Context: an optimization exercise on an open-source flow, tuned for small area. The choices shown serve that exercise and are no tape-out recipe. RTL that was checked went through simulation tests only; none was proved equivalent to the original. Not every run is shown, and edits may drop behaviour that the tests do not exercise. The RTL of run 2 was laid out without a check of its function.

<file path="run.sh">
#!/bin/bash
# synth_recipe.tcl (not shown) runs the flow's synth.tcl, then flattens the netlist and writes it again
# the make line also repeats each setting of config.mk as NAME=value (left out here)
make -C /OpenROAD-flow-scripts/flow DESIGN_CONFIG=/design/flow/config.mk WORK_HOME=/design/flow/orfs CLKGATE_MAP_FILE= SYNTH_SCRIPT=/design/flow/synth_recipe.tcl finish
</file>
<file path="config.mk">
export PLATFORM = sky130hd
export DESIGN_NAME = regfile2r1w
export DESIGN_NICKNAME = regfile2r1w
export VERILOG_FILES = /design/flow/design.v
export SDC_FILE = /design/flow/constraint.sdc
export NUM_CORES = 4
export LEC_CHECK = 0
export CAP_MARGIN = 20
export CORE_MARGIN = 2
export CORE_UTILIZATION = 65
export SLEW_MARGIN = 20
</file>
<file path="constraint.sdc">
create_clock -name core_clock -period 5.0 [get_ports {clk}]
set_input_delay 1.0000 -clock core_clock [delete_from_list [all_inputs] [get_ports {clk}]]
set_output_delay 1.0000 -clock core_clock [all_outputs]
set_load 0.01 [all_outputs]
</file>
<file path="design.v">
module regfile2r1w(
	input clk,
	input reset,
	input [3:0] add1,
	input [3:0] add2,
	output [31:0] dataout1,
	output [31:0] dataout2,
	input  wen,
	input [3:0] addw,
	input [31:0] datain
);
reg ph;
always @(posedge clk)
	ph <= ~ph & reset;
wire [31:0] w = ~reset ? 32'hffffffff : (datain ^ {32{ph}});
wire [31:0] s1 [16:0];		 
wire [31:0] s2 [16:0];
assign s1[0] = 32'h0;
assign s2[0] = 32'h0;
genvar i;
generate
	for (i = 0; i < 16; i = i + 1) begin : g
		reg [31:0] q;
		wire ld = ~reset | (~wen & (addw == i));
		always @(posedge clk)
			q <= ~((q | {32{ld}}) & (w | {32{~ld}}));
		assign s1[i+1] = s1[i] | (q & {32{add1 == i}});
		assign s2[i+1] = s2[i] | (q & {32{add2 == i}});
	end
endgenerate
assign dataout1 = s1[16] ^ {32{ph}};
assign dataout2 = s2[16] ^ {32{ph}};
endmodule
</file>
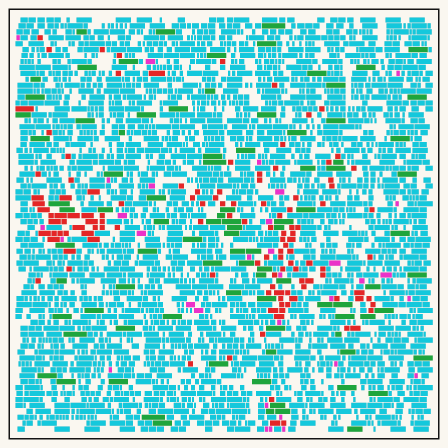
Figure 1: run 1, drive-strength map.
legend:
  green:
    size: x6 and larger
    cells: 92
    share: 3.1%
  red:
    size: x3 and x4
    cells: 121
    share: 4.1%
  magenta:
    size: x2
    cells: 32
    share: 1.1%
  cyan:
    size: x1 and smaller
    cells: 2696
    share: 92%
Signal buffers: 225
post-synthesis to final-layout area growth: 14.4%

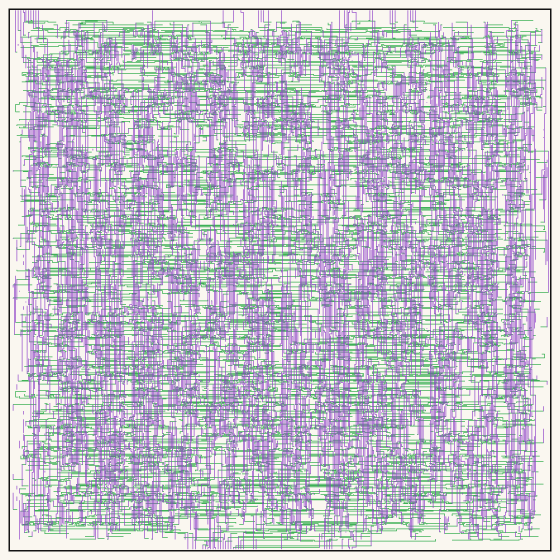
Figure 2: run 1, routed metal, one colour a layer.
Two of the layers only.
legend:
  green:
    layer: M1
    wire_length: 33.2 mm
  purple:
    layer: M2
    wire_length: 38.2 mm

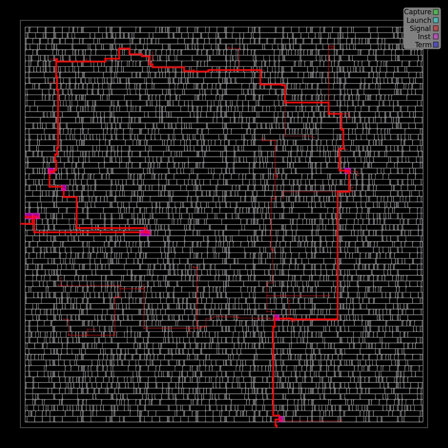
Figure 3: run 1, worst path highlighted.
Final WS setup: -0.0705 ns
setup_tns: -0.0953 ns
Finished Core Util: 0.753
Tmin final: 5.07 ns

==> results.toml, run 1 <==
[timing]
worst_slack_ns = -0.0705
hold_viol = 0
max_freq_ghz = 0.197
finalSetupViolCount = 3
slew_viol_final = 0
final.setup_skew_ns = 0.0128
finalCritPeriodShare = 1.01
worstMarginPinSlew_ns = 1.31
rsz0062_at_grt = "false"
slew_headroom = 0.124
fin_hold_ws_ns = 0.467

[setup_path]
endpoint = "dataout2[13]"
r2r_end = "g[15].q[6]"
rr_startpoint = "ph"
slowest_stage = "nor2_2"
worst_path_largest_cell_delay_ns = 1.05
critical_path.top_delay_family = "buffers and inverters"
rr_worst_depth = 5
crit_cells = 8
worst_setup_path_end_kind = "output port"
crit_path_start_kind = "input port"
crit_fanout = 18
worst-path-buf-inv = 3
crit_chain = "buf_2 > nor2_2 > buf_4 > a22oi_1 > o22ai_1 > nor4_2 > xnor2_1 > clkdlybuf4s50_1"
arrival_ns = 4.07
crit_required_ns = 4.00
crit_start = "add2[0]"
worst-setup-path-type = "input port to output port"
ff2ff_setup_slack_ns = 2.66

[cells_and_area]
largest_class = "multi-input combinational cells"
num-nets-final = 2952
largest_register_ffs = 512
clockNetworkAreaShare = 0.0608
clockBufferCount = 75
layout_commonest_cell = "nand2_1"
buf_share = 0.0816
antenna_cells = 1
multi_input_area_share = 0.463
seq_area_frac = 0.373
mostFrequentLayoutCells = "518 x nand2_1, 512 x dfxtp_1, 463 x o21ai_0, 378 x a22oi_1"
regMostFlops = "g.q"
final_cells = 3410
stdcell_area_um2 = 27500
multi_input_area_um2 = 12700
drive_gt1_frac = 0.0833
seq_cells = 513
reg_top3 = "g.q: 512 flops, ph: 1 flops"
inv_count = 0
seq_area_um2 = 10300
fillers = 2741
multi_input_cells = 2113

[clock_network]
cts.sinks = 513
htree_levels = 2
path_clk_slew_ns = 0.06
tritoncts = "built"
cts_resized = 2
cts_setup_buffers = 0
root_buffer = "clkbuf_16"
clock_latency_ns = 0.62
cts_buffers = 52
cts_buffer_depth = 3
hold_buffers = 0

[route]
wl_um = 91000
dr.pass1.iters = 7
final_antenna_net_count = 0
drt-wirelength-per-cell_um = 26.7
top_layer = "met5"
wl_met1_um = 33200
met3_length_um = 13700
first_iter_violations = 3458
via_per_inst = 7.15
vias = 24400
drcViolationCount = 0
wl_met2_um = 38200

[grt]
grt_pass1_wl_um = 136000
use_met1 = 0.595
grt_use_met3 = 0.129
grt_use_met2 = 0.686
top_usage_layer = "met2"
grt_use_total = 0.458
grt_max_degree = 65
overflow = 0
antenna_found_initial = 1
first_global_vias = 23400

[synthesis]
yosysWarningCount = 1
synth.top_cells.by_area = "dfxtp_1 43%, a22oi_1 12%, o21ai_0 9.6%"
netlist_top_cells_count = "518 x nand2_1, 513 x dfxtp_1, 463 x o21ai_0"
synthMuxAreaShare = 0.0533
syn_inst = 2964
synth-seq-area-share = 0.427
yosysTopAreaCellShare = 0.427
ys_types = 30
synth_area_um2 = 24000
synth_edf_count = 0
synth_top_family_by_area = "compound AO/OA/AOI/OAI gates"
synthArstFlopShare = 0
yosysTopAreaCell = "dfxtp_1"
synth_ff_type = "dfxtp_1"
synth_compound_area_frac = 0.301
synth_xor_area_frac = 0.0350
syn_avg_cell_area_um2 = 8.11
synth_fp_nets = 3011
synthSimpleGateAreaFrac = 0.128
yosysMostFrequentCell = "nand2_1"
synth-seq-cells = 513
synth_fa_ha_area_frac = 0

[pwr]
power_density_nw_per_um2 = 410
p_leak_nw = 9.90
seq_power_mw = 5.04
seqPwrFrac = 0.447
p_total_mw = 11.3
power.share.switching = 0.304
p_int_mw = 7.85
top_power_group = "registers"
ir_worst_vdd_v = 0.000318
p_comb_mw = 2.29
power_frac_comb = 0.203
switchingPower_mw = 3.42
clkPwrFrac = 0.349
clock_power_mw = 3.94

[min_path]
min_path_type = "flop to flop"
worstHoldStart = "g[3].q[26]"
holdPathEnd = "g[3].q[26]"
min_path_cells = 1

[die]
fp.dieArea_um2 = 38500
core_um2 = 36500
start_util = 0.658
rows = 70
io_pins = 111
die_width_um = 196
num_tap_cells = 468
die_h_um = 196

[place]
place_inst = 3317
place_hpwl_um = 54300
preCtsSetupSlack_ns = -0.136
port_buffers = 110
gp_congestion = 0.948
dpl_cell_area_um2 = 25700

[job]
cap_violations = 0

[run_status]
check.faults = "setup timing"
status = "complete, but fails checks"
Figure 4. Signal routing as the flow saved it (run 1).
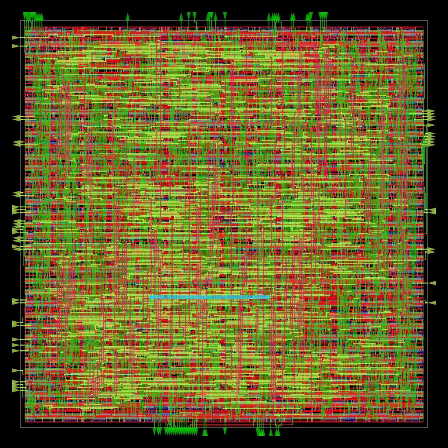

## Run 2: what changed since run 1
==> design.v (replaced) <==
module regfile2r1w(
	input clk,
	input reset,
	input [3:0] add1,
	input [3:0] add2,
	output [31:0] dataout1,
	output [31:0] dataout2,
	input  wen,
	input [3:0] addw,
	input [31:0] datain
); 
(* mem2reg *) reg [31:0] regfile [15:0];
always @(posedge clk) 
begin
	if (reset==0) begin
		integer i;
		for(i=0;i<16;i++) regfile[i] <=0;
	end else 
		if (wen == 0) begin
			regfile[addw] <= datain;
		end
	begin
	end
end
assign dataout1 = regfile[add1];
assign dataout2 = regfile[add2];
endmodule
--- a/config.mk
+++ b/config.mk
@@ -7,5 +7,5 @@
 export LEC_CHECK = 0
 export CAP_MARGIN = 20
 export CORE_MARGIN = 2
-export CORE_UTILIZATION = 65
+export CORE_UTILIZATION = 40
 export SLEW_MARGIN = 20
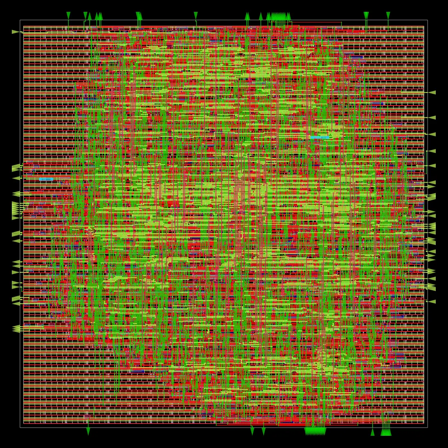
Figure 5: run 2, signal routing as the flow saved it.
gr usage total: 0.327
met2 wire length: 48500 µm

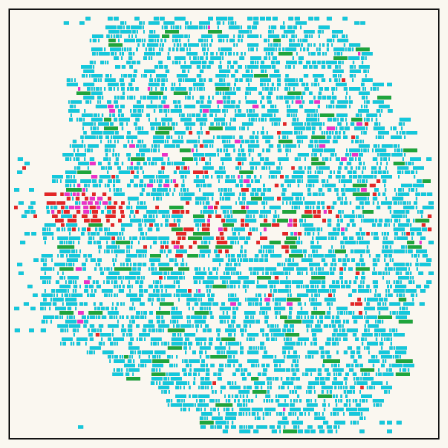
Figure 6: run 2, drive-strength map.
legend:
  cyan:
    size: x1 and smaller
    cells: 3174
    share: 91%
  green:
    size: x6 and larger
    cells: 106
    share: 3.0%
  magenta:
    size: x2
    cells: 69
    share: 2.0%
  red:
    size: x3 and x4
    cells: 147
    share: 4.2%

==> results.toml, run 2 <==
[pwr]
seq_power_mw = 4.18
top_power_group = "clock"
ir_worst_vdd_v = 0.000306
power_density_nw_per_um2 = 324
clock_power_mw = 4.85
clkPwrFrac = 0.478

[setup_path]
critical_path.top_delay_family = "buffers and inverters"
worst_setup_path_end_kind = "output port"
crit_path_start_kind = "input port"
rr_worst_depth = 2
worst-path-buf-inv = 3
crit_fanout = 30
arrival_ns = 3.84
endpoint = "dataout2[0]"
crit_required_ns = 4.00
crit_cells = 7

[synthesis]
synth.top_cells.by_area = "dfxtp_1 38%, nand2_1 15%, a21boi_0 10%"
yosysTopAreaCell = "dfxtp_1"
synth-seq-cells = 512
yosysTopAreaCellShare = 0.376
synth_compound_area_frac = 0.346
netlist_top_cells_count = "1097 x nand2_1, 512 x dfxtp_1, 366 x a21boi_0"
syn_inst = 3547
synth_top_family_by_area = "compound AO/OA/AOI/OAI gates"
ys_types = 63
synth_fa_ha_area_frac = 0
syn_avg_cell_area_um2 = 7.69

[cells_and_area]
mostFrequentLayoutCells = "1090 x nand2_1, 512 x dfxtp_1, 366 x a21boi_0, 241 x a22oi_1, 174 x a21boi_1"
inv_count = 4
largest_register_ffs = 512
clockNetworkAreaShare = 0.0688
final_util = 0.465
reg_top3 = "regfile: 512 flops"
largest_class = "multi-input combinational cells"
regMostFlops = "regfile"
multi_input_area_um2 = 15500
multi_input_area_share = 0.495
final_cells = 4369
seq_area_frac = 0.327

[route]
vias = 27800
met3_length_um = 14200
first_iter_violations = 4205
final_antenna_net_count = 0
drcViolationCount = 0
via_per_inst = 6.36
drt-wirelength-per-cell_um = 27.3
wl_um = 119000

[timing]
fin_hold_ws_ns = 0.470
finalCritPeriodShare = 0.967
slew_viol_final = 0
period_minus_slack_ns = 4.84
hold_viol = 0
rsz0062_at_grt = "false"
fin_tns_setup_ns = 0
slew_headroom = 0.181
final.setup_skew_ns = 0

[grt]
first_global_vias = 25500
grt_use_met3 = 0.0846
overflow = 0
use_met1 = 0.465
grt_use_met2 = 0.465
grt_max_degree = 182

[place]
place_inst = 4260
preCtsSetupSlack_ns = 0.265

[die]
die_width_um = 265
die_h_um = 265
fp.dieArea_um2 = 70300
rows = 95

[min_path]
min_path_type = "flop to flop"
worstHoldStart = "regfile[1][21]"

[run_status]
status = "complete, no violations"

[clock_network]
htree_levels = 2
clock_latency_ns = 0.63
cts.sinks = 512
root_buffer = "clkbuf_16"
Figure 7. Routed metal, one colour a layer (run 2).
Two of the layers only.
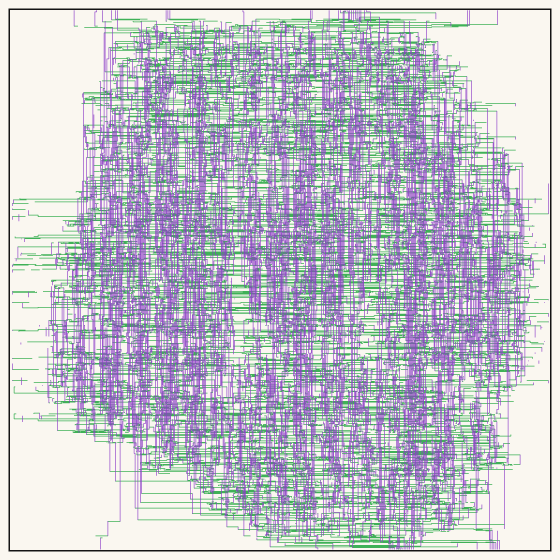

--- run 3 (changed files replaced; the others as in run 2) ---
removed: run.sh
==> design.v <==
module regfile2r1w(
	input clk,
	input reset,
	input [3:0] add1,
	input [3:0] add2,
	output [31:0] dataout1,
	output [31:0] dataout2,
	input  wen,
	input [3:0] addw,
	input [31:0] datain
);
reg ph;
always @(posedge clk)
	ph <= ~ph & reset;
wire [31:0] w = ~reset ? 32'hffffffff : (datain ^ {32{ph}});
wire [31:0] s1 [16:0];		 
wire [31:0] s2 [16:0];
assign s1[0] = 32'h0;
assign s2[0] = 32'h0;
genvar i;
generate
	for (i = 0; i < 16; i = i + 1) begin : g
		reg [31:0] q;
		wire ld = ~reset | (~wen & (addw == i));
		always @(posedge clk)
			q <= ~((q | {32{ld}}) & (w | {32{~ld}}));
		assign s1[i+1] = s1[i] | (q & {32{add1 == i}});
		assign s2[i+1] = s2[i] | (q & {32{add2 == i}});
	end
endgenerate
assign dataout1 = s1[16] ^ {32{ph}};
assign dataout2 = s2[16] ^ {32{ph}};
endmodule
==> flow/run.sh <==
#!/bin/bash
# Own layout flow: the standard synthesis (for the flip-flops' names and cell
# types), then a hand-mapped netlist of the same design with those flip-flops
# (flow/gen_netlist.py) in place of the synthesised one, then the standard
# layout steps from floorplan to finish.
set -euo pipefail
R=orfs/results/${FLOW_PLATFORM}/regfile2r1w/base

bash standard.sh synth > synth_standard.log 2>&1
cp $R/1_2_yosys.v standard_1_2_yosys.v
python3 flow/gen_netlist.py standard_1_2_yosys.v netlist.v > gen_netlist.log 2>&1
cp netlist.v $R/1_2_yosys.v
rm -f $R/1_synth.odb $R/1_synth.sdc
touch $R/1_2_yosys.v

bash standard.sh \
  "BUFFER_PORTS_ARGS=-buffer_cell sky130_fd_sc_hd__buf_1" \
  finish > layout.log 2>&1
==> flow/gen_netlist.py <==
#!/usr/bin/env python3
"""Writes a hand-mapped gate netlist of regfile2r1w (the phase-toggled register
file of rtl/regfile.v) on sky130_fd_sc_hd cells.

usage: gen_netlist.py STANDARD_NETLIST OUT_NETLIST

The flip-flops keep the instance names and cell type that the standard
synthesis (STANDARD_NETLIST) gave them; the script stops with an error if that
netlist's flip-flops are not exactly the ones written here.
"""
import re
import sys

P = "sky130_fd_sc_hd__"
cells = []
wires = []
n_inst = [0]


def wire(name):
    wires.append(name)
    return name


def cell(kind, pins, name=None):
    if name is None:
        n_inst[0] += 1
        name = "u%d" % n_inst[0]
    conn = ", ".join(".%s(%s)" % (p, s) for p, s in pins)
    cells.append("  %s%s %s (%s);" % (P, kind, name, conn))


def ffname(i, b):
    return "\\g[%d].q[%d]$_DFF_P_ " % (i, b)


# ---------------------------------------------------------------- phase
ph = wire("ph")
cell("dfxtp_1", [("CLK", "clk"), ("D", wire("ph_d")), ("Q", ph)], "\\ph$_DFF_P_ ")
cell("nor2b_1", [("A", ph), ("B_N", "reset"), ("Y", "ph_d")])   # ~ph & reset

# ---------------------------------------------------------------- write data: w = datain ^ ph
for b in range(32):
    cell("xor2_1", [("A", "datain[%d]" % b), ("B", ph), ("X", wire("w%d" % b))])

# ---------------------------------------------------------------- write decode
# ld_i  = wr_i | ~reset   (load)
# ldn_i = ~(wr_i & reset) (keep; 1 under reset, so a reset loads 0)
rn = wire("rn")
cell("inv_1", [("A", "reset"), ("Y", rn)])
awn = []
for k in range(4):
    awn.append(wire("awn%d" % k))
    cell("inv_1", [("A", "addw[%d]" % k), ("Y", awn[k])])


def lit(bus, inv, k, v):
    # signal that is 0 when bit k equals v (for a NOR decoder)
    return inv[k] if v else "%s[%d]" % (bus, k)


wlo, whw, whr = [], [], []
for j in range(4):
    wlo.append(wire("wlo%d" % j))
    cell("nor2_1", [("A", lit("addw", awn, 1, j >> 1)), ("B", lit("addw", awn, 0, j & 1)), ("Y", wlo[j])])
for k in range(4):
    whw.append(wire("whw%d" % k))
    cell("nor3_1", [("A", "wen"), ("B", lit("addw", awn, 3, k >> 1)), ("C", lit("addw", awn, 2, k & 1)), ("Y", whw[k])])
    whr.append(wire("whr%d" % k))
    cell("nor4_1", [("A", "wen"), ("B", rn), ("C", lit("addw", awn, 3, k >> 1)), ("D", lit("addw", awn, 2, k & 1)), ("Y", whr[k])])
ld, ldn = [], []
for i in range(16):
    ld.append(wire("ld%d" % i))
    cell("a21o_1", [("A1", wlo[i & 3]), ("A2", whw[i >> 2]), ("B1", rn), ("X", ld[i])])
    ldn.append(wire("ldn%d" % i))
    cell("nand2_1", [("A", wlo[i & 3]), ("B", whr[i >> 2]), ("Y", ldn[i])])

# ---------------------------------------------------------------- storage
# q' = ~((ld | q) & (ldn | w)): not loaded -> ~q, loaded -> ~w, reset -> 0
for i in range(16):
    for b in range(32):
        q = wire("q_%d_%d" % (i, b))
        d = wire("d_%d_%d" % (i, b))
        cell("o22ai_1", [("A1", ld[i]), ("A2", q), ("B1", ldn[i]), ("B2", "w%d" % b), ("Y", d)])
        cell("dfxtp_1", [("CLK", "clk"), ("D", d), ("Q", q)], ffname(i, b))

# ---------------------------------------------------------------- read ports
for port, addr, out in ((1, "add1", "dataout1"), (2, "add2", "dataout2")):
    an = []
    for k in range(4):
        an.append(wire("a%dn%d" % (port, k)))
        cell("inv_1", [("A", "%s[%d]" % (addr, k)), ("Y", an[k])])
    lo, hi = [], []
    for j in range(4):
        lo.append(wire("r%dlo%d" % (port, j)))
        cell("nor2_1", [("A", lit(addr, an, 1, j >> 1)), ("B", lit(addr, an, 0, j & 1)), ("Y", lo[j])])
        hi.append(wire("r%dhi%d" % (port, j)))
        cell("nor2_1", [("A", lit(addr, an, 3, j >> 1)), ("B", lit(addr, an, 2, j & 1)), ("Y", hi[j])])
    nsel = []
    for i in range(16):
        nsel.append(wire("r%dns%d" % (port, i)))
        cell("nand2_1", [("A", lo[i & 3]), ("B", hi[i >> 2]), ("Y", nsel[i])])
    for b in range(32):
        ys = []
        for m in range(8):
            y = wire("r%dy_%d_%d" % (port, b, m))
            i0, i1 = 2 * m, 2 * m + 1
            cell("o22ai_1", [("A1", nsel[i0]), ("A2", "q_%d_%d" % (i0, b)),
                             ("B1", nsel[i1]), ("B2", "q_%d_%d" % (i1, b)), ("Y", y)])
            ys.append(y)
        n1 = wire("r%dn1_%d" % (port, b))
        n2 = wire("r%dn2_%d" % (port, b))
        z = wire("r%dz_%d" % (port, b))
        cell("nor4_1", [("A", ys[0]), ("B", ys[1]), ("C", ys[2]), ("D", ys[3]), ("Y", n1)])
        cell("nor4_1", [("A", ys[4]), ("B", ys[5]), ("C", ys[6]), ("D", ys[7]), ("Y", n2)])
        cell("nand2_1", [("A", n1), ("B", n2), ("Y", z)])      # ~stored bit
        cell("xnor2_1", [("A", z), ("B", ph), ("Y", "%s[%d]" % (out, b))])


def check_flops(path):
    want = set(["\\ph$_DFF_P_"] + ["\\g[%d].q[%d]$_DFF_P_" % (i, b) for i in range(16) for b in range(32)])
    got = {}
    text = open(path).read()
    for m in re.finditer(r"^\s*(sky130_fd_sc_hd__\w+)\s+(\\\S+|\w+)\s*\(", text, re.M):
        kind, name = m.group(1), m.group(2)
        if re.search(r"__(dfx|dfr|dfs|edf|sdf|dlx|dlr|sedf|dfb)", kind):
            got[name] = kind
    if set(got) != want or any(k != P + "dfxtp_1" for k in got.values()):
        sys.exit("gen_netlist: the standard synthesis's flip-flops differ from this netlist's: %d vs %d"
                 % (len(got), len(want)))


def main():
    check_flops(sys.argv[1])
    with open(sys.argv[2], "w") as f:
        f.write("module regfile2r1w(clk, reset, add1, add2, dataout1, dataout2, wen, addw, datain);\n")
        f.write("  input clk;\n  input reset;\n  input [3:0] add1;\n  input [3:0] add2;\n")
        f.write("  output [31:0] dataout1;\n  output [31:0] dataout2;\n")
        f.write("  input wen;\n  input [3:0] addw;\n  input [31:0] datain;\n")
        for w in wires:
            f.write("  wire %s;\n" % w)
        f.write("\n".join(cells))
        f.write("\nendmodule\n")


main()
==> standard.sh <==
#!/bin/bash
# synth_recipe.tcl (not shown) runs the flow's synth.tcl, then flattens the netlist and writes it again
# the make line also repeats each setting of config.mk as NAME=value (left out here)
make -C /OpenROAD-flow-scripts/flow DESIGN_CONFIG=/design/flow/config.mk WORK_HOME=/design/flow/orfs CLKGATE_MAP_FILE= SYNTH_SCRIPT=/design/flow/synth_recipe.tcl "${@:-finish}"
==> config.mk <==
export PLATFORM = sky130hd
export DESIGN_NAME = regfile2r1w
export DESIGN_NICKNAME = regfile2r1w
export VERILOG_FILES = /design/flow/design.v
export SDC_FILE = /design/flow/constraint.sdc
export NUM_CORES = 4
export LEC_CHECK = 0
export CAP_MARGIN = 20
export CORE_MARGIN = 2
export CORE_UTILIZATION = 65
export SLEW_MARGIN = 20
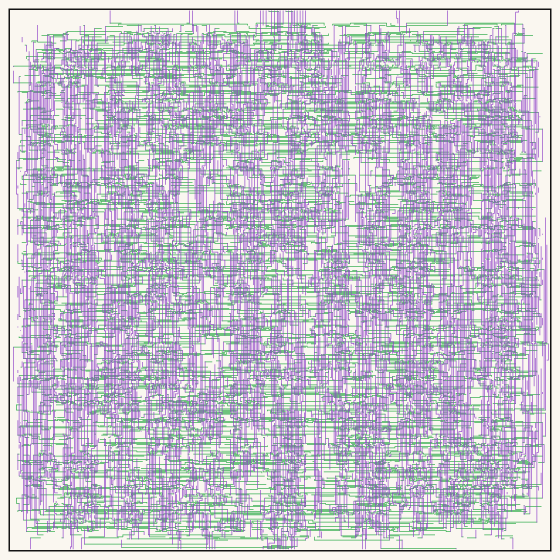
Figure 8: run 3, routed metal, one colour a layer.
Two of the layers only.
legend:
  purple:
    layer: M2
    wire_length: 34.7 mm
  green:
    layer: M1
    wire_length: 27.2 mm

==> results.toml, run 3 <==
[die]
die_width_um = 175
num_tap_cells = 384
rows = 62
io_pins = 111
core_um2 = 28800
start_util = 0.661

[timing]
hold_viol = 0
finalSetupViolCount = 0
worstMarginPinSlew_ns = 1.12
final.setup_skew_ns = 0.0215
fin_tns_setup_ns = 0
slew_headroom = 0.257
worst_slack_ns = 0.719
fin_hold_ws_ns = 0.469
max_freq_ghz = 0.234
finalCritPeriodShare = 0.856

[grt]
first_global_vias = 21100
grt_use_met2 = 0.776
overflow = 0
grt_use_met3 = 0.206
top_usage_layer = "met2"
use_met1 = 0.630

[cells_and_area]
n_all_buffers = 207
clockNetworkAreaShare = 0.0729
mostFrequentLayoutCells = "1024 x o22ai_1, 512 x dfxtp_1, 132 x nor4_1, 112 x nand2_1, 110 x buf_1"
seq_area_frac = 0.452
multi_input_area_um2 = 8920
clockBufferCount = 70
syn2layout_area_growth_pct = 19.4
reg_top3 = "g.q: 512 flops, ph: 1 flops"
fillers = 1945
seq_cells = 513
drive_gt1_frac = 0.0899
buf_share = 0.0594
num-nets-final = 2236
seq_area_um2 = 10300
layout_commonest_cell = "o22ai_1"
multi_input_cells = 1405
largest_class = "registers"

[clock_network]
clock_latency_ns = 0.58
hold_buffers = 0
tritoncts = "built"
cts_buffers = 49
cts_buffer_depth = 3
htree_levels = 2
cts.sinks = 513
cts_resized = 0
cts_setup_buffers = 0

[route]
met3_length_um = 14600
dr.pass1.iters = 13
wl_um = 84000
wl_met1_um = 27200
first_iter_violations = 4956
top_layer = "met4"
final_antenna_net_count = 0
vias = 22100
via_per_inst = 8.46

[synthesis]
yosysWarningCount = 1
syn_avg_cell_area_um2 = 9.86
synth_area_um2 = 19000
syn_inst = 1931
synth_fp_nets = 1978

[place]
port_buffers = 110
place_hpwl_um = 45800
dpl_cell_area_um2 = 20900
place_inst = 2521

[setup_path]
rr_worst_depth = 3
r2r_end = "g[5].q[16]"
critical_path.top_delay_family = "simple AND/OR/NAND/NOR gates"
crit_cells = 10
crit_fanout = 22
arrival_ns = 3.28
slowest_stage = "nor4_1"
crit_start = "add2[1]"
crit_required_ns = 4.00
rr_startpoint = "ph"
worst-setup-path-type = "input port to output port"
ff2ff_setup_slack_ns = 2.83
worst-path-buf-inv = 4

[pwr]
top_power_group = "registers"
p_int_mw = 7.30
p_comb_mw = 1.50
p_leak_nw = 8.60
seq_power_mw = 4.76
power.share.switching = 0.279
clock_power_mw = 3.87
ir_worst_vdd_v = 0.000339
power_frac_comb = 0.148

[run_status]
status = "complete, no violations"

[job]
cap_violations = 0

[min_path]
worstHoldStart = "g[14].q[2]"
min_path_type = "flop to flop"
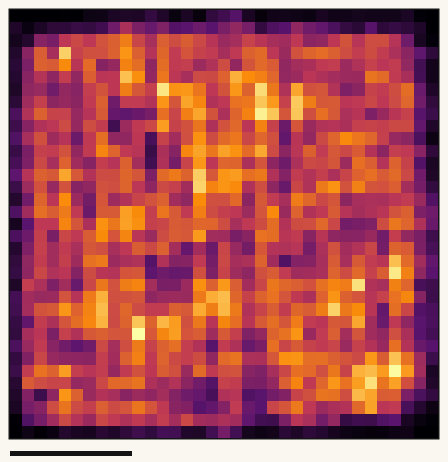
Figure 9: run 3, wiring heat map.
Bar = 50 µm. The die is cut into 35 by 35 equal tiles; black is low, pale yellow is high, scaled to the fullest tile. Values are wire area over tile area, all layers added.
fullest tile: 1.1
mean over tiles: 0.52
tiles over half the peak: 50%

Figure 10. Worst path highlighted (run 3).
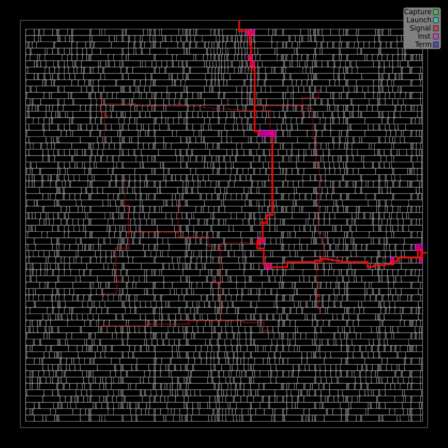

## Run 4: what changed since run 3
--- a/flow/run.sh
+++ b/flow/run.sh
@@ -15,4 +15,5 @@
 
 bash standard.sh \
   "BUFFER_PORTS_ARGS=-buffer_cell sky130_fd_sc_hd__buf_1" \
+  "CTS_ARGS=-sink_clustering_enable -repair_clock_nets -dont_use_dummy_load -buf_list sky130_fd_sc_hd__clkbuf_4 -sink_clustering_size 9 -sink_clustering_max_diameter 40" \
   finish > layout.log 2>&1
--- a/flow/gen_netlist.py
+++ b/flow/gen_netlist.py
@@ -71,9 +71,9 @@
 ld, ldn = [], []
 for i in range(16):
     ld.append(wire("ld%d" % i))
-    cell("a21o_1", [("A1", wlo[i & 3]), ("A2", whw[i >> 2]), ("B1", rn), ("X", ld[i])])
+    cell("a21o_2", [("A1", wlo[i & 3]), ("A2", whw[i >> 2]), ("B1", rn), ("X", ld[i])])
     ldn.append(wire("ldn%d" % i))
-    cell("nand2_1", [("A", wlo[i & 3]), ("B", whr[i >> 2]), ("Y", ldn[i])])
+    cell("nand2_2", [("A", wlo[i & 3]), ("B", whr[i >> 2]), ("Y", ldn[i])])
 
 # ---------------------------------------------------------------- storage
 # q' = ~((ld | q) & (ldn | w)): not loaded -> ~q, loaded -> ~w, reset -> 0
@@ -99,7 +99,7 @@
     nsel = []
     for i in range(16):
         nsel.append(wire("r%dns%d" % (port, i)))
-        cell("nand2_1", [("A", lo[i & 3]), ("B", hi[i >> 2]), ("Y", nsel[i])])
+        cell("nand2_2", [("A", lo[i & 3]), ("B", hi[i >> 2]), ("Y", nsel[i])])
     for b in range(32):
         ys = []
         for m in range(8):
--- a/config.mk
+++ b/config.mk
@@ -7,5 +7,6 @@
 export LEC_CHECK = 0
 export CAP_MARGIN = 20
 export CORE_MARGIN = 2
-export CORE_UTILIZATION = 65
+export CORE_UTILIZATION = 70
+export GPL_TIMING_DRIVEN = 0
 export SLEW_MARGIN = 20
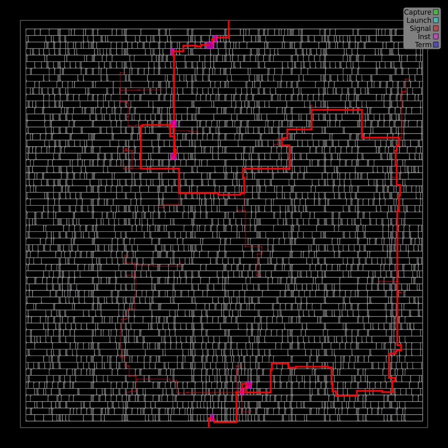
Figure 11: run 4, worst path highlighted.
non-filler instance count after layout: 2454
Tmin final: 4.53 ns
Final WS setup: 0.465 ns
setup_tns: 0 ns

==> results.toml, run 4 <==
[run_status]
status = "complete, no violations"

[setup_path]
crit_top_cell = "buf_1"
endpoint = "dataout2[28]"
crit_cells = 8
worst_setup_path_end_kind = "output port"
ff2ff_setup_slack_ns = 2.82
arrival_ns = 3.53
worst-setup-path-type = "input port to output port"
crit_fanout = 32
rr_startpoint = "ph"
slowest_stage = "nand2_2"
crit_start = "add2[2]"
worst_path_largest_cell_delay_ns = 0.86
crit_path_start_kind = "input port"
crit_chain = "buf_1 > nor2_1 > nand2_2 > o22ai_1 > nor4_1 > nand2_1 > xnor2_1 > buf_1"
worst-path-buf-inv = 2
rr_worst_depth = 3
crit_required_ns = 4.00
critical_path.top_delay_family = "simple AND/OR/NAND/NOR gates"
r2r_end = "g[11].q[13]"

[cells_and_area]
mostFrequentLayoutCells = "1024 x o22ai_1, 512 x dfxtp_1, 132 x nor4_1, 110 x buf_1, 68 x clkbuf_4"
regMostFlops = "g.q"
final_util = 0.772
layout_commonest_cell = "o22ai_1"
largest_class = "registers"
fillers = 1931
inv_count = 13
antenna_cells = 1
drive_gt1_frac = 0.0786
syn2layout_area_growth_pct = 8.54
buf_share = 0.0225
num-nets-final = 2161
stdcell_area_um2 = 20800
clockNetworkAreaShare = 0.0245
multi_input_area_um2 = 9080
seq_area_um2 = 10300
seq_area_frac = 0.494
n_all_buffers = 113
multi_input_area_share = 0.436
clockBufferCount = 68
largest_register_ffs = 512
reg_top3 = "g.q: 512 flops, ph: 1 flops"
seq_cells = 513
multi_input_cells = 1405

[job]
cap_violations = 0

[pwr]
seq_power_mw = 4.73
p_int_mw = 5.62
clkPwrFrac = 0.239
clock_power_mw = 1.94
power_density_nw_per_um2 = 390
p_leak_nw = 7.62
seqPwrFrac = 0.583
switchingPower_mw = 2.51
power.share.switching = 0.309
power_frac_comb = 0.178
p_comb_mw = 1.45
p_total_mw = 8.12
ir_worst_vdd_v = 0.000266
top_power_group = "registers"

[clock_network]
tritoncts = "built"
root_buffer = "clkbuf_4"
cts_resized = 0
cts_setup_buffers = 0
cts_buffers = 68
htree_levels = 3
path_clk_slew_ns = 0.10
cts.sinks = 513
clock_latency_ns = 0.74
cts_buffer_depth = 3
hold_buffers = 0

[route]
drcViolationCount = 0
final_antenna_net_count = 0
dr.pass1.iters = 14
drt-wirelength-per-cell_um = 32.6
via_per_inst = 8.73
first_iter_violations = 3869
wl_um = 80100

[timing]
finalCritPeriodShare = 0.907
finalSetupViolCount = 0
final.setup_skew_ns = 0.0682
hold_viol = 0
max_freq_ghz = 0.221
fin_hold_ws_ns = 0.476
worstMarginPinSlew_ns = 1.24
rsz0062_at_grt = "false"
slew_viol_final = 0
slew_headroom = 0.170

[synthesis]
synth_fp_nets = 1978
yosysWarningCount = 1
synth_area_um2 = 19200
syn_inst = 1931
syn_avg_cell_area_um2 = 9.93

[place]
place_hpwl_um = 38300
port_buffers = 110
dpl_cell_area_um2 = 20100
gp_congestion = 0.892
place_inst = 2384
preCtsSetupSlack_ns = 0.734

[min_path]
min_path_cells = 1
holdPathEnd = "g[11].q[23]"
min_path_type = "flop to flop"
worstHoldStart = "g[11].q[23]"

[grt]
first_global_vias = 20300
antenna_found_initial = 1
top_usage_layer = "met2"
use_met1 = 0.627
grt_pass1_wl_um = 116000
grt_use_total = 0.532
grt_use_met3 = 0.190
overflow = 0
grt_use_met2 = 0.789
grt_max_degree = 40

[die]
core_um2 = 27000
die_h_um = 170
io_pins = 111
num_tap_cells = 341
rows = 60
start_util = 0.711
fp.dieArea_um2 = 28700
die_width_um = 170
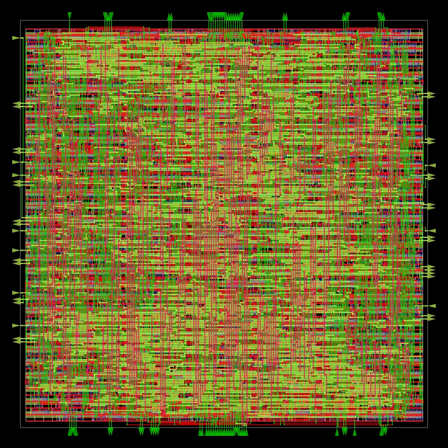
Figure 12: run 4, signal routing as the flow saved it.
total number of vias: 21400
met2 wire length: 32800 µm
Metal-1 WL: 25500 µm
Top Metal Used: met4
routed wl met3: 13600 µm

Figure 13. Wiring heat map (run 4).
Bar = 50 µm. The die is cut into 34 by 34 equal tiles; black is low, pale yellow is high, scaled to the fullest tile. Values are wire area over tile area, all layers added.
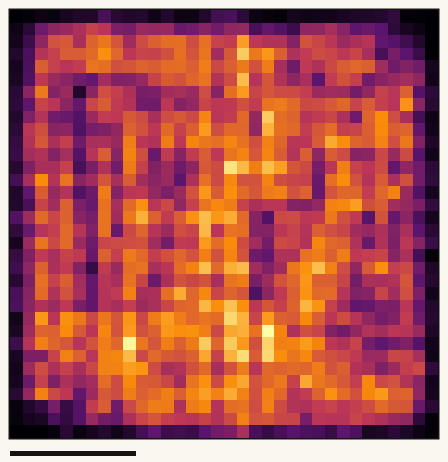

## Run 5: what changed since run 4
--- a/config.mk
+++ b/config.mk
@@ -5,8 +5,8 @@
 export SDC_FILE = /design/flow/constraint.sdc
 export NUM_CORES = 4
 export LEC_CHECK = 0
-export CAP_MARGIN = 20
+export CAP_MARGIN = 5
 export CORE_MARGIN = 2
 export CORE_UTILIZATION = 70
 export GPL_TIMING_DRIVEN = 0
-export SLEW_MARGIN = 20
+export SLEW_MARGIN = 5
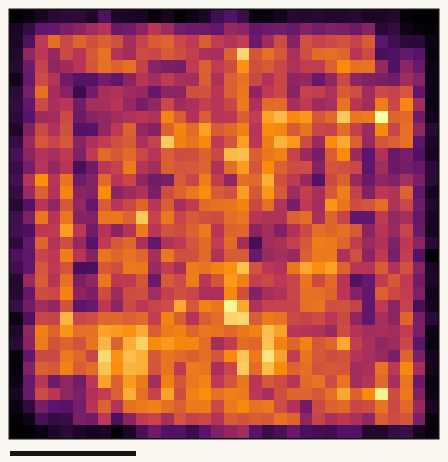
Figure 14: run 5, wiring heat map.
Bar = 50 µm. The die is cut into 34 by 34 equal tiles; black is low, pale yellow is high, scaled to the fullest tile. Values are wire area over tile area, all layers added.
nearly empty tiles: 1.4%
fullest tile: 1.1
mean over tiles: 0.54
tiles over half the peak: 52%
drt wl/cell: 32.7 µm
gr usage total: 0.540
total number of vias: 21600
DRT Wirelength: 80200 µm

==> results.toml, run 5 <==
[route]
first_iter_violations = 4456
wl_met1_um = 25600
top_layer = "met4"
final_antenna_net_count = 0
dr.pass1.iters = 13
met3_length_um = 14000
wl_met2_um = 32700
drcViolationCount = 0

[cells_and_area]
reg_top3 = "g.q: 512 flops, ph: 1 flops"
stdcell_area_um2 = 20600
final_util = 0.764
fillers = 1978
clockNetworkAreaShare = 0.0252
mostFrequentLayoutCells = "1024 x o22ai_1, 512 x dfxtp_1, 132 x nor4_1, 110 x buf_1, 69 x clkbuf_4"
seq_cells = 513
multi_input_area_um2 = 8860
layout_commonest_cell = "o22ai_1"
drive_gt1_frac = 0.0649
seq_area_um2 = 10300
regMostFlops = "g.q"
largest_register_ffs = 512
multi_input_area_share = 0.430
seq_area_frac = 0.499
clockBufferCount = 69
buf_share = 0.0224
multi_input_cells = 1405
antenna_cells = 2
num-nets-final = 2161
largest_class = "registers"
inv_count = 13
n_all_buffers = 112
syn2layout_area_growth_pct = 7.41

[grt]
grt_pass1_wl_um = 117000
grt_use_met2 = 0.775
grt_use_met3 = 0.232
top_usage_layer = "met2"
grt_max_degree = 40
antenna_found_initial = 2
use_met1 = 0.630
overflow = 0

[place]
preCtsSetupSlack_ns = 0.699
gp_congestion = 0.892
place_hpwl_um = 38100
port_buffers = 110
place_inst = 2384
dpl_cell_area_um2 = 20100

[die]
core_um2 = 27000
num_tap_cells = 341
start_util = 0.711
io_pins = 111
rows = 60
fp.dieArea_um2 = 28700
die_h_um = 170
die_width_um = 170

[clock_network]
root_buffer = "clkbuf_4"
cts_resized = 0
htree_levels = 3
clock_latency_ns = 0.75
cts_buffers = 69
tritoncts = "built"
cts.sinks = 513
path_clk_slew_ns = 0.09
hold_buffers = 0
cts_setup_buffers = 0

[setup_path]
crit_cells = 9
crit_chain = "buf_1 > inv_1 > nor2_1 > nand2_2 > o22ai_1 > nor4_1 > nand2_1 > xnor2_1 > buf_1"
r2r_end = "g[12].q[18]"
ff2ff_setup_slack_ns = 2.57
critical_path.top_delay_family = "simple AND/OR/NAND/NOR gates"
crit_start = "add1[0]"
worst-path-buf-inv = 3
worst_path_largest_cell_delay_ns = 0.89
worst_setup_path_end_kind = "output port"
crit_path_start_kind = "input port"
crit_required_ns = 4.00
rr_worst_depth = 3
rr_startpoint = "ph"
crit_top_cell = "buf_1"
endpoint = "dataout1[28]"
worst-setup-path-type = "input port to output port"
arrival_ns = 3.66

[min_path]
min_path_type = "flop to flop"
worstHoldStart = "g[6].q[29]"
holdPathEnd = "g[6].q[29]"
min_path_cells = 1

[pwr]
clkPwrFrac = 0.242
p_comb_mw = 1.43
seqPwrFrac = 0.582
ir_worst_vdd_v = 0.000284
power.share.switching = 0.309
clock_power_mw = 1.97
seq_power_mw = 4.73
power_frac_comb = 0.176
p_total_mw = 8.13
top_power_group = "registers"
power_density_nw_per_um2 = 395
p_int_mw = 5.62
switchingPower_mw = 2.51

[timing]
worst_slack_ns = 0.340
fin_hold_ws_ns = 0.474
finalSetupViolCount = 0
hold_viol = 0
worstMarginPinSlew_ns = 1.34
period_minus_slack_ns = 4.66
slew_headroom = 0.107
slew_viol_final = 0
max_freq_ghz = 0.215
finalCritPeriodShare = 0.932
final.setup_skew_ns = 0.0963
rsz0062_at_grt = "false"

[job]
cap_violations = 0

[synthesis]
syn_avg_cell_area_um2 = 9.93
yosysWarningCount = 1
syn_inst = 1931
synth_area_um2 = 19200
synth_fp_nets = 1978

[run_status]
status = "complete, no violations"
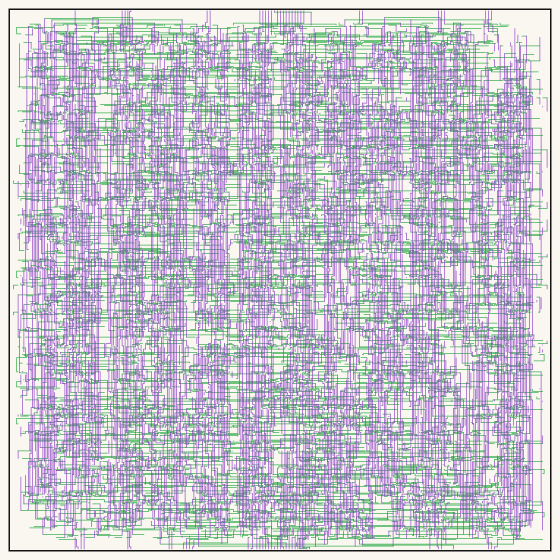
Figure 15: run 5, routed metal, one colour a layer.
Two of the layers only.

Figure 16. Signal routing as the flow saved it (run 5).
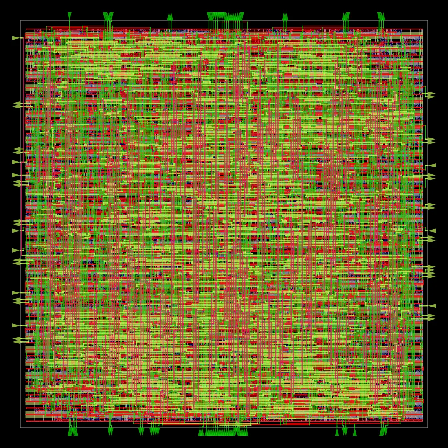

## Run 6: what changed since run 5
--- a/flow/run.sh
+++ b/flow/run.sh
@@ -15,5 +15,5 @@
 
 bash standard.sh \
   "BUFFER_PORTS_ARGS=-buffer_cell sky130_fd_sc_hd__buf_1" \
-  "CTS_ARGS=-sink_clustering_enable -repair_clock_nets -dont_use_dummy_load -buf_list sky130_fd_sc_hd__clkbuf_4 -sink_clustering_size 9 -sink_clustering_max_diameter 40" \
+  "CTS_ARGS=-sink_clustering_enable -repair_clock_nets -dont_use_dummy_load -buf_list sky130_fd_sc_hd__clkbuf_4 -sink_clustering_size 10 -sink_clustering_max_diameter 40" \
   finish > layout.log 2>&1
--- a/flow/gen_netlist.py
+++ b/flow/gen_netlist.py
@@ -41,7 +41,7 @@
 
 # ---------------------------------------------------------------- write data: w = datain ^ ph
 for b in range(32):
-    cell("xor2_1", [("A", "datain[%d]" % b), ("B", ph), ("X", wire("w%d" % b))])
+    cell("xor2_2", [("A", "datain[%d]" % b), ("B", ph), ("X", wire("w%d" % b))])
 
 # ---------------------------------------------------------------- write decode
 # ld_i  = wr_i | ~reset   (load)
--- a/config.mk
+++ b/config.mk
@@ -5,8 +5,8 @@
 export SDC_FILE = /design/flow/constraint.sdc
 export NUM_CORES = 4
 export LEC_CHECK = 0
-export CAP_MARGIN = 5
+export CAP_MARGIN = 20
 export CORE_MARGIN = 2
 export CORE_UTILIZATION = 70
 export GPL_TIMING_DRIVEN = 0
-export SLEW_MARGIN = 5
+export SLEW_MARGIN = 20
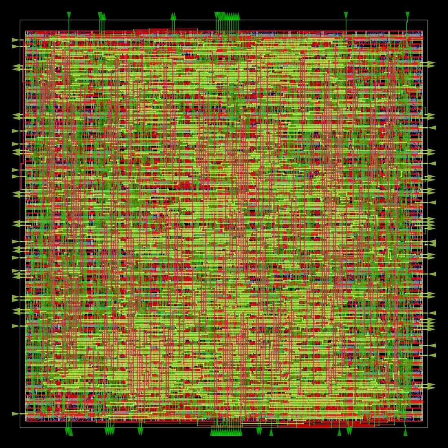
Figure 17: run 6, signal routing as the flow saved it.
total number of vias: 21300
met2 wire length: 32800 µm
DRT Wirelength: 80400 µm
routed wl met3: 14400 µm

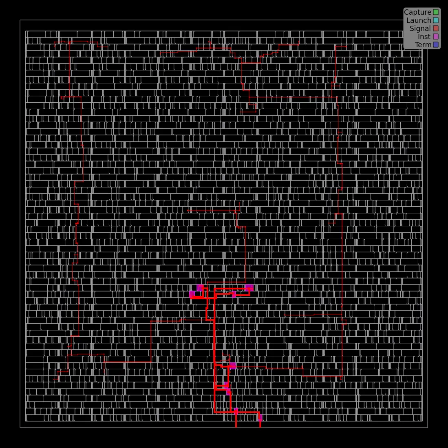
Figure 18: run 6, worst path highlighted.
Tmin final: 4.70 ns
Finished Core Util: 0.768

==> results.toml, run 6 <==
[cells_and_area]
num-nets-final = 2151
regMostFlops = "g.q"
seq_area_frac = 0.494
seq_area_um2 = 10300
drive_gt1_frac = 0.0752
reg_top3 = "g.q: 512 flops, ph: 1 flops"
largest_class = "registers"
clockBufferCount = 59
seq_cells = 513
layout_commonest_cell = "o22ai_1"
largest_register_ffs = 512
final_cells = 2475
syn2layout_area_growth_pct = 7.17
inv_count = 13
stdcell_area_um2 = 20800
multi_input_area_share = 0.438
buf_share = 0.0225
multi_input_cells = 1405
n_all_buffers = 112
mostFrequentLayoutCells = "1024 x o22ai_1, 512 x dfxtp_1, 132 x nor4_1, 110 x buf_1"
fillers = 1973
antenna_cells = 1
clockNetworkAreaShare = 0.0213

[setup_path]
worst-setup-path-type = "input port to output port"
crit_top_cell = "buf_1"
crit_path_start_kind = "input port"
ff2ff_setup_slack_ns = 2.86
endpoint = "dataout2[29]"
r2r_end = "g[1].q[10]"
rr_worst_depth = 3
worst_path_largest_cell_delay_ns = 0.90
rr_startpoint = "ph"
slowest_stage = "nand2_2"
arrival_ns = 3.70
crit_chain = "buf_1 > inv_1 > nor2_1 > nand2_2 > o22ai_1 > nor4_1 > nand2_1 > xnor2_1 > buf_1"
crit_cells = 9
worst_setup_path_end_kind = "output port"
crit_start = "add2[3]"
crit_fanout = 32
critical_path.top_delay_family = "simple AND/OR/NAND/NOR gates"
crit_required_ns = 4.00
worst-path-buf-inv = 3

[synthesis]
synth_area_um2 = 19400
synth_fp_nets = 1978
syn_inst = 1931
syn_avg_cell_area_um2 = 10.1
yosysWarningCount = 1

[grt]
overflow = 0
grt_use_total = 0.536
antenna_found_initial = 1
grt_pass1_wl_um = 116000
grt_use_met3 = 0.239
use_met1 = 0.628
grt_max_degree = 40
top_usage_layer = "met2"
grt_use_met2 = 0.774
first_global_vias = 20400

[pwr]
clock_power_mw = 1.83
p_int_mw = 5.53
power_density_nw_per_um2 = 385
p_leak_nw = 7.60
power_frac_comb = 0.181
seqPwrFrac = 0.590
ir_worst_vdd_v = 0.000249
p_total_mw = 8.02
top_power_group = "registers"
seq_power_mw = 4.73
switchingPower_mw = 2.49
p_comb_mw = 1.45
power.share.switching = 0.311
clkPwrFrac = 0.229

[place]
preCtsSetupSlack_ns = 0.718
gp_congestion = 0.874
place_inst = 2415
port_buffers = 110
place_hpwl_um = 37800
dpl_cell_area_um2 = 20400

[route]
via_per_inst = 8.62
first_iter_violations = 4085
dr.pass1.iters = 9
final_antenna_net_count = 0
wl_met1_um = 25800
drcViolationCount = 0
top_layer = "met4"
drt-wirelength-per-cell_um = 32.5

[timing]
final.setup_skew_ns = 0.0414
slew_viol_final = 0
finalSetupViolCount = 0
rsz0062_at_grt = "false"
slew_headroom = 0.114
worstMarginPinSlew_ns = 1.32
worst_slack_ns = 0.300
max_freq_ghz = 0.213
fin_tns_setup_ns = 0
hold_viol = 0
finalCritPeriodShare = 0.940
fin_hold_ws_ns = 0.477

[min_path]
worstHoldStart = "g[12].q[5]"
min_path_type = "flop to flop"
holdPathEnd = "g[12].q[5]"
min_path_cells = 1

[run_status]
status = "complete, no violations"

[clock_network]
root_buffer = "clkbuf_4"
cts_resized = 0
htree_levels = 2
path_clk_slew_ns = 0.09
cts.sinks = 513
cts_buffer_depth = 3
hold_buffers = 0
cts_buffers = 59

[die]
rows = 60
die_width_um = 171
fp.dieArea_um2 = 29100
start_util = 0.716
core_um2 = 27100
io_pins = 111
die_h_um = 171

[job]
cap_violations = 0
Figure 19. Metal 2 (run 6).
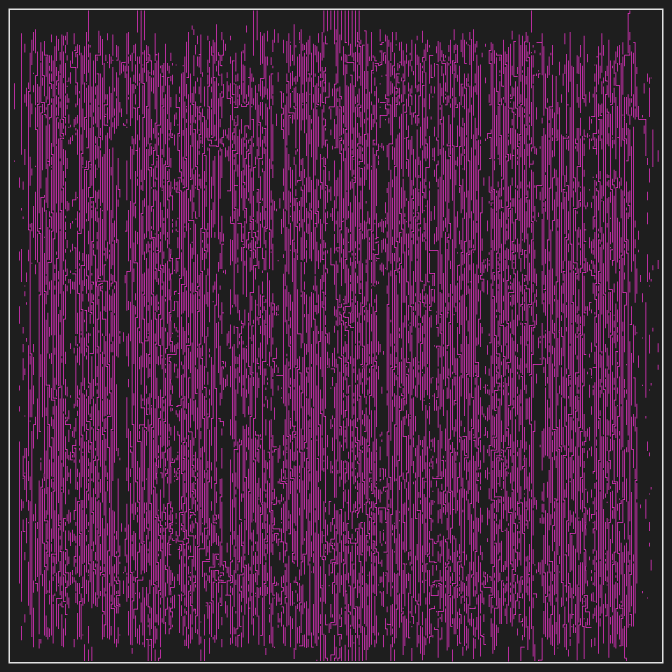

## Run 7: what changed since run 6
--- a/flow/run.sh
+++ b/flow/run.sh
@@ -15,5 +15,5 @@
 
 bash standard.sh \
   "BUFFER_PORTS_ARGS=-buffer_cell sky130_fd_sc_hd__buf_1" \
-  "CTS_ARGS=-sink_clustering_enable -repair_clock_nets -dont_use_dummy_load -buf_list sky130_fd_sc_hd__clkbuf_4 -sink_clustering_size 10 -sink_clustering_max_diameter 40" \
+  "CTS_ARGS=-sink_clustering_enable -repair_clock_nets -dont_use_dummy_load -buf_list sky130_fd_sc_hd__clkbuf_4 -sink_clustering_size 9 -sink_clustering_max_diameter 40" \
   finish > layout.log 2>&1
--- a/flow/gen_netlist.py
+++ b/flow/gen_netlist.py
@@ -39,9 +39,14 @@
 cell("dfxtp_1", [("CLK", "clk"), ("D", wire("ph_d")), ("Q", ph)], "\\ph$_DFF_P_ ")
 cell("nor2b_1", [("A", ph), ("B_N", "reset"), ("Y", "ph_d")])   # ~ph & reset
 
-# ---------------------------------------------------------------- write data: w = datain ^ ph
+# ---------------------------------------------------------------- write data: w = datain ^ ph = xnor(datain, ~ph)
+# ph is fanned out through three inverters, each driving 32 XOR/XNOR inputs
+phn = []
+for k in range(3):
+    phn.append(wire("phn%d" % k))
+    cell("inv_2", [("A", ph), ("Y", phn[k])])
 for b in range(32):
-    cell("xor2_2", [("A", "datain[%d]" % b), ("B", ph), ("X", wire("w%d" % b))])
+    cell("xnor2_1", [("A", "datain[%d]" % b), ("B", phn[0]), ("Y", wire("w%d" % b))])
 
 # ---------------------------------------------------------------- write decode
 # ld_i  = wr_i | ~reset   (load)
@@ -114,7 +119,7 @@
         cell("nor4_1", [("A", ys[0]), ("B", ys[1]), ("C", ys[2]), ("D", ys[3]), ("Y", n1)])
         cell("nor4_1", [("A", ys[4]), ("B", ys[5]), ("C", ys[6]), ("D", ys[7]), ("Y", n2)])
         cell("nand2_1", [("A", n1), ("B", n2), ("Y", z)])      # ~stored bit
-        cell("xnor2_1", [("A", z), ("B", ph), ("Y", "%s[%d]" % (out, b))])
+        cell("xor2_1", [("A", z), ("B", phn[port]), ("X", "%s[%d]" % (out, b))])
 
 
 def check_flops(path):
--- a/config.mk
+++ b/config.mk
@@ -5,8 +5,9 @@
 export SDC_FILE = /design/flow/constraint.sdc
 export NUM_CORES = 4
 export LEC_CHECK = 0
-export CAP_MARGIN = 20
+export CAP_MARGIN = 5
 export CORE_MARGIN = 2
 export CORE_UTILIZATION = 70
 export GPL_TIMING_DRIVEN = 0
-export SLEW_MARGIN = 20
+export SETUP_SLACK_MARGIN = 0.1
+export SLEW_MARGIN = 5
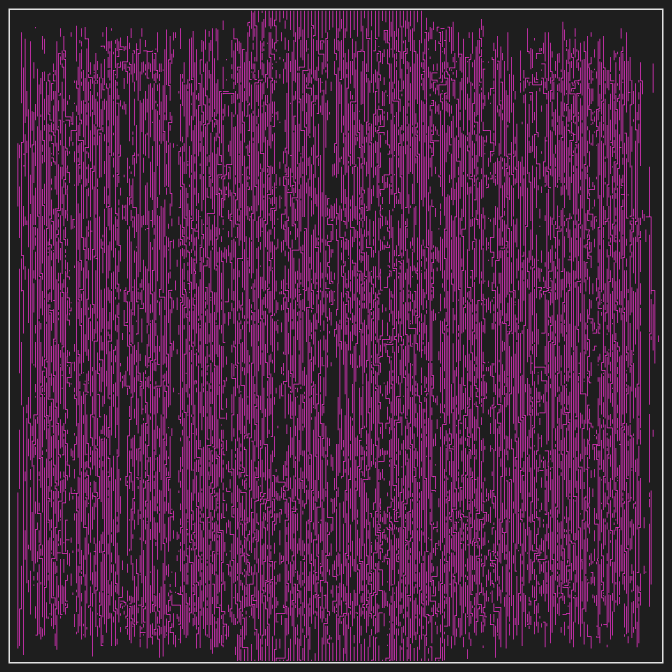
Figure 20: run 7, metal 2.
wire length on this layer: 33.7 mm
main direction: vertical
nets with wire on the layer: 1974
longest straight run: 68.5 µm

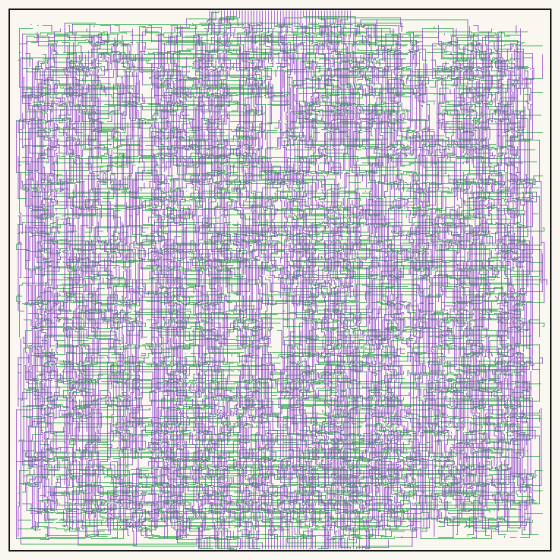
Figure 21: run 7, routed metal, one colour a layer.
Two of the layers only.
drt wl/cell: 34.3 µm
total number of vias: 21900
DRT Wirelength: 84300 µm
gr usage total: 0.562

==> results.toml, run 7 <==
[run_status]
status = "complete, but fails checks"
check.faults = "setup timing"

[pwr]
clkPwrFrac = 0.238
top_power_group = "registers"
switchingPower_mw = 2.63
power_density_nw_per_um2 = 396
p_comb_mw = 1.55
power.share.switching = 0.319
clock_power_mw = 1.96
ir_worst_vdd_v = 0.000260
seq_power_mw = 4.72
power_frac_comb = 0.188

[setup_path]
critical_path.top_delay_family = "simple AND/OR/NAND/NOR gates"
crit_chain = "buf_1 > inv_1 > nor2_1 > nand2_2 > o22ai_1 > nor4_1 > nand2_1 > xor2_1 > buf_1"
worst_path_largest_cell_delay_ns = 0.84
rr_startpoint = "ph"
crit_top_cell = "buf_1"
worst_setup_path_end_kind = "output port"
crit_path_start_kind = "input port"
crit_start = "add1[3]"
crit_required_ns = 4.00
r2r_end = "g[3].q[11]"

[synthesis]
yosysWarningCount = 1
syn_inst = 1934
synth_fp_nets = 1981

[cells_and_area]
clockNetworkAreaShare = 0.0246
seq_cells = 513
layout_commonest_cell = "o22ai_1"
fillers = 1913
antenna_cells = 1
inv_count = 16
reg_top3 = "g.q: 512 flops, ph: 1 flops"
final_cells = 2456
drive_gt1_frac = 0.0785
multi_input_cells = 1405
regMostFlops = "g.q"
buf_share = 0.0206
stdcell_area_um2 = 20800
multi_input_area_um2 = 9080
largest_class = "registers"
mostFrequentLayoutCells = "1024 x o22ai_1, 513 x dfxtp_1, 132 x nor4_1, 110 x buf_1, 68 x clkbuf_4"
seq_area_um2 = 10300

[route]
via_per_inst = 8.93
met3_length_um = 15400
final_antenna_net_count = 0
top_layer = "met4"
first_iter_violations = 4800
dr.pass1.iters = 11
wl_met2_um = 33700

[clock_network]
cts_setup_buffers = 0
path_clk_slew_ns = 0.05
clock_latency_ns = 0.75
cts_buffer_depth = 3
cts.sinks = 513
htree_levels = 3
hold_buffers = 0

[timing]
max_freq_ghz = 0.197
finalSetupViolCount = 1
slew_viol_final = 0
period_minus_slack_ns = 5.07
fin_tns_setup_ns = -0.0690
fin_hold_ws_ns = 0.473
slew_headroom = 0.0899
worst_slack_ns = -0.0690
hold_viol = 0
worstMarginPinSlew_ns = 1.36

[place]
gp_congestion = 0.969
place_inst = 2386
place_hpwl_um = 41800
dpl_cell_area_um2 = 20000
port_buffers = 110

[grt]
grt_max_degree = 33
grt_use_met3 = 0.238
first_global_vias = 21100
overflow = 0
grt_use_met2 = 0.805
use_met1 = 0.649
antenna_found_initial = 1
grt_pass1_wl_um = 121000

[die]
num_tap_cells = 341
io_pins = 111

[min_path]
min_path_cells = 1
min_path_type = "flop to flop"
worstHoldStart = "g[15].q[10]"
holdPathEnd = "g[15].q[10]"
Figure 22. Wiring heat map (run 7).
Bar = 50 µm. The die is cut into 34 by 34 equal tiles; black is low, pale yellow is high, scaled to the fullest tile. Values are wire area over tile area, all layers added.
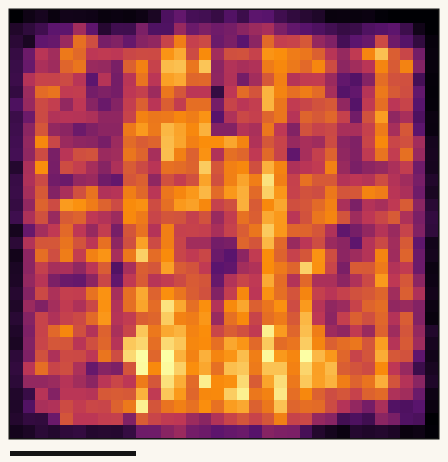

## Run 8: what changed since run 7
--- a/config.mk
+++ b/config.mk
@@ -8,6 +8,6 @@
 export CAP_MARGIN = 5
 export CORE_MARGIN = 2
 export CORE_UTILIZATION = 70
-export GPL_TIMING_DRIVEN = 0
+export GPL_TIMING_DRIVEN = 1
 export SETUP_SLACK_MARGIN = 0.1
 export SLEW_MARGIN = 5
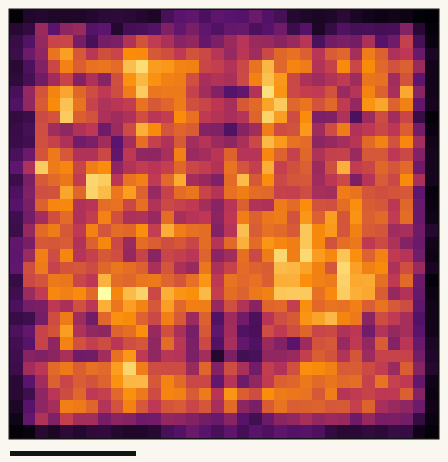
Figure 23: run 8, wiring heat map.
Bar = 50 µm. The die is cut into 34 by 34 equal tiles; black is low, pale yellow is high, scaled to the fullest tile. Values are wire area over tile area, all layers added.
tiles over half the peak: 54%
fullest tile: 1.1
mean over tiles: 0.54
total number of vias: 22000
drt wl/cell: 31.8 µm

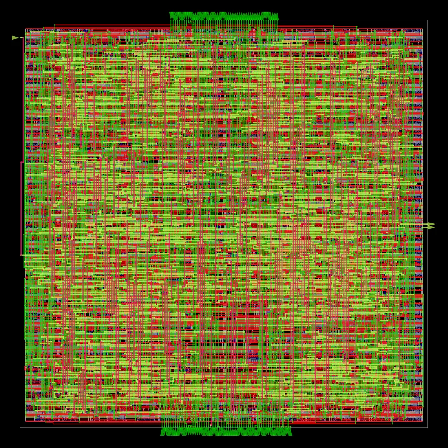
Figure 24: run 8, signal routing as the flow saved it.
gr usage total: 0.540
met2 wire length: 32900 µm
Metal-1 WL: 26900 µm
DRT Wirelength: 81100 µm
routed wl met3: 14300 µm

==> results.toml, run 8 <==
[setup_path]
arrival_ns = 3.68
worst_setup_path_end_kind = "output port"
r2r_end = "g[11].q[25]"
worst-path-buf-inv = 3
worst-setup-path-type = "input port to output port"
crit_cells = 9
slowest_stage = "nor4_1"
critical_path.top_delay_family = "simple AND/OR/NAND/NOR gates"
rr_startpoint = "ph"
crit_fanout = 23
crit_chain = "buf_1 > inv_1 > nor2_1 > nand2_2 > o22ai_1 > nor4_1 > nand2_1 > xor2_1 > buf_1"
crit_start = "add2[1]"
crit_top_cell = "buf_1"
rr_worst_depth = 4
ff2ff_setup_slack_ns = 2.73
crit_path_start_kind = "input port"
crit_required_ns = 4.00
endpoint = "dataout2[30]"

[cells_and_area]
regMostFlops = "g.q"
seq_area_um2 = 10300
clockNetworkAreaShare = 0.0239
largest_register_ffs = 512
fillers = 1813
inv_count = 16
antenna_cells = 2
stdcell_area_um2 = 21400
n_all_buffers = 202
largest_class = "registers"
mostFrequentLayoutCells = "1024 x o22ai_1, 513 x dfxtp_1, 132 x nor4_1, 110 x buf_1, 87 x buf_4"
multi_input_area_um2 = 8950
multi_input_cells = 1405
drive_gt1_frac = 0.109
syn2layout_area_growth_pct = 11.5
seq_area_frac = 0.480
multi_input_area_share = 0.419
seq_cells = 513
reg_top3 = "g.q: 512 flops, ph: 1 flops"
final_cells = 2547
buf_share = 0.0545
layout_commonest_cell = "o22ai_1"
final_util = 0.794
num-nets-final = 2253

[pwr]
seq_power_mw = 4.74
power.share.switching = 0.321
clkPwrFrac = 0.234
p_total_mw = 8.31
clock_power_mw = 1.95
power_density_nw_per_um2 = 388
switchingPower_mw = 2.67
ir_worst_vdd_v = 0.000349
p_int_mw = 5.64
top_power_group = "registers"
p_comb_mw = 1.62
seqPwrFrac = 0.571
power_frac_comb = 0.195
p_leak_nw = 8.14

[grt]
use_met1 = 0.682
grt_max_degree = 33
overflow = 0
grt_use_met3 = 0.204
grt_pass1_wl_um = 119000
grt_use_met2 = 0.790
top_usage_layer = "met2"
antenna_found_initial = 1
first_global_vias = 20300

[die]
io_pins = 111
fp.dieArea_um2 = 28700
die_width_um = 170
start_util = 0.712
core_um2 = 27000
num_tap_cells = 341
rows = 60

[clock_network]
cts_setup_buffers = 0
clock_latency_ns = 0.78
cts_resized = 0
cts.sinks = 513
cts_buffers = 68
htree_levels = 3
path_clk_slew_ns = 0.09
root_buffer = "clkbuf_4"
cts_buffer_depth = 3
hold_buffers = 0

[min_path]
min_path_type = "flop to flop"
holdPathEnd = "g[9].q[31]"
worstHoldStart = "g[9].q[31]"
min_path_cells = 1

[synthesis]
yosysWarningCount = 1
syn_avg_cell_area_um2 = 9.92
syn_inst = 1934
synth_fp_nets = 1981
synth_area_um2 = 19200

[timing]
hold_viol = 0
finalCritPeriodShare = 0.937
fin_tns_setup_ns = 0
slew_headroom = 0.156
rsz0062_at_grt = "false"
period_minus_slack_ns = 4.68
slew_viol_final = 0
finalSetupViolCount = 0
max_freq_ghz = 0.214
final.setup_skew_ns = 0.0559
worstMarginPinSlew_ns = 1.26
worst_slack_ns = 0.317

[place]
port_buffers = 110
place_inst = 2477
preCtsSetupSlack_ns = 0.700
gp_congestion = 1.09
place_hpwl_um = 48600
dpl_cell_area_um2 = 20900

[route]
final_antenna_net_count = 0
first_iter_violations = 4934
dr.pass1.iters = 17
drcViolationCount = 0
top_layer = "met4"
via_per_inst = 8.65

[job]
cap_violations = 0

[run_status]
status = "complete, no violations"
Figure 25. Routed metal, one colour a layer (run 8).
Two of the layers only.
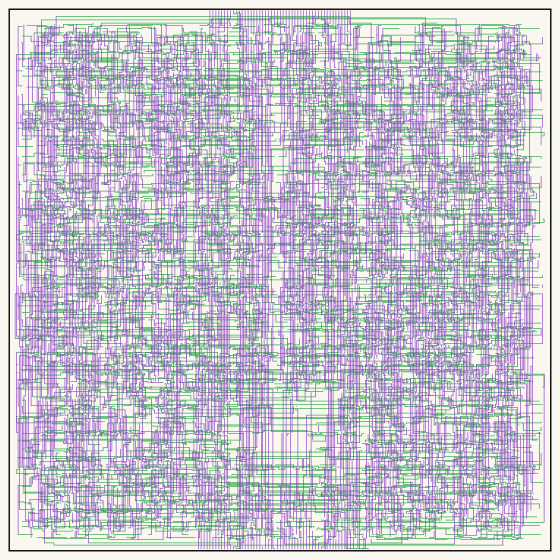

## Run 9: what changed since run 8
--- a/config.mk
+++ b/config.mk
@@ -8,6 +8,6 @@
 export CAP_MARGIN = 5
 export CORE_MARGIN = 2
 export CORE_UTILIZATION = 70
-export GPL_TIMING_DRIVEN = 1
-export SETUP_SLACK_MARGIN = 0.1
+export GPL_TIMING_DRIVEN = 0
+export SETUP_SLACK_MARGIN = 0.3
 export SLEW_MARGIN = 5
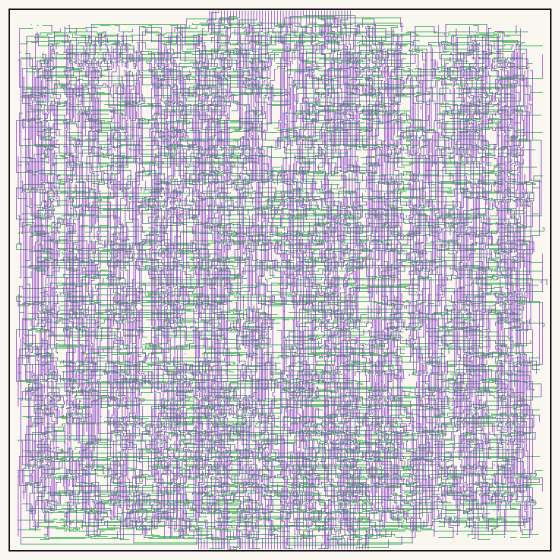
Figure 26: run 9, routed metal, one colour a layer.
Two of the layers only.
legend:
  purple:
    layer: M2
    wire_length: 33.6 mm
  green:
    layer: M1
    wire_length: 26.2 mm

==> results.toml, run 9 <==
[cells_and_area]
seq_area_frac = 0.492
inv_count = 16
mostFrequentLayoutCells = "1024 x o22ai_1, 513 x dfxtp_1, 132 x nor4_1, 110 x buf_1, 68 x clkbuf_4"
largest_register_ffs = 512
antenna_cells = 2
n_all_buffers = 112
reg_top3 = "g.q: 512 flops, ph: 1 flops"
multi_input_area_um2 = 9160
multi_input_area_share = 0.439
multi_input_cells = 1405
seq_cells = 513
regMostFlops = "g.q"
num-nets-final = 2163
stdcell_area_um2 = 20900
fillers = 1904
drive_gt1_frac = 0.0785
buf_share = 0.0205
seq_area_um2 = 10300
clockBufferCount = 68
layout_commonest_cell = "o22ai_1"
final_util = 0.774
largest_class = "registers"
syn2layout_area_growth_pct = 8.75
clockNetworkAreaShare = 0.0245
final_cells = 2457

[timing]
finalCritPeriodShare = 0.972
fin_hold_ws_ns = 0.473
worstMarginPinSlew_ns = 1.32
max_freq_ghz = 0.206
slew_viol_final = 0
hold_viol = 0
finalSetupViolCount = 0
final.setup_skew_ns = 0.0590
period_minus_slack_ns = 4.86
slew_headroom = 0.115
rsz0062_at_grt = "true"
worst_slack_ns = 0.139
fin_tns_setup_ns = 0

[route]
dr.pass1.iters = 14
wl_um = 84400
first_iter_violations = 4862
wl_met1_um = 26200
via_per_inst = 9.01
final_antenna_net_count = 0
drcViolationCount = 0

[grt]
grt_pass1_wl_um = 121000
grt_use_met3 = 0.238
grt_max_degree = 33
grt_use_met2 = 0.805
use_met1 = 0.649
overflow = 0
grt_use_total = 0.562
first_global_vias = 21100
top_usage_layer = "met2"
antenna_found_initial = 1

[die]
fp.dieArea_um2 = 28700
io_pins = 111
num_tap_cells = 341
rows = 60
core_um2 = 27000
start_util = 0.712
die_width_um = 170
die_h_um = 170

[clock_network]
root_buffer = "clkbuf_4"
htree_levels = 3
tritoncts = "built"
clock_latency_ns = 0.75
path_clk_slew_ns = 0.08
cts_buffers = 68
cts_resized = 0
cts.sinks = 513
cts_setup_buffers = 0
hold_buffers = 0
cts_buffer_depth = 3

[place]
gp_congestion = 0.969
place_hpwl_um = 41800
preCtsSetupSlack_ns = 0.517
dpl_cell_area_um2 = 20000
place_inst = 2386
port_buffers = 110

[pwr]
p_leak_nw = 7.98
p_total_mw = 8.24
power.share.switching = 0.320
seq_power_mw = 4.73
power_frac_comb = 0.189
clock_power_mw = 1.96
switchingPower_mw = 2.63
power_density_nw_per_um2 = 395
clkPwrFrac = 0.238
top_power_group = "registers"
ir_worst_vdd_v = 0.000263
p_comb_mw = 1.55
p_int_mw = 5.60
seqPwrFrac = 0.574

[setup_path]
crit_chain = "buf_1 > nor2_1 > nand2_2 > o22ai_1 > nor4_1 > nand2_1 > xor2_1 > buf_1"
slowest_stage = "nand2_2"
crit_fanout = 32
rr_startpoint = "ph"
rr_worst_depth = 3
r2r_end = "g[15].q[11]"
ff2ff_setup_slack_ns = 1.60
crit_start = "add2[1]"
endpoint = "dataout2[13]"
critical_path.top_delay_family = "simple AND/OR/NAND/NOR gates"
crit_cells = 8
worst-path-buf-inv = 2
crit_top_cell = "buf_1"
worst-setup-path-type = "input port to output port"
arrival_ns = 3.86
crit_path_start_kind = "input port"
worst_path_largest_cell_delay_ns = 0.95
crit_required_ns = 4.00
worst_setup_path_end_kind = "output port"

[job]
cap_violations = 0

[synthesis]
syn_inst = 1934
syn_avg_cell_area_um2 = 9.92
synth_fp_nets = 1981
synth_area_um2 = 19200
yosysWarningCount = 1

[min_path]
min_path_cells = 1
worstHoldStart = "g[3].q[18]"
holdPathEnd = "g[3].q[18]"
min_path_type = "flop to flop"

[run_status]
status = "complete, no violations"
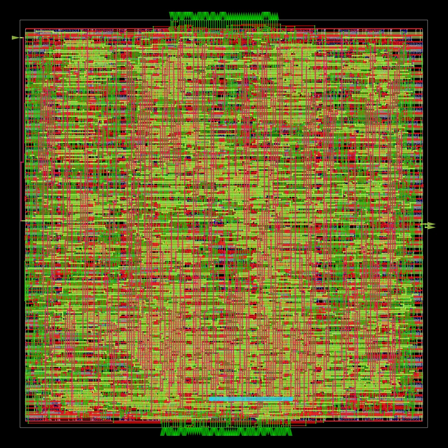
Figure 27: run 9, signal routing as the flow saved it.
total number of vias: 22100
drt wl/cell: 34.3 µm
Top Metal Used: met5
routed wl met3: 15400 µm
met2 wire length: 33600 µm

Figure 28. Metal 2 (run 9).
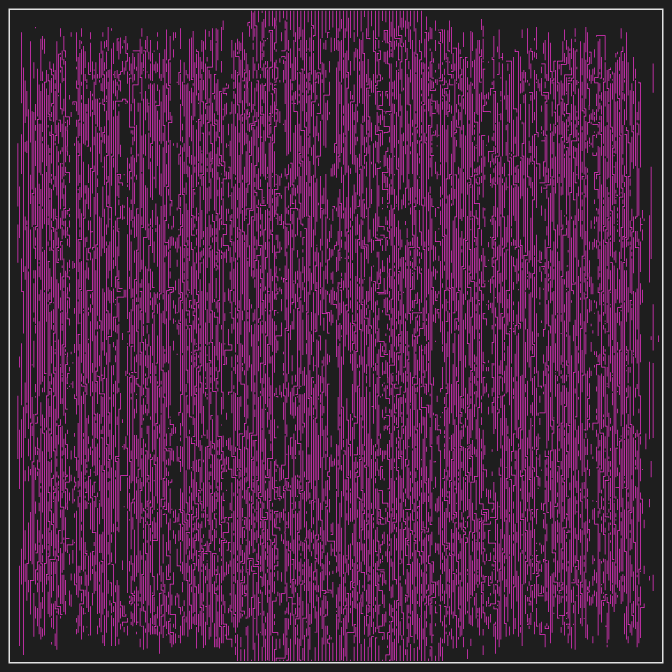

## Run 10: what changed since run 9
--- a/flow/gen_netlist.py
+++ b/flow/gen_netlist.py
@@ -39,14 +39,14 @@
 cell("dfxtp_1", [("CLK", "clk"), ("D", wire("ph_d")), ("Q", ph)], "\\ph$_DFF_P_ ")
 cell("nor2b_1", [("A", ph), ("B_N", "reset"), ("Y", "ph_d")])   # ~ph & reset
 
-# ---------------------------------------------------------------- write data: w = datain ^ ph = xnor(datain, ~ph)
-# ph is fanned out through three inverters, each driving 32 XOR/XNOR inputs
-phn = []
-for k in range(3):
+# ---------------------------------------------------------------- write data: w = datain ^ ph
+for b in range(32):
+    cell("xor2_1", [("A", "datain[%d]" % b), ("B", ph), ("X", wire("w%d" % b))])
+# for the read ports, ph is fanned out through two inverters, one per port
+phn = [None]
+for k in (1, 2):
     phn.append(wire("phn%d" % k))
     cell("inv_2", [("A", ph), ("Y", phn[k])])
-for b in range(32):
-    cell("xnor2_1", [("A", "datain[%d]" % b), ("B", phn[0]), ("Y", wire("w%d" % b))])
 
 # ---------------------------------------------------------------- write decode
 # ld_i  = wr_i | ~reset   (load)
--- a/config.mk
+++ b/config.mk
@@ -9,5 +9,5 @@
 export CORE_MARGIN = 2
 export CORE_UTILIZATION = 70
 export GPL_TIMING_DRIVEN = 0
-export SETUP_SLACK_MARGIN = 0.3
+export SETUP_SLACK_MARGIN = 0.2
 export SLEW_MARGIN = 5
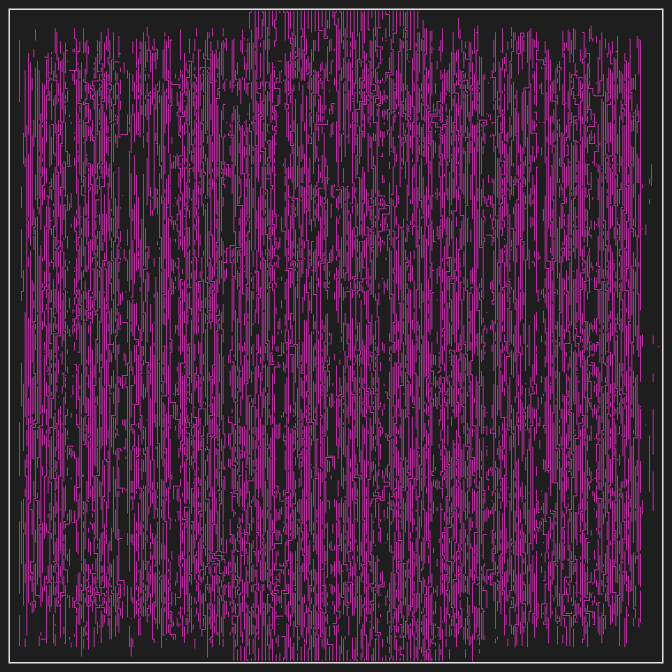
Figure 29: run 10, metal 2.
share of all routed wire: 41%
longest straight run: 77.9 µm
nets with wire on the layer: 2008
wire length on this layer: 33.1 mm
met2 usage in global routing: 0.790
DRT Wirelength: 81700 µm
total number of vias: 21700

==> results.toml, run 10 <==
[timing]
worstMarginPinSlew_ns = 1.38
finalSetupViolCount = 0
max_freq_ghz = 0.210
hold_viol = 0
finalCritPeriodShare = 0.950
fin_tns_setup_ns = 0
rsz0062_at_grt = "false"
slew_viol_final = 0
worst_slack_ns = 0.249
slew_headroom = 0.0750
fin_hold_ws_ns = 0.474
final.setup_skew_ns = 0.102
period_minus_slack_ns = 4.75

[cells_and_area]
clockNetworkAreaShare = 0.0247
mostFrequentLayoutCells = "1024 x o22ai_1, 512 x dfxtp_1, 132 x nor4_1, 110 x buf_1, 87 x xor2_1"
largest_class = "registers"
drive_gt1_frac = 0.0691
inv_count = 15
seq_area_frac = 0.498
seq_area_um2 = 10300
fillers = 1950
clockBufferCount = 68
layout_commonest_cell = "o22ai_1"
multi_input_area_share = 0.432
reg_top3 = "g.q: 512 flops, ph: 1 flops"
regMostFlops = "g.q"
multi_input_area_um2 = 8920
stdcell_area_um2 = 20600
n_all_buffers = 112
largest_register_ffs = 512
num-nets-final = 2162
buf_share = 0.0213
seq_cells = 513
final_cells = 2455
syn2layout_area_growth_pct = 7.55
multi_input_cells = 1405

[grt]
grt_pass1_wl_um = 119000
top_usage_layer = "met2"
overflow = 0
antenna_found_initial = 1
grt_use_met3 = 0.224
use_met1 = 0.630
grt_max_degree = 33

[setup_path]
crit_start = "add2[1]"
worst-setup-path-type = "input port to output port"
crit_chain = "buf_1 > inv_1 > nor2_1 > nand2_2 > o22ai_1 > nor4_1 > nand2_1 > xor2_1 > buf_1"
rr_startpoint = "ph"
ff2ff_setup_slack_ns = 2.65
crit_top_cell = "buf_1"
arrival_ns = 3.75
worst_path_largest_cell_delay_ns = 0.86
worst-path-buf-inv = 3
slowest_stage = "nand2_2"
worst_setup_path_end_kind = "output port"
crit_fanout = 32
rr_worst_depth = 3
crit_cells = 9
crit_path_start_kind = "input port"
crit_required_ns = 4.00

[die]
core_um2 = 27000
io_pins = 111
die_width_um = 170
num_tap_cells = 341
rows = 60
fp.dieArea_um2 = 28700
die_h_um = 170
start_util = 0.712

[run_status]
status = "complete, no violations"

[clock_network]
clock_latency_ns = 0.76
hold_buffers = 0
tritoncts = "built"
cts_buffer_depth = 3
cts_setup_buffers = 0
htree_levels = 3
cts_resized = 0
root_buffer = "clkbuf_4"
path_clk_slew_ns = 0.10
cts.sinks = 513
cts_buffers = 68

[pwr]
p_total_mw = 8.20
seq_power_mw = 4.73
ir_worst_vdd_v = 0.000293
clock_power_mw = 1.97
p_int_mw = 5.58
seqPwrFrac = 0.577
top_power_group = "registers"
power_frac_comb = 0.183
power_density_nw_per_um2 = 397
switchingPower_mw = 2.62
clkPwrFrac = 0.240
p_comb_mw = 1.50
power.share.switching = 0.319
p_leak_nw = 7.72

[place]
dpl_cell_area_um2 = 20000
place_hpwl_um = 41800
port_buffers = 110
preCtsSetupSlack_ns = 0.593
gp_congestion = 0.911

[min_path]
min_path_type = "flop to flop"
min_path_cells = 1
holdPathEnd = "g[2].q[5]"

[synthesis]
synth_area_um2 = 19200
syn_avg_cell_area_um2 = 9.92
yosysWarningCount = 1
synth_fp_nets = 1980
syn_inst = 1933

[route]
via_per_inst = 8.83
final_antenna_net_count = 0
first_iter_violations = 4566
drcViolationCount = 0
top_layer = "met5"
met3_length_um = 13700

[job]
cap_violations = 0
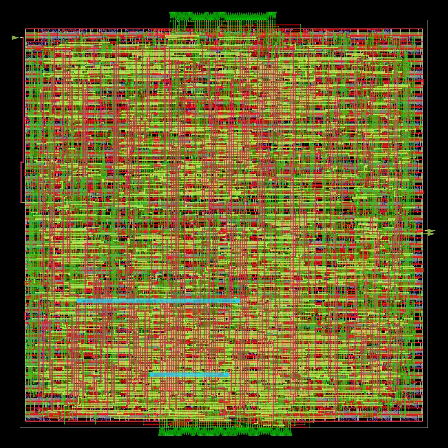
Figure 30: run 10, signal routing as the flow saved it.
Metal-1 WL: 25900 µm
gr usage total: 0.548
met2 wire length: 33100 µm
drt wl/cell: 33.3 µm

## Run 11: what changed since run 10
--- a/config.mk
+++ b/config.mk
@@ -9,5 +9,4 @@
 export CORE_MARGIN = 2
 export CORE_UTILIZATION = 70
 export GPL_TIMING_DRIVEN = 0
-export SETUP_SLACK_MARGIN = 0.2
 export SLEW_MARGIN = 5
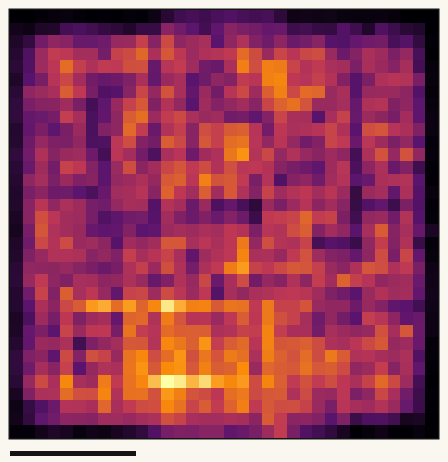
Figure 31: run 11, wiring heat map.
Bar = 50 µm. The die is cut into 34 by 34 equal tiles; black is low, pale yellow is high, scaled to the fullest tile. Values are wire area over tile area, all layers added.

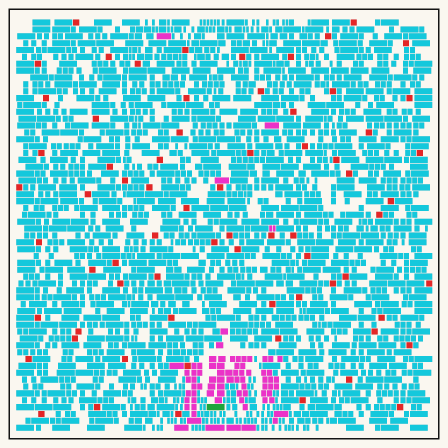
Figure 32: run 11, drive-strength map.
legend:
  cyan:
    size: x1 and smaller
    cells: 1967
    share: 93%
  green:
    size: x6 and larger
    cells: 1
    share: 0.047%
  red:
    size: x3 and x4
    cells: 69
    share: 3.3%
  magenta:
    size: x2
    cells: 76
    share: 3.6%

==> results.toml, run 11 <==
[timing]
finalSetupViolCount = 0
rsz0062_at_grt = "false"
worst_slack_ns = 0.249
finalCritPeriodShare = 0.950
fin_hold_ws_ns = 0.474
final.setup_skew_ns = 0.102
max_freq_ghz = 0.210
hold_viol = 0
worstMarginPinSlew_ns = 1.38
slew_headroom = 0.0750
fin_tns_setup_ns = 0
period_minus_slack_ns = 4.75

[pwr]
power.share.switching = 0.319
ir_worst_vdd_v = 0.000293
power_frac_comb = 0.183
power_density_nw_per_um2 = 397
p_int_mw = 5.58
seqPwrFrac = 0.577
clkPwrFrac = 0.240
p_total_mw = 8.20
clock_power_mw = 1.97
p_leak_nw = 7.72
top_power_group = "registers"
seq_power_mw = 4.73

[grt]
first_global_vias = 20800
grt_pass1_wl_um = 119000
antenna_found_initial = 1
grt_use_total = 0.548
grt_use_met3 = 0.224
top_usage_layer = "met2"
grt_max_degree = 33
overflow = 0
grt_use_met2 = 0.790

[cells_and_area]
multi_input_cells = 1405
antenna_cells = 1
layout_commonest_cell = "o22ai_1"
stdcell_area_um2 = 20600
seq_area_um2 = 10300
buf_share = 0.0213
clockBufferCount = 68
seq_cells = 513
largest_class = "registers"
n_all_buffers = 112
mostFrequentLayoutCells = "1024 x o22ai_1, 512 x dfxtp_1, 132 x nor4_1, 110 x buf_1, 87 x xor2_1"
seq_area_frac = 0.498
num-nets-final = 2162
multi_input_area_share = 0.432
regMostFlops = "g.q"
fillers = 1950
final_util = 0.765
reg_top3 = "g.q: 512 flops, ph: 1 flops"
clockNetworkAreaShare = 0.0247
final_cells = 2455
inv_count = 15

[die]
core_um2 = 27000
die_width_um = 170
start_util = 0.712
fp.dieArea_um2 = 28700
num_tap_cells = 341
io_pins = 111
rows = 60

[place]
place_inst = 2385
gp_congestion = 0.911
dpl_cell_area_um2 = 20000
port_buffers = 110
place_hpwl_um = 41800

[synthesis]
syn_avg_cell_area_um2 = 9.92
yosysWarningCount = 1
synth_area_um2 = 19200
synth_fp_nets = 1980

[route]
vias = 21700
first_iter_violations = 4566
dr.pass1.iters = 15
wl_um = 81700
wl_met2_um = 33100
via_per_inst = 8.83

[clock_network]
cts_setup_buffers = 0
path_clk_slew_ns = 0.10
hold_buffers = 0
cts.sinks = 513
htree_levels = 3
root_buffer = "clkbuf_4"

[setup_path]
ff2ff_setup_slack_ns = 2.65
endpoint = "dataout2[19]"
worst_path_largest_cell_delay_ns = 0.86
crit_cells = 9
crit_chain = "buf_1 > inv_1 > nor2_1 > nand2_2 > o22ai_1 > nor4_1 > nand2_1 > xor2_1 > buf_1"
critical_path.top_delay_family = "simple AND/OR/NAND/NOR gates"
arrival_ns = 3.75
crit_start = "add2[1]"
rr_worst_depth = 3
crit_fanout = 32
crit_path_start_kind = "input port"
worst_setup_path_end_kind = "output port"
slowest_stage = "nand2_2"
crit_top_cell = "buf_1"
rr_startpoint = "ph"

[run_status]
status = "complete, no violations"

[min_path]
worstHoldStart = "g[2].q[5]"

[job]
cap_violations = 0
Figure 33. Routed metal, one colour a layer (run 11).
Two of the layers only.
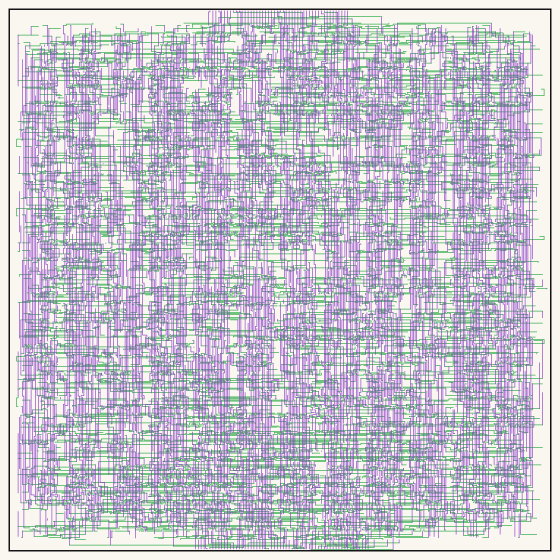

## Run 12: what changed since run 11
--- a/flow/gen_netlist.py
+++ b/flow/gen_netlist.py
@@ -39,14 +39,14 @@
 cell("dfxtp_1", [("CLK", "clk"), ("D", wire("ph_d")), ("Q", ph)], "\\ph$_DFF_P_ ")
 cell("nor2b_1", [("A", ph), ("B_N", "reset"), ("Y", "ph_d")])   # ~ph & reset
 
-# ---------------------------------------------------------------- write data: w = datain ^ ph
-for b in range(32):
-    cell("xor2_1", [("A", "datain[%d]" % b), ("B", ph), ("X", wire("w%d" % b))])
-# for the read ports, ph is fanned out through two inverters, one per port
-phn = [None]
-for k in (1, 2):
+# ---------------------------------------------------------------- write data: w = datain ^ ph = xnor(datain, ~ph)
+# ph is fanned out through three inverters, each driving 32 XOR/XNOR inputs
+phn = []
+for k in range(3):
     phn.append(wire("phn%d" % k))
     cell("inv_2", [("A", ph), ("Y", phn[k])])
+for b in range(32):
+    cell("xnor2_1", [("A", "datain[%d]" % b), ("B", phn[0]), ("Y", wire("w%d" % b))])
 
 # ---------------------------------------------------------------- write decode
 # ld_i  = wr_i | ~reset   (load)
@@ -101,17 +101,21 @@
         cell("nor2_1", [("A", lit(addr, an, 1, j >> 1)), ("B", lit(addr, an, 0, j & 1)), ("Y", lo[j])])
         hi.append(wire("r%dhi%d" % (port, j)))
         cell("nor2_1", [("A", lit(addr, an, 3, j >> 1)), ("B", lit(addr, an, 2, j & 1)), ("Y", hi[j])])
+    # each select line is driven twice, once for bits 0-15 and once for 16-31
     nsel = []
-    for i in range(16):
-        nsel.append(wire("r%dns%d" % (port, i)))
-        cell("nand2_2", [("A", lo[i & 3]), ("B", hi[i >> 2]), ("Y", nsel[i])])
+    for h in range(2):
+        nsel.append([])
+        for i in range(16):
+            nsel[h].append(wire("r%dns%d_%d" % (port, i, h)))
+            cell("nand2_2", [("A", lo[i & 3]), ("B", hi[i >> 2]), ("Y", nsel[h][i])])
     for b in range(32):
         ys = []
         for m in range(8):
             y = wire("r%dy_%d_%d" % (port, b, m))
             i0, i1 = 2 * m, 2 * m + 1
-            cell("o22ai_1", [("A1", nsel[i0]), ("A2", "q_%d_%d" % (i0, b)),
-                             ("B1", nsel[i1]), ("B2", "q_%d_%d" % (i1, b)), ("Y", y)])
+            ns = nsel[b >> 4]
+            cell("o22ai_1", [("A1", ns[i0]), ("A2", "q_%d_%d" % (i0, b)),
+                             ("B1", ns[i1]), ("B2", "q_%d_%d" % (i1, b)), ("Y", y)])
             ys.append(y)
         n1 = wire("r%dn1_%d" % (port, b))
         n2 = wire("r%dn2_%d" % (port, b))
--- a/config.mk
+++ b/config.mk
@@ -9,4 +9,5 @@
 export CORE_MARGIN = 2
 export CORE_UTILIZATION = 70
 export GPL_TIMING_DRIVEN = 0
+export SETUP_SLACK_MARGIN = 0.2
 export SLEW_MARGIN = 5
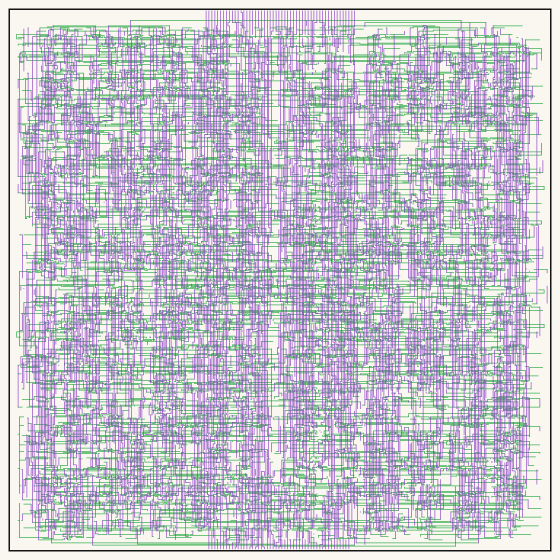
Figure 34: run 12, routed metal, one colour a layer.
Two of the layers only.
total number of vias: 21500
gr usage total: 0.525
drt wl/cell: 31.3 µm
DRT Wirelength: 79000 µm

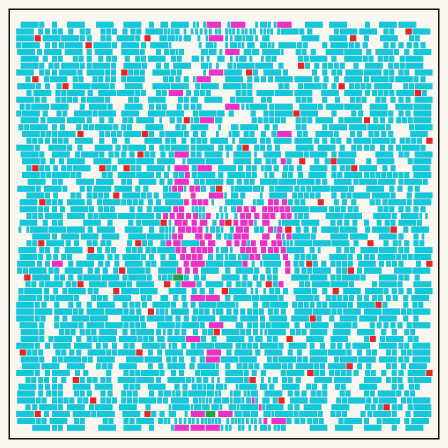
Figure 35: run 12, drive-strength map.
post-synthesis to final-layout area growth: 8.61%
post-route cell area: 21100 µm²
Signal buffers: 112

==> results.toml, run 12 <==
[run_status]
status = "complete, no violations"

[die]
core_um2 = 27100
io_pins = 111
die_h_um = 170
num_tap_cells = 372
fp.dieArea_um2 = 29000

[route]
wl_met1_um = 27000
met3_length_um = 14900
via_per_inst = 8.52
top_layer = "met4"
final_antenna_net_count = 0

[grt]
grt_max_degree = 33
grt_pass1_wl_um = 115000
grt_use_met2 = 0.742
top_usage_layer = "met2"
overflow = 0

[pwr]
seq_power_mw = 4.73
seqPwrFrac = 0.573
power_density_nw_per_um2 = 392
power_frac_comb = 0.192
top_power_group = "registers"
p_comb_mw = 1.58
p_int_mw = 5.60
clock_power_mw = 1.94
p_leak_nw = 7.86

[cells_and_area]
num-nets-final = 2194
largest_class = "registers"
clockBufferCount = 67
seq_cells = 513
multi_input_area_share = 0.442
final_cells = 2524
reg_top3 = "g.q: 512 flops, ph: 1 flops"
clockNetworkAreaShare = 0.0239
multi_input_cells = 1437
multi_input_area_um2 = 9300
largest_register_ffs = 512
seq_area_frac = 0.488
layout_commonest_cell = "o22ai_1"
mostFrequentLayoutCells = "1024 x o22ai_1, 513 x dfxtp_1, 131 x nor4_1, 110 x buf_1, 80 x nand2_2"

[place]
place_inst = 2450
port_buffers = 110
place_hpwl_um = 45500
preCtsSetupSlack_ns = 0.405

[clock_network]
path_clk_slew_ns = 0.09
tritoncts = "built"
cts.sinks = 513
hold_buffers = 0
cts_buffers = 67
cts_resized = 0

[setup_path]
crit_fanout = 16
slowest_stage = "nor4_1"
ff2ff_setup_slack_ns = 1.90
rr_startpoint = "ph"
r2r_end = "g[3].q[24]"
critical_path.top_delay_family = "simple AND/OR/NAND/NOR gates"
worst-path-buf-inv = 2
rr_worst_depth = 4
endpoint = "dataout1[30]"
crit_cells = 8
crit_start = "add1[0]"

[timing]
hold_viol = 0
fin_hold_ws_ns = 0.473
fin_tns_setup_ns = 0
period_minus_slack_ns = 4.83
finalSetupViolCount = 0
slew_headroom = 0.203
max_freq_ghz = 0.207
finalCritPeriodShare = 0.966

[min_path]
holdPathEnd = "g[7].q[11]"

[job]
cap_violations = 0

[synthesis]
syn_avg_cell_area_um2 = 9.86
## Run 13: what changed since run 12
--- a/flow/run.sh
+++ b/flow/run.sh
@@ -13,7 +13,9 @@
 rm -f $R/1_synth.odb $R/1_synth.sdc
 touch $R/1_2_yosys.v
 
+export PRE_GLOBAL_PLACE_SKIP_IO_TCL=$PWD/flow/place.tcl
+export POST_GLOBAL_PLACE_TCL=$PWD/flow/unfix.tcl
 bash standard.sh \
   "BUFFER_PORTS_ARGS=-buffer_cell sky130_fd_sc_hd__buf_1" \
-  "CTS_ARGS=-sink_clustering_enable -repair_clock_nets -dont_use_dummy_load -buf_list sky130_fd_sc_hd__clkbuf_4 -sink_clustering_size 9 -sink_clustering_max_diameter 40" \
+  "CTS_ARGS=-sink_clustering_enable -repair_clock_nets -dont_use_dummy_load -buf_list sky130_fd_sc_hd__clkbuf_4 -sink_clustering_size 10 -sink_clustering_max_diameter 50" \
   finish > layout.log 2>&1
--- a/flow/gen_netlist.py
+++ b/flow/gen_netlist.py
@@ -86,7 +86,8 @@
     for b in range(32):
         q = wire("q_%d_%d" % (i, b))
         d = wire("d_%d_%d" % (i, b))
-        cell("o22ai_1", [("A1", ld[i]), ("A2", q), ("B1", ldn[i]), ("B2", "w%d" % b), ("Y", d)])
+        cell("o22ai_1", [("A1", ld[i]), ("A2", q), ("B1", ldn[i]), ("B2", "w%d" % b), ("Y", d)],
+             "nx_%d_%d" % (i, b))
         cell("dfxtp_1", [("CLK", "clk"), ("D", d), ("Q", q)], ffname(i, b))
 
 # ---------------------------------------------------------------- read ports
@@ -101,21 +102,18 @@
         cell("nor2_1", [("A", lit(addr, an, 1, j >> 1)), ("B", lit(addr, an, 0, j & 1)), ("Y", lo[j])])
         hi.append(wire("r%dhi%d" % (port, j)))
         cell("nor2_1", [("A", lit(addr, an, 3, j >> 1)), ("B", lit(addr, an, 2, j & 1)), ("Y", hi[j])])
-    # each select line is driven twice, once for bits 0-15 and once for 16-31
     nsel = []
-    for h in range(2):
-        nsel.append([])
-        for i in range(16):
-            nsel[h].append(wire("r%dns%d_%d" % (port, i, h)))
-            cell("nand2_2", [("A", lo[i & 3]), ("B", hi[i >> 2]), ("Y", nsel[h][i])])
+    for i in range(16):
+        nsel.append(wire("r%dns%d" % (port, i)))
+        cell("nand2_2", [("A", lo[i & 3]), ("B", hi[i >> 2]), ("Y", nsel[i])])
     for b in range(32):
         ys = []
         for m in range(8):
             y = wire("r%dy_%d_%d" % (port, b, m))
             i0, i1 = 2 * m, 2 * m + 1
-            ns = nsel[b >> 4]
-            cell("o22ai_1", [("A1", ns[i0]), ("A2", "q_%d_%d" % (i0, b)),
-                             ("B1", ns[i1]), ("B2", "q_%d_%d" % (i1, b)), ("Y", y)])
+            cell("o22ai_1", [("A1", nsel[i0]), ("A2", "q_%d_%d" % (i0, b)),
+                             ("B1", nsel[i1]), ("B2", "q_%d_%d" % (i1, b)), ("Y", y)],
+                 "rd%d_%d_%d" % (port, m, b))
             ys.append(y)
         n1 = wire("r%dn1_%d" % (port, b))
         n2 = wire("r%dn2_%d" % (port, b))
==> flow/place.tcl (new file) <==
# Structured pre-placement, run before the first global placement: the 512
# storage bits are laid out as an array. Registers 2m and 2m+1 share a band
# of rows; in it, bit b is a unit of the two flip-flops, their next-state
# gates and the two read gates of the pair. Units sit at the same place in
# every band, so a bit's column runs through all bands. The array cells are
# FIRM during global placement (unfix.tcl releases them afterwards).
set block [ord::get_db_block]
set rows {}
foreach r [$block getRows] { lappend rows [list [lindex [$r getOrigin] 1] $r] }
set rows [lsort -integer -index 0 $rows]
set nrows [llength $rows]
set site_w [[[lindex [lindex $rows 0] 1] getSite] getWidth]

set NB 8
set UPR 5
set RPB [expr {(32 + $UPR - 1) / $UPR}]
set first [expr {($nrows - $NB * $RPB) / 2}]
if {$first < 0} { error "place.tcl: $nrows rows are too few for the array" }

# blocked intervals (fixed cells, i.e. tap cells) per row y
array set blocked {}
foreach inst [$block getInsts] {
  if {[$inst isFixed]} {
    set bb [$inst getBBox]
    lappend blocked([$bb yMin]) [list [$bb xMin] [$bb xMax]]
  }
}

proc find_inst {name} {
  set i [[ord::get_db_block] findInst $name]
  if {$i eq "NULL"} { error "place.tcl: no instance $name" }
  return $i
}

set placed 0
for {set m 0} {$m < $NB} {incr m} {
  for {set b 0} {$b < 32} {incr b} {
    set r [expr {$first + $m * $RPB + $b / $UPR}]
    set k [expr {$b % $UPR}]
    set row [lindex [lindex $rows $r] 1]
    set y [lindex [lindex $rows $r] 0]
    set x0 [lindex [$row getOrigin] 0]
    set nsites [$row getSiteCount]
    set pitch [expr {$nsites / $UPR}]
    set x [expr {$x0 + ($k * $pitch + ($pitch - 52) / 2) * $site_w}]
    set i0 [expr {2 * $m}]
    set i1 [expr {2 * $m + 1}]
    set names [list "g\[$i0\].q\[$b\]\$_DFF_P_" nx_${i0}_$b rd1_${m}_$b rd2_${m}_$b nx_${i1}_$b "g\[$i1\].q\[$b\]\$_DFF_P_"]
    foreach n $names {
      set inst [find_inst $n]
      set w [[$inst getMaster] getWidth]
      set moved 1
      while {$moved} {
        set moved 0
        if {[info exists blocked($y)]} {
          foreach iv $blocked($y) {
            if {$x < [lindex $iv 1] && $x + $w > [lindex $iv 0]} { set x [lindex $iv 1]; set moved 1 }
          }
        }
      }
      if {$x + $w > $x0 + $nsites * $site_w} { error "place.tcl: row $r overflows" }
      $inst setOrient [$row getOrient]
      $inst setLocation $x $y
      $inst setPlacementStatus FIRM
      lappend blocked($y) [list $x [expr {$x + $w}]]
      set x [expr {$x + $w}]
      incr placed
    }
  }
}
puts "place.tcl: placed $placed array cells in rows $first..[expr {$first + $NB * $RPB - 1}] of $nrows"
==> flow/unfix.tcl (new file) <==
# Releases the array cells that place.tcl fixed, once global placement is done.
set n 0
foreach inst [[ord::get_db_block] getInsts] {
  if {[$inst getPlacementStatus] eq "FIRM"} { $inst setPlacementStatus PLACED; incr n }
}
puts "unfix.tcl: released $n cells"
--- a/config.mk
+++ b/config.mk
@@ -7,7 +7,6 @@
 export LEC_CHECK = 0
 export CAP_MARGIN = 5
 export CORE_MARGIN = 2
-export CORE_UTILIZATION = 70
+export CORE_UTILIZATION = 65
 export GPL_TIMING_DRIVEN = 0
-export SETUP_SLACK_MARGIN = 0.2
 export SLEW_MARGIN = 5
==> results.toml, run 13 <==
[run_status]
status = "did not finish"
haltStage = "3_1_place_gp_skip_io"
error_line = "Error: global_place_skip_io.tcl, 4 place.tcl: no instance g[0].q[0]$_DFF_P_"

[synthesis]
yosysWarningCount = 1
syn_avg_cell_area_um2 = 9.92
synth_area_um2 = 19200
synth_fp_nets = 1981
syn_inst = 1934

[die]
rows = 62
start_util = 0.665
die_width_um = 176
die_h_um = 176
## Run 14: what changed since run 13
--- a/flow/place.tcl
+++ b/flow/place.tcl
@@ -45,7 +45,10 @@
     set x [expr {$x0 + ($k * $pitch + ($pitch - 52) / 2) * $site_w}]
     set i0 [expr {2 * $m}]
     set i1 [expr {2 * $m + 1}]
-    set names [list "g\[$i0\].q\[$b\]\$_DFF_P_" nx_${i0}_$b rd1_${m}_$b rd2_${m}_$b nx_${i1}_$b "g\[$i1\].q\[$b\]\$_DFF_P_"]
+    # the database keeps the backslashes of the escaped Verilog names
+    set f0 [format {g\[%d\].q\[%d\]$_DFF_P_} $i0 $b]
+    set f1 [format {g\[%d\].q\[%d\]$_DFF_P_} $i1 $b]
+    set names [list $f0 nx_${i0}_$b rd1_${m}_$b rd2_${m}_$b nx_${i1}_$b $f1]
     foreach n $names {
       set inst [find_inst $n]
       set w [[$inst getMaster] getWidth]
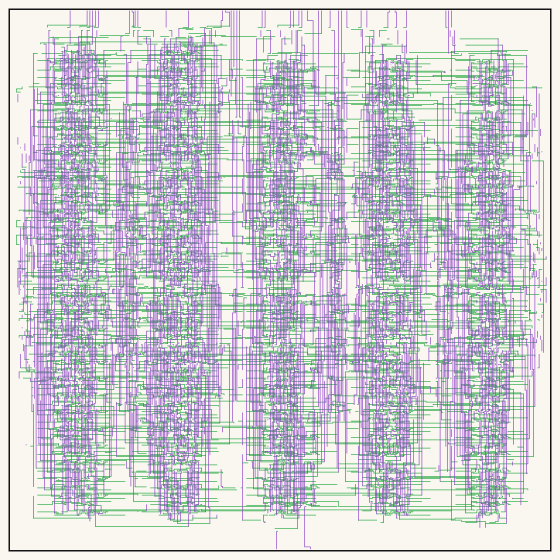
Figure 36: run 14, routed metal, one colour a layer.
Two of the layers only.
legend:
  purple:
    layer: M2
    wire_length: 26.7 mm
  green:
    layer: M1
    wire_length: 23.3 mm

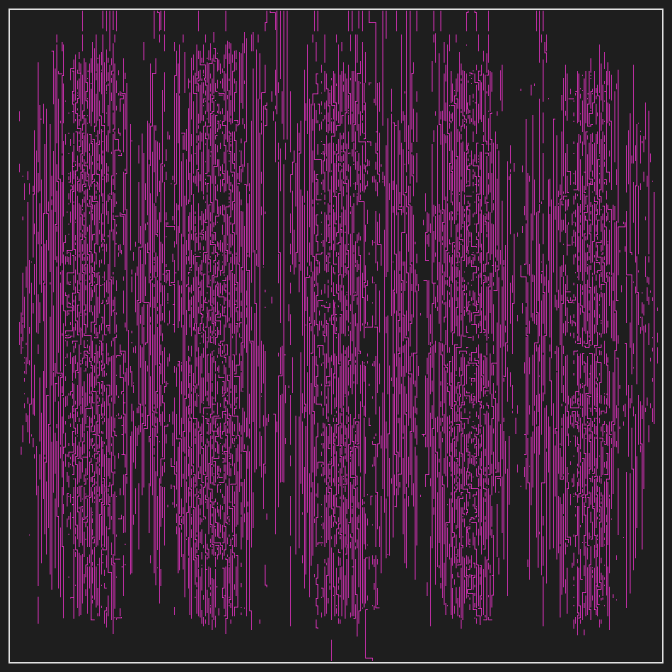
Figure 37: run 14, metal 2.
longest straight run: 85.7 µm
wire length on this layer: 26.7 mm
main direction: vertical
total number of vias: 19000
DRT Wirelength: 68400 µm
met2 usage in global routing: 0.640

==> results.toml, run 14 <==
[pwr]
clock_power_mw = 1.73
seqPwrFrac = 0.591
ir_worst_vdd_v = 0.000239
switchingPower_mw = 2.49
p_total_mw = 7.99
seq_power_mw = 4.72
p_comb_mw = 1.53

[clock_network]
tritoncts = "built"
htree_levels = 2
cts_buffer_depth = 3
hold_buffers = 0
cts_buffers = 58
root_buffer = "clkbuf_4"
clock_latency_ns = 0.75
path_clk_slew_ns = 0.10

[timing]
slew_headroom = 0.163
max_freq_ghz = 0.216
fin_hold_ws_ns = 0.474
rsz0062_at_grt = "false"
worstMarginPinSlew_ns = 1.25
final.setup_skew_ns = 0.0318
worst_slack_ns = 0.370
fin_tns_setup_ns = 0
finalCritPeriodShare = 0.926

[setup_path]
rr_worst_depth = 3
crit_required_ns = 4.00
crit_start = "add2[0]"
arrival_ns = 3.63
worst-setup-path-type = "input port to output port"
crit_path_start_kind = "input port"
crit_top_cell = "buf_1"
r2r_end = "g[3].q[21]"
endpoint = "dataout2[28]"
worst-path-buf-inv = 3
crit_cells = 9
critical_path.top_delay_family = "simple AND/OR/NAND/NOR gates"
slowest_stage = "nor4_1"
rr_startpoint = "ph"
worst_setup_path_end_kind = "output port"

[synthesis]
synth_area_um2 = 19200

[die]
rows = 62
die_h_um = 176
io_pins = 111
core_um2 = 28900
fp.dieArea_um2 = 30900
num_tap_cells = 384
die_width_um = 176

[cells_and_area]
seq_area_frac = 0.494
multi_input_area_um2 = 9090
syn2layout_area_growth_pct = 8.34
regMostFlops = "g.q"
mostFrequentLayoutCells = "1024 x o22ai_1, 513 x dfxtp_1, 132 x nor4_1, 110 x buf_1"
largest_class = "registers"
seq_cells = 513
multi_input_cells = 1405
n_all_buffers = 112
antenna_cells = 2
fillers = 1760
final_util = 0.720
seq_area_um2 = 10300
multi_input_area_share = 0.438
num-nets-final = 2153
drive_gt1_frac = 0.0756
layout_commonest_cell = "o22ai_1"
final_cells = 2490

[run_status]
status = "complete, no violations"

[job]
cap_violations = 0

[route]
first_iter_violations = 4604
top_layer = "met5"
drcViolationCount = 0
wl_met2_um = 26700
wl_met1_um = 23300
met3_length_um = 11300
dr.pass1.iters = 14
via_per_inst = 7.62

[place]
place_inst = 2430
preCtsSetupSlack_ns = 0.617
dpl_cell_area_um2 = 20300

[grt]
grt_use_met3 = 0.103
use_met1 = 0.564

[min_path]
min_path_cells = 1
min_path_type = "flop to flop"
holdPathEnd = "g[0].q[3]"
worstHoldStart = "g[0].q[3]"
## Run 15: what changed since run 14
--- a/flow/run.sh
+++ b/flow/run.sh
@@ -2,7 +2,8 @@
 # Own layout flow: the standard synthesis (for the flip-flops' names and cell
 # types), then a hand-mapped netlist of the same design with those flip-flops
 # (flow/gen_netlist.py) in place of the synthesised one, then the standard
-# layout steps from floorplan to finish.
+# layout steps from floorplan to finish, with the storage array pre-placed
+# (flow/place.tcl).
 set -euo pipefail
 R=orfs/results/${FLOW_PLATFORM}/regfile2r1w/base
 
@@ -17,5 +18,5 @@
 export POST_GLOBAL_PLACE_TCL=$PWD/flow/unfix.tcl
 bash standard.sh \
   "BUFFER_PORTS_ARGS=-buffer_cell sky130_fd_sc_hd__buf_1" \
-  "CTS_ARGS=-sink_clustering_enable -repair_clock_nets -dont_use_dummy_load -buf_list sky130_fd_sc_hd__clkbuf_4 -sink_clustering_size 10 -sink_clustering_max_diameter 50" \
+  "CTS_ARGS=-sink_clustering_enable -repair_clock_nets -dont_use_dummy_load -buf_list sky130_fd_sc_hd__clkbuf_4 -sink_clustering_size 9 -sink_clustering_max_diameter 40" \
   finish > layout.log 2>&1
--- a/flow/gen_netlist.py
+++ b/flow/gen_netlist.py
@@ -39,14 +39,14 @@
 cell("dfxtp_1", [("CLK", "clk"), ("D", wire("ph_d")), ("Q", ph)], "\\ph$_DFF_P_ ")
 cell("nor2b_1", [("A", ph), ("B_N", "reset"), ("Y", "ph_d")])   # ~ph & reset
 
-# ---------------------------------------------------------------- write data: w = datain ^ ph = xnor(datain, ~ph)
-# ph is fanned out through three inverters, each driving 32 XOR/XNOR inputs
-phn = []
-for k in range(3):
+# ---------------------------------------------------------------- write data: w = datain ^ ph
+for b in range(32):
+    cell("xor2_1", [("A", "datain[%d]" % b), ("B", ph), ("X", wire("w%d" % b))])
+# for the read ports, ph is fanned out through two inverters, one per port
+phn = [None]
+for k in (1, 2):
     phn.append(wire("phn%d" % k))
     cell("inv_2", [("A", ph), ("Y", phn[k])])
-for b in range(32):
-    cell("xnor2_1", [("A", "datain[%d]" % b), ("B", phn[0]), ("Y", wire("w%d" % b))])
 
 # ---------------------------------------------------------------- write decode
 # ld_i  = wr_i | ~reset   (load)
@@ -118,8 +118,9 @@
         n1 = wire("r%dn1_%d" % (port, b))
         n2 = wire("r%dn2_%d" % (port, b))
         z = wire("r%dz_%d" % (port, b))
-        cell("nor4_1", [("A", ys[0]), ("B", ys[1]), ("C", ys[2]), ("D", ys[3]), ("Y", n1)])
-        cell("nor4_1", [("A", ys[4]), ("B", ys[5]), ("C", ys[6]), ("D", ys[7]), ("Y", n2)])
+        # even and odd register pairs, so that both NOR4s sit mid-column
+        cell("nor4_1", [("A", ys[0]), ("B", ys[2]), ("C", ys[4]), ("D", ys[6]), ("Y", n1)])
+        cell("nor4_1", [("A", ys[1]), ("B", ys[3]), ("C", ys[5]), ("D", ys[7]), ("Y", n2)])
         cell("nand2_1", [("A", n1), ("B", n2), ("Y", z)])      # ~stored bit
         cell("xor2_1", [("A", z), ("B", phn[port]), ("X", "%s[%d]" % (out, b))])
 
--- a/flow/place.tcl
+++ b/flow/place.tcl
@@ -12,7 +12,7 @@
 set site_w [[[lindex [lindex $rows 0] 1] getSite] getWidth]
 
 set NB 8
-set UPR 5
+set UPR 6
 set RPB [expr {(32 + $UPR - 1) / $UPR}]
 set first [expr {($nrows - $NB * $RPB) / 2}]
 if {$first < 0} { error "place.tcl: $nrows rows are too few for the array" }
--- a/config.mk
+++ b/config.mk
@@ -7,6 +7,7 @@
 export LEC_CHECK = 0
 export CAP_MARGIN = 5
 export CORE_MARGIN = 2
-export CORE_UTILIZATION = 65
+export CORE_UTILIZATION = 70
 export GPL_TIMING_DRIVEN = 0
+export SETUP_SLACK_MARGIN = 0.1
 export SLEW_MARGIN = 5
==> results.toml, run 15 <==
[run_status]
error_line = "[ERROR GPL-0305] RePlAce diverged during gradient descent calculation, resulting in an invalid step length (Inf or NaN). This is often caused by numerical instability ..."
status = "did not finish"
haltStage = "3_1_place_gp_skip_io"

[die]
die_width_um = 170
start_util = 0.712
rows = 60
die_h_um = 170

[synthesis]
yosysWarningCount = 1
syn_avg_cell_area_um2 = 9.92
syn_inst = 1933
synth_area_um2 = 19200
synth_fp_nets = 1980
## Run 16: what changed since run 15
--- a/config.mk
+++ b/config.mk
@@ -7,7 +7,7 @@
 export LEC_CHECK = 0
 export CAP_MARGIN = 5
 export CORE_MARGIN = 2
-export CORE_UTILIZATION = 70
+export CORE_UTILIZATION = 65
 export GPL_TIMING_DRIVEN = 0
 export SETUP_SLACK_MARGIN = 0.1
 export SLEW_MARGIN = 5
==> results.toml, run 16 <==
[run_status]
status = "did not finish"
haltStage = "3_1_place_gp_skip_io"
error_line = "Error: global_place_skip_io.tcl, 4 place.tcl: row 7 overflows"

[die]
die_width_um = 176
die_h_um = 176
start_util = 0.665
rows = 62

[synthesis]
syn_avg_cell_area_um2 = 9.92
synth_area_um2 = 19200
synth_fp_nets = 1980
syn_inst = 1933
yosysWarningCount = 1
## Run 17: what changed since run 16
--- a/flow/place.tcl
+++ b/flow/place.tcl
@@ -12,7 +12,7 @@
 set site_w [[[lindex [lindex $rows 0] 1] getSite] getWidth]
 
 set NB 8
-set UPR 6
+set UPR 5
 set RPB [expr {(32 + $UPR - 1) / $UPR}]
 set first [expr {($nrows - $NB * $RPB) / 2}]
 if {$first < 0} { error "place.tcl: $nrows rows are too few for the array" }
==> results.toml, run 17 <==
[die]
rows = 62
start_util = 0.665
die_width_um = 176
io_pins = 111
die_h_um = 176

[clock_network]
cts_buffers = 69
cts_resized = 13
root_buffer = "clkbuf_4"
cts_buffer_depth = 3
hold_buffers = 0
htree_levels = 3
cts_setup_buffers = 0

[grt]
grt_use_total = 0.639
use_met1 = 0.700
top_usage_layer = "met2"
grt_use_met3 = 0.419
grt_max_degree = 33
first_global_vias = 19600
overflow = 64
grt_pass1_wl_um = 143000
grt_use_met2 = 0.803

[place]
port_buffers = 110
dpl_cell_area_um2 = 20400
place_hpwl_um = 65100
preCtsSetupSlack_ns = -0.0599
place_inst = 2432

[synthesis]
syn_inst = 1933
yosysWarningCount = 1
syn_avg_cell_area_um2 = 9.92
synth_area_um2 = 19200
synth_fp_nets = 1980

[run_status]
error_line = "[ERROR GRT-0116] Global routing finished with congestion. Check the congestion regions in the DRC Viewer."
status = "did not finish"
haltStage = "5_1_grt"
## Run 18: what changed since run 17
--- a/flow/place.tcl
+++ b/flow/place.tcl
@@ -12,7 +12,7 @@
 set site_w [[[lindex [lindex $rows 0] 1] getSite] getWidth]
 
 set NB 8
-set UPR 5
+set UPR 6
 set RPB [expr {(32 + $UPR - 1) / $UPR}]
 set first [expr {($nrows - $NB * $RPB) / 2}]
 if {$first < 0} { error "place.tcl: $nrows rows are too few for the array" }
@@ -42,7 +42,7 @@
     set x0 [lindex [$row getOrigin] 0]
     set nsites [$row getSiteCount]
     set pitch [expr {$nsites / $UPR}]
-    set x [expr {$x0 + ($k * $pitch + ($pitch - 52) / 2) * $site_w}]
+    set x [expr {$x0 + $k * $pitch * $site_w}]
     set i0 [expr {2 * $m}]
     set i1 [expr {2 * $m + 1}]
     # the database keeps the backslashes of the escaped Verilog names
==> results.toml, run 18 <==
[run_status]
status = "did not finish"
haltStage = "3_1_place_gp_skip_io"
error_line = "Error: global_place_skip_io.tcl, 4 place.tcl: row 7 overflows"

[synthesis]
synth_fp_nets = 1980
yosysWarningCount = 1
synth_area_um2 = 19200
syn_inst = 1933
syn_avg_cell_area_um2 = 9.92

[die]
start_util = 0.665
die_h_um = 176
rows = 62
die_width_um = 176
## Run 19: what changed since run 18
--- a/flow/gen_netlist.py
+++ b/flow/gen_netlist.py
@@ -118,9 +118,8 @@
         n1 = wire("r%dn1_%d" % (port, b))
         n2 = wire("r%dn2_%d" % (port, b))
         z = wire("r%dz_%d" % (port, b))
-        # even and odd register pairs, so that both NOR4s sit mid-column
-        cell("nor4_1", [("A", ys[0]), ("B", ys[2]), ("C", ys[4]), ("D", ys[6]), ("Y", n1)])
-        cell("nor4_1", [("A", ys[1]), ("B", ys[3]), ("C", ys[5]), ("D", ys[7]), ("Y", n2)])
+        cell("nor4_1", [("A", ys[0]), ("B", ys[1]), ("C", ys[2]), ("D", ys[3]), ("Y", n1)])
+        cell("nor4_1", [("A", ys[4]), ("B", ys[5]), ("C", ys[6]), ("D", ys[7]), ("Y", n2)])
         cell("nand2_1", [("A", n1), ("B", n2), ("Y", z)])      # ~stored bit
         cell("xor2_1", [("A", z), ("B", phn[port]), ("X", "%s[%d]" % (out, b))])
 
--- a/flow/place.tcl
+++ b/flow/place.tcl
@@ -41,7 +41,8 @@
     set y [lindex [lindex $rows $r] 0]
     set x0 [lindex [$row getOrigin] 0]
     set nsites [$row getSiteCount]
-    set pitch [expr {$nsites / $UPR}]
+    # a unit is 52 sites, plus up to 16 more where a cell has to jump a tap
+    set pitch [expr {($nsites - 68) / ($UPR - 1)}]
     set x [expr {$x0 + $k * $pitch * $site_w}]
     set i0 [expr {2 * $m}]
     set i1 [expr {2 * $m + 1}]
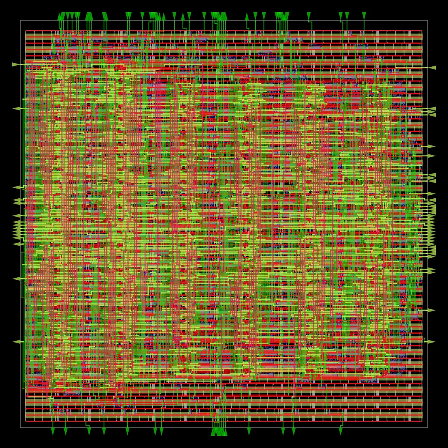
Figure 38: run 19, signal routing as the flow saved it.
routed wl met3: 11700 µm
gr usage total: 0.440
DRT Wirelength: 68900 µm
met2 wire length: 27500 µm
drt wl/cell: 27.6 µm

==> results.toml, run 19 <==
[clock_network]
tritoncts = "built"
htree_levels = 3
path_clk_slew_ns = 0.08
cts_resized = 0
cts_setup_buffers = 0
cts_buffer_depth = 3
hold_buffers = 0
clock_latency_ns = 0.78
cts.sinks = 513
cts_buffers = 68
root_buffer = "clkbuf_4"

[die]
io_pins = 111
core_um2 = 28900
rows = 62
num_tap_cells = 384
fp.dieArea_um2 = 30900
die_width_um = 176
die_h_um = 176
start_util = 0.665

[route]
drcViolationCount = 0
final_antenna_net_count = 0
via_per_inst = 7.67
vias = 19200
first_iter_violations = 5363
wl_met1_um = 22600
dr.pass1.iters = 17
top_layer = "met4"

[setup_path]
crit_path_start_kind = "input port"
ff2ff_setup_slack_ns = 2.10
slowest_stage = "nor4_1"
crit_cells = 9
endpoint = "dataout2[13]"
critical_path.top_delay_family = "simple AND/OR/NAND/NOR gates"
worst_setup_path_end_kind = "output port"
crit_chain = "buf_1 > inv_1 > nor2_1 > nand2_2 > o22ai_1 > nor4_1 > nand2_1 > xor2_1 > buf_1"
crit_required_ns = 4.00
worst_path_largest_cell_delay_ns = 0.83
crit_start = "add2[0]"
crit_top_cell = "buf_1"
rr_startpoint = "ph"
r2r_end = "g[5].q[12]"
arrival_ns = 3.72
worst-path-buf-inv = 3
rr_worst_depth = 3
worst-setup-path-type = "input port to output port"
crit_fanout = 32

[cells_and_area]
antenna_cells = 3
drive_gt1_frac = 0.0786
clockBufferCount = 68
largest_register_ffs = 512
reg_top3 = "g.q: 512 flops, ph: 1 flops"
seq_area_um2 = 10300
inv_count = 15
mostFrequentLayoutCells = "1024 x o22ai_1, 512 x dfxtp_1, 131 x nor4_1, 110 x buf_1"
multi_input_cells = 1405
syn2layout_area_growth_pct = 8.64
fillers = 1706
buf_share = 0.0211
multi_input_area_um2 = 9070
seq_cells = 513
final_util = 0.722
multi_input_area_share = 0.435
regMostFlops = "g.q"
layout_commonest_cell = "o22ai_1"
seq_area_frac = 0.493
num-nets-final = 2162
stdcell_area_um2 = 20800
final_cells = 2500
n_all_buffers = 112
largest_class = "registers"
clockNetworkAreaShare = 0.0245

[pwr]
seqPwrFrac = 0.583
seq_power_mw = 4.73
switchingPower_mw = 2.54
clkPwrFrac = 0.231
p_comb_mw = 1.51
power_density_nw_per_um2 = 390
p_leak_nw = 7.75
clock_power_mw = 1.88
p_total_mw = 8.12
ir_worst_vdd_v = 0.000272
power.share.switching = 0.312
power_frac_comb = 0.186
top_power_group = "registers"
p_int_mw = 5.58

[synthesis]
synth_fp_nets = 1980
synth_area_um2 = 19200
syn_avg_cell_area_um2 = 9.92
yosysWarningCount = 1
syn_inst = 1933

[grt]
grt_pass1_wl_um = 102000
overflow = 0
grt_max_degree = 33
grt_use_met3 = 0.126
grt_use_met2 = 0.644
top_usage_layer = "met2"
first_global_vias = 17100
use_met1 = 0.568
antenna_found_initial = 2

[place]
preCtsSetupSlack_ns = 0.382
place_hpwl_um = 45800
port_buffers = 110
place_inst = 2428
dpl_cell_area_um2 = 20200

[timing]
fin_hold_ws_ns = 0.473
period_minus_slack_ns = 4.72
hold_viol = 0
worstMarginPinSlew_ns = 1.76
fin_tns_setup_ns = 0
finalSetupViolCount = 0
rsz0062_at_grt = "false"
slew_headroom = -0.175
slew_viol_final = 51
finalCritPeriodShare = 0.943
final.setup_skew_ns = 0.0475
max_freq_ghz = 0.212
worst_slack_ns = 0.284

[min_path]
worstHoldStart = "g[0].q[5]"
holdPathEnd = "g[0].q[5]"
min_path_type = "flop to flop"
min_path_cells = 1

[run_status]
check.faults = "capacitance limit, slew limit"
status = "complete, but fails checks"

[job]
cap_violations = 3
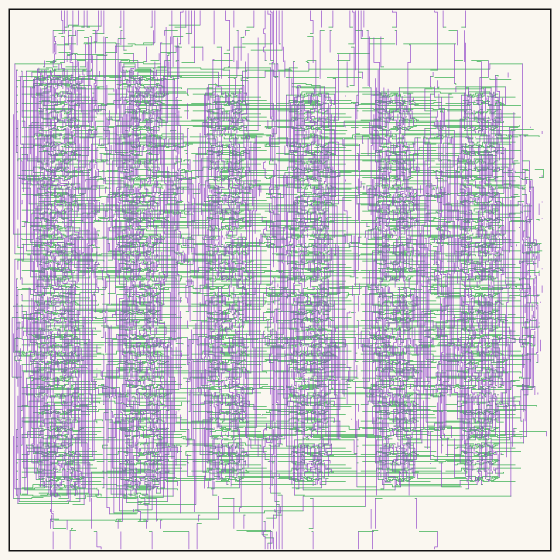
Figure 39: run 19, routed metal, one colour a layer.
Two of the layers only.
legend:
  green:
    layer: M1
    wire_length: 22.6 mm
  purple:
    layer: M2
    wire_length: 27.5 mm

## afterwards: timing with drivers on the ports
The results above use ideal ports. As a check the final layouts listed here were re-extracted and re-timed, cells and wires unchanged.
Step 1 assumes that a clkbuf_16 drives the clock port and a buf_2 every other input.
Step 2 also shifts input and output timing later by t, the mid clock arrival at the registers, as if the neighbouring blocks saw the same clock.
Three values: ideal ports, drivers, drivers and shift; two values: the first two.
| run | shift t [ns] | setup slack, ns | clock arrival spread, ns | worst data-port slew with drivers (ns) | pins driven straight from the clock port |
|---|---|---|---|---|---|
| run 1 | 0.669 | -0.070 / -0.090 / -0.090 | 0.023 / 0.023 | 0.04 | 1 |
| run 2 | 0.696 | 0.164 / 0.138 / 0.138 | 0.017 / 0.016 | 0.10 | 1 |
| run 3 | 0.619 | 0.719 / 0.696 / 0.696 | 0.035 / 0.035 | 0.04 | 1 |
| run 4 | 0.750 | 0.465 / 0.442 / 0.442 | 0.075 / 0.075 | 0.05 | 1 |
| run 5 | 0.749 | 0.340 / 0.318 / 0.318 | 0.096 / 0.096 | 0.06 | 1 |
| run 6 | 0.793 | 0.300 / 0.277 / 0.277 | 0.072 / 0.072 | 0.04 | 1 |
| run 7 | 0.752 | -0.069 / -0.107 / -0.107 | 0.091 / 0.091 | 0.06 | 1 |
| run 8 | 0.776 | 0.317 / 0.291 / 0.291 | 0.106 / 0.105 | 0.06 | 1 |
| run 9 | 0.750 | 0.139 / 0.100 / 0.100 | 0.098 / 0.098 | 0.07 | 1 |
| run 10 | 0.761 | 0.249 / 0.227 / 0.227 | 0.102 / 0.102 | 0.06 | 1 |
| run 11 | 0.761 | 0.249 / 0.227 / 0.227 | 0.102 / 0.102 | 0.06 | 1 |
| run 12 | 0.778 | 0.168 / 0.143 / 0.143 | 0.083 / 0.083 | 0.11 | 1 |
| run 14 | 0.775 | 0.370 / 0.346 / 0.346 | 0.048 / 0.048 | 0.10 | 1 |
| run 19 | 0.780 | 0.284 / 0.258 / 0.258 | 0.091 / 0.091 | 0.04 | 1 |
For run 9, which loses most, drivers alone change the setup slack by -0.039 ns; drivers and shift together by -0.039 ns.
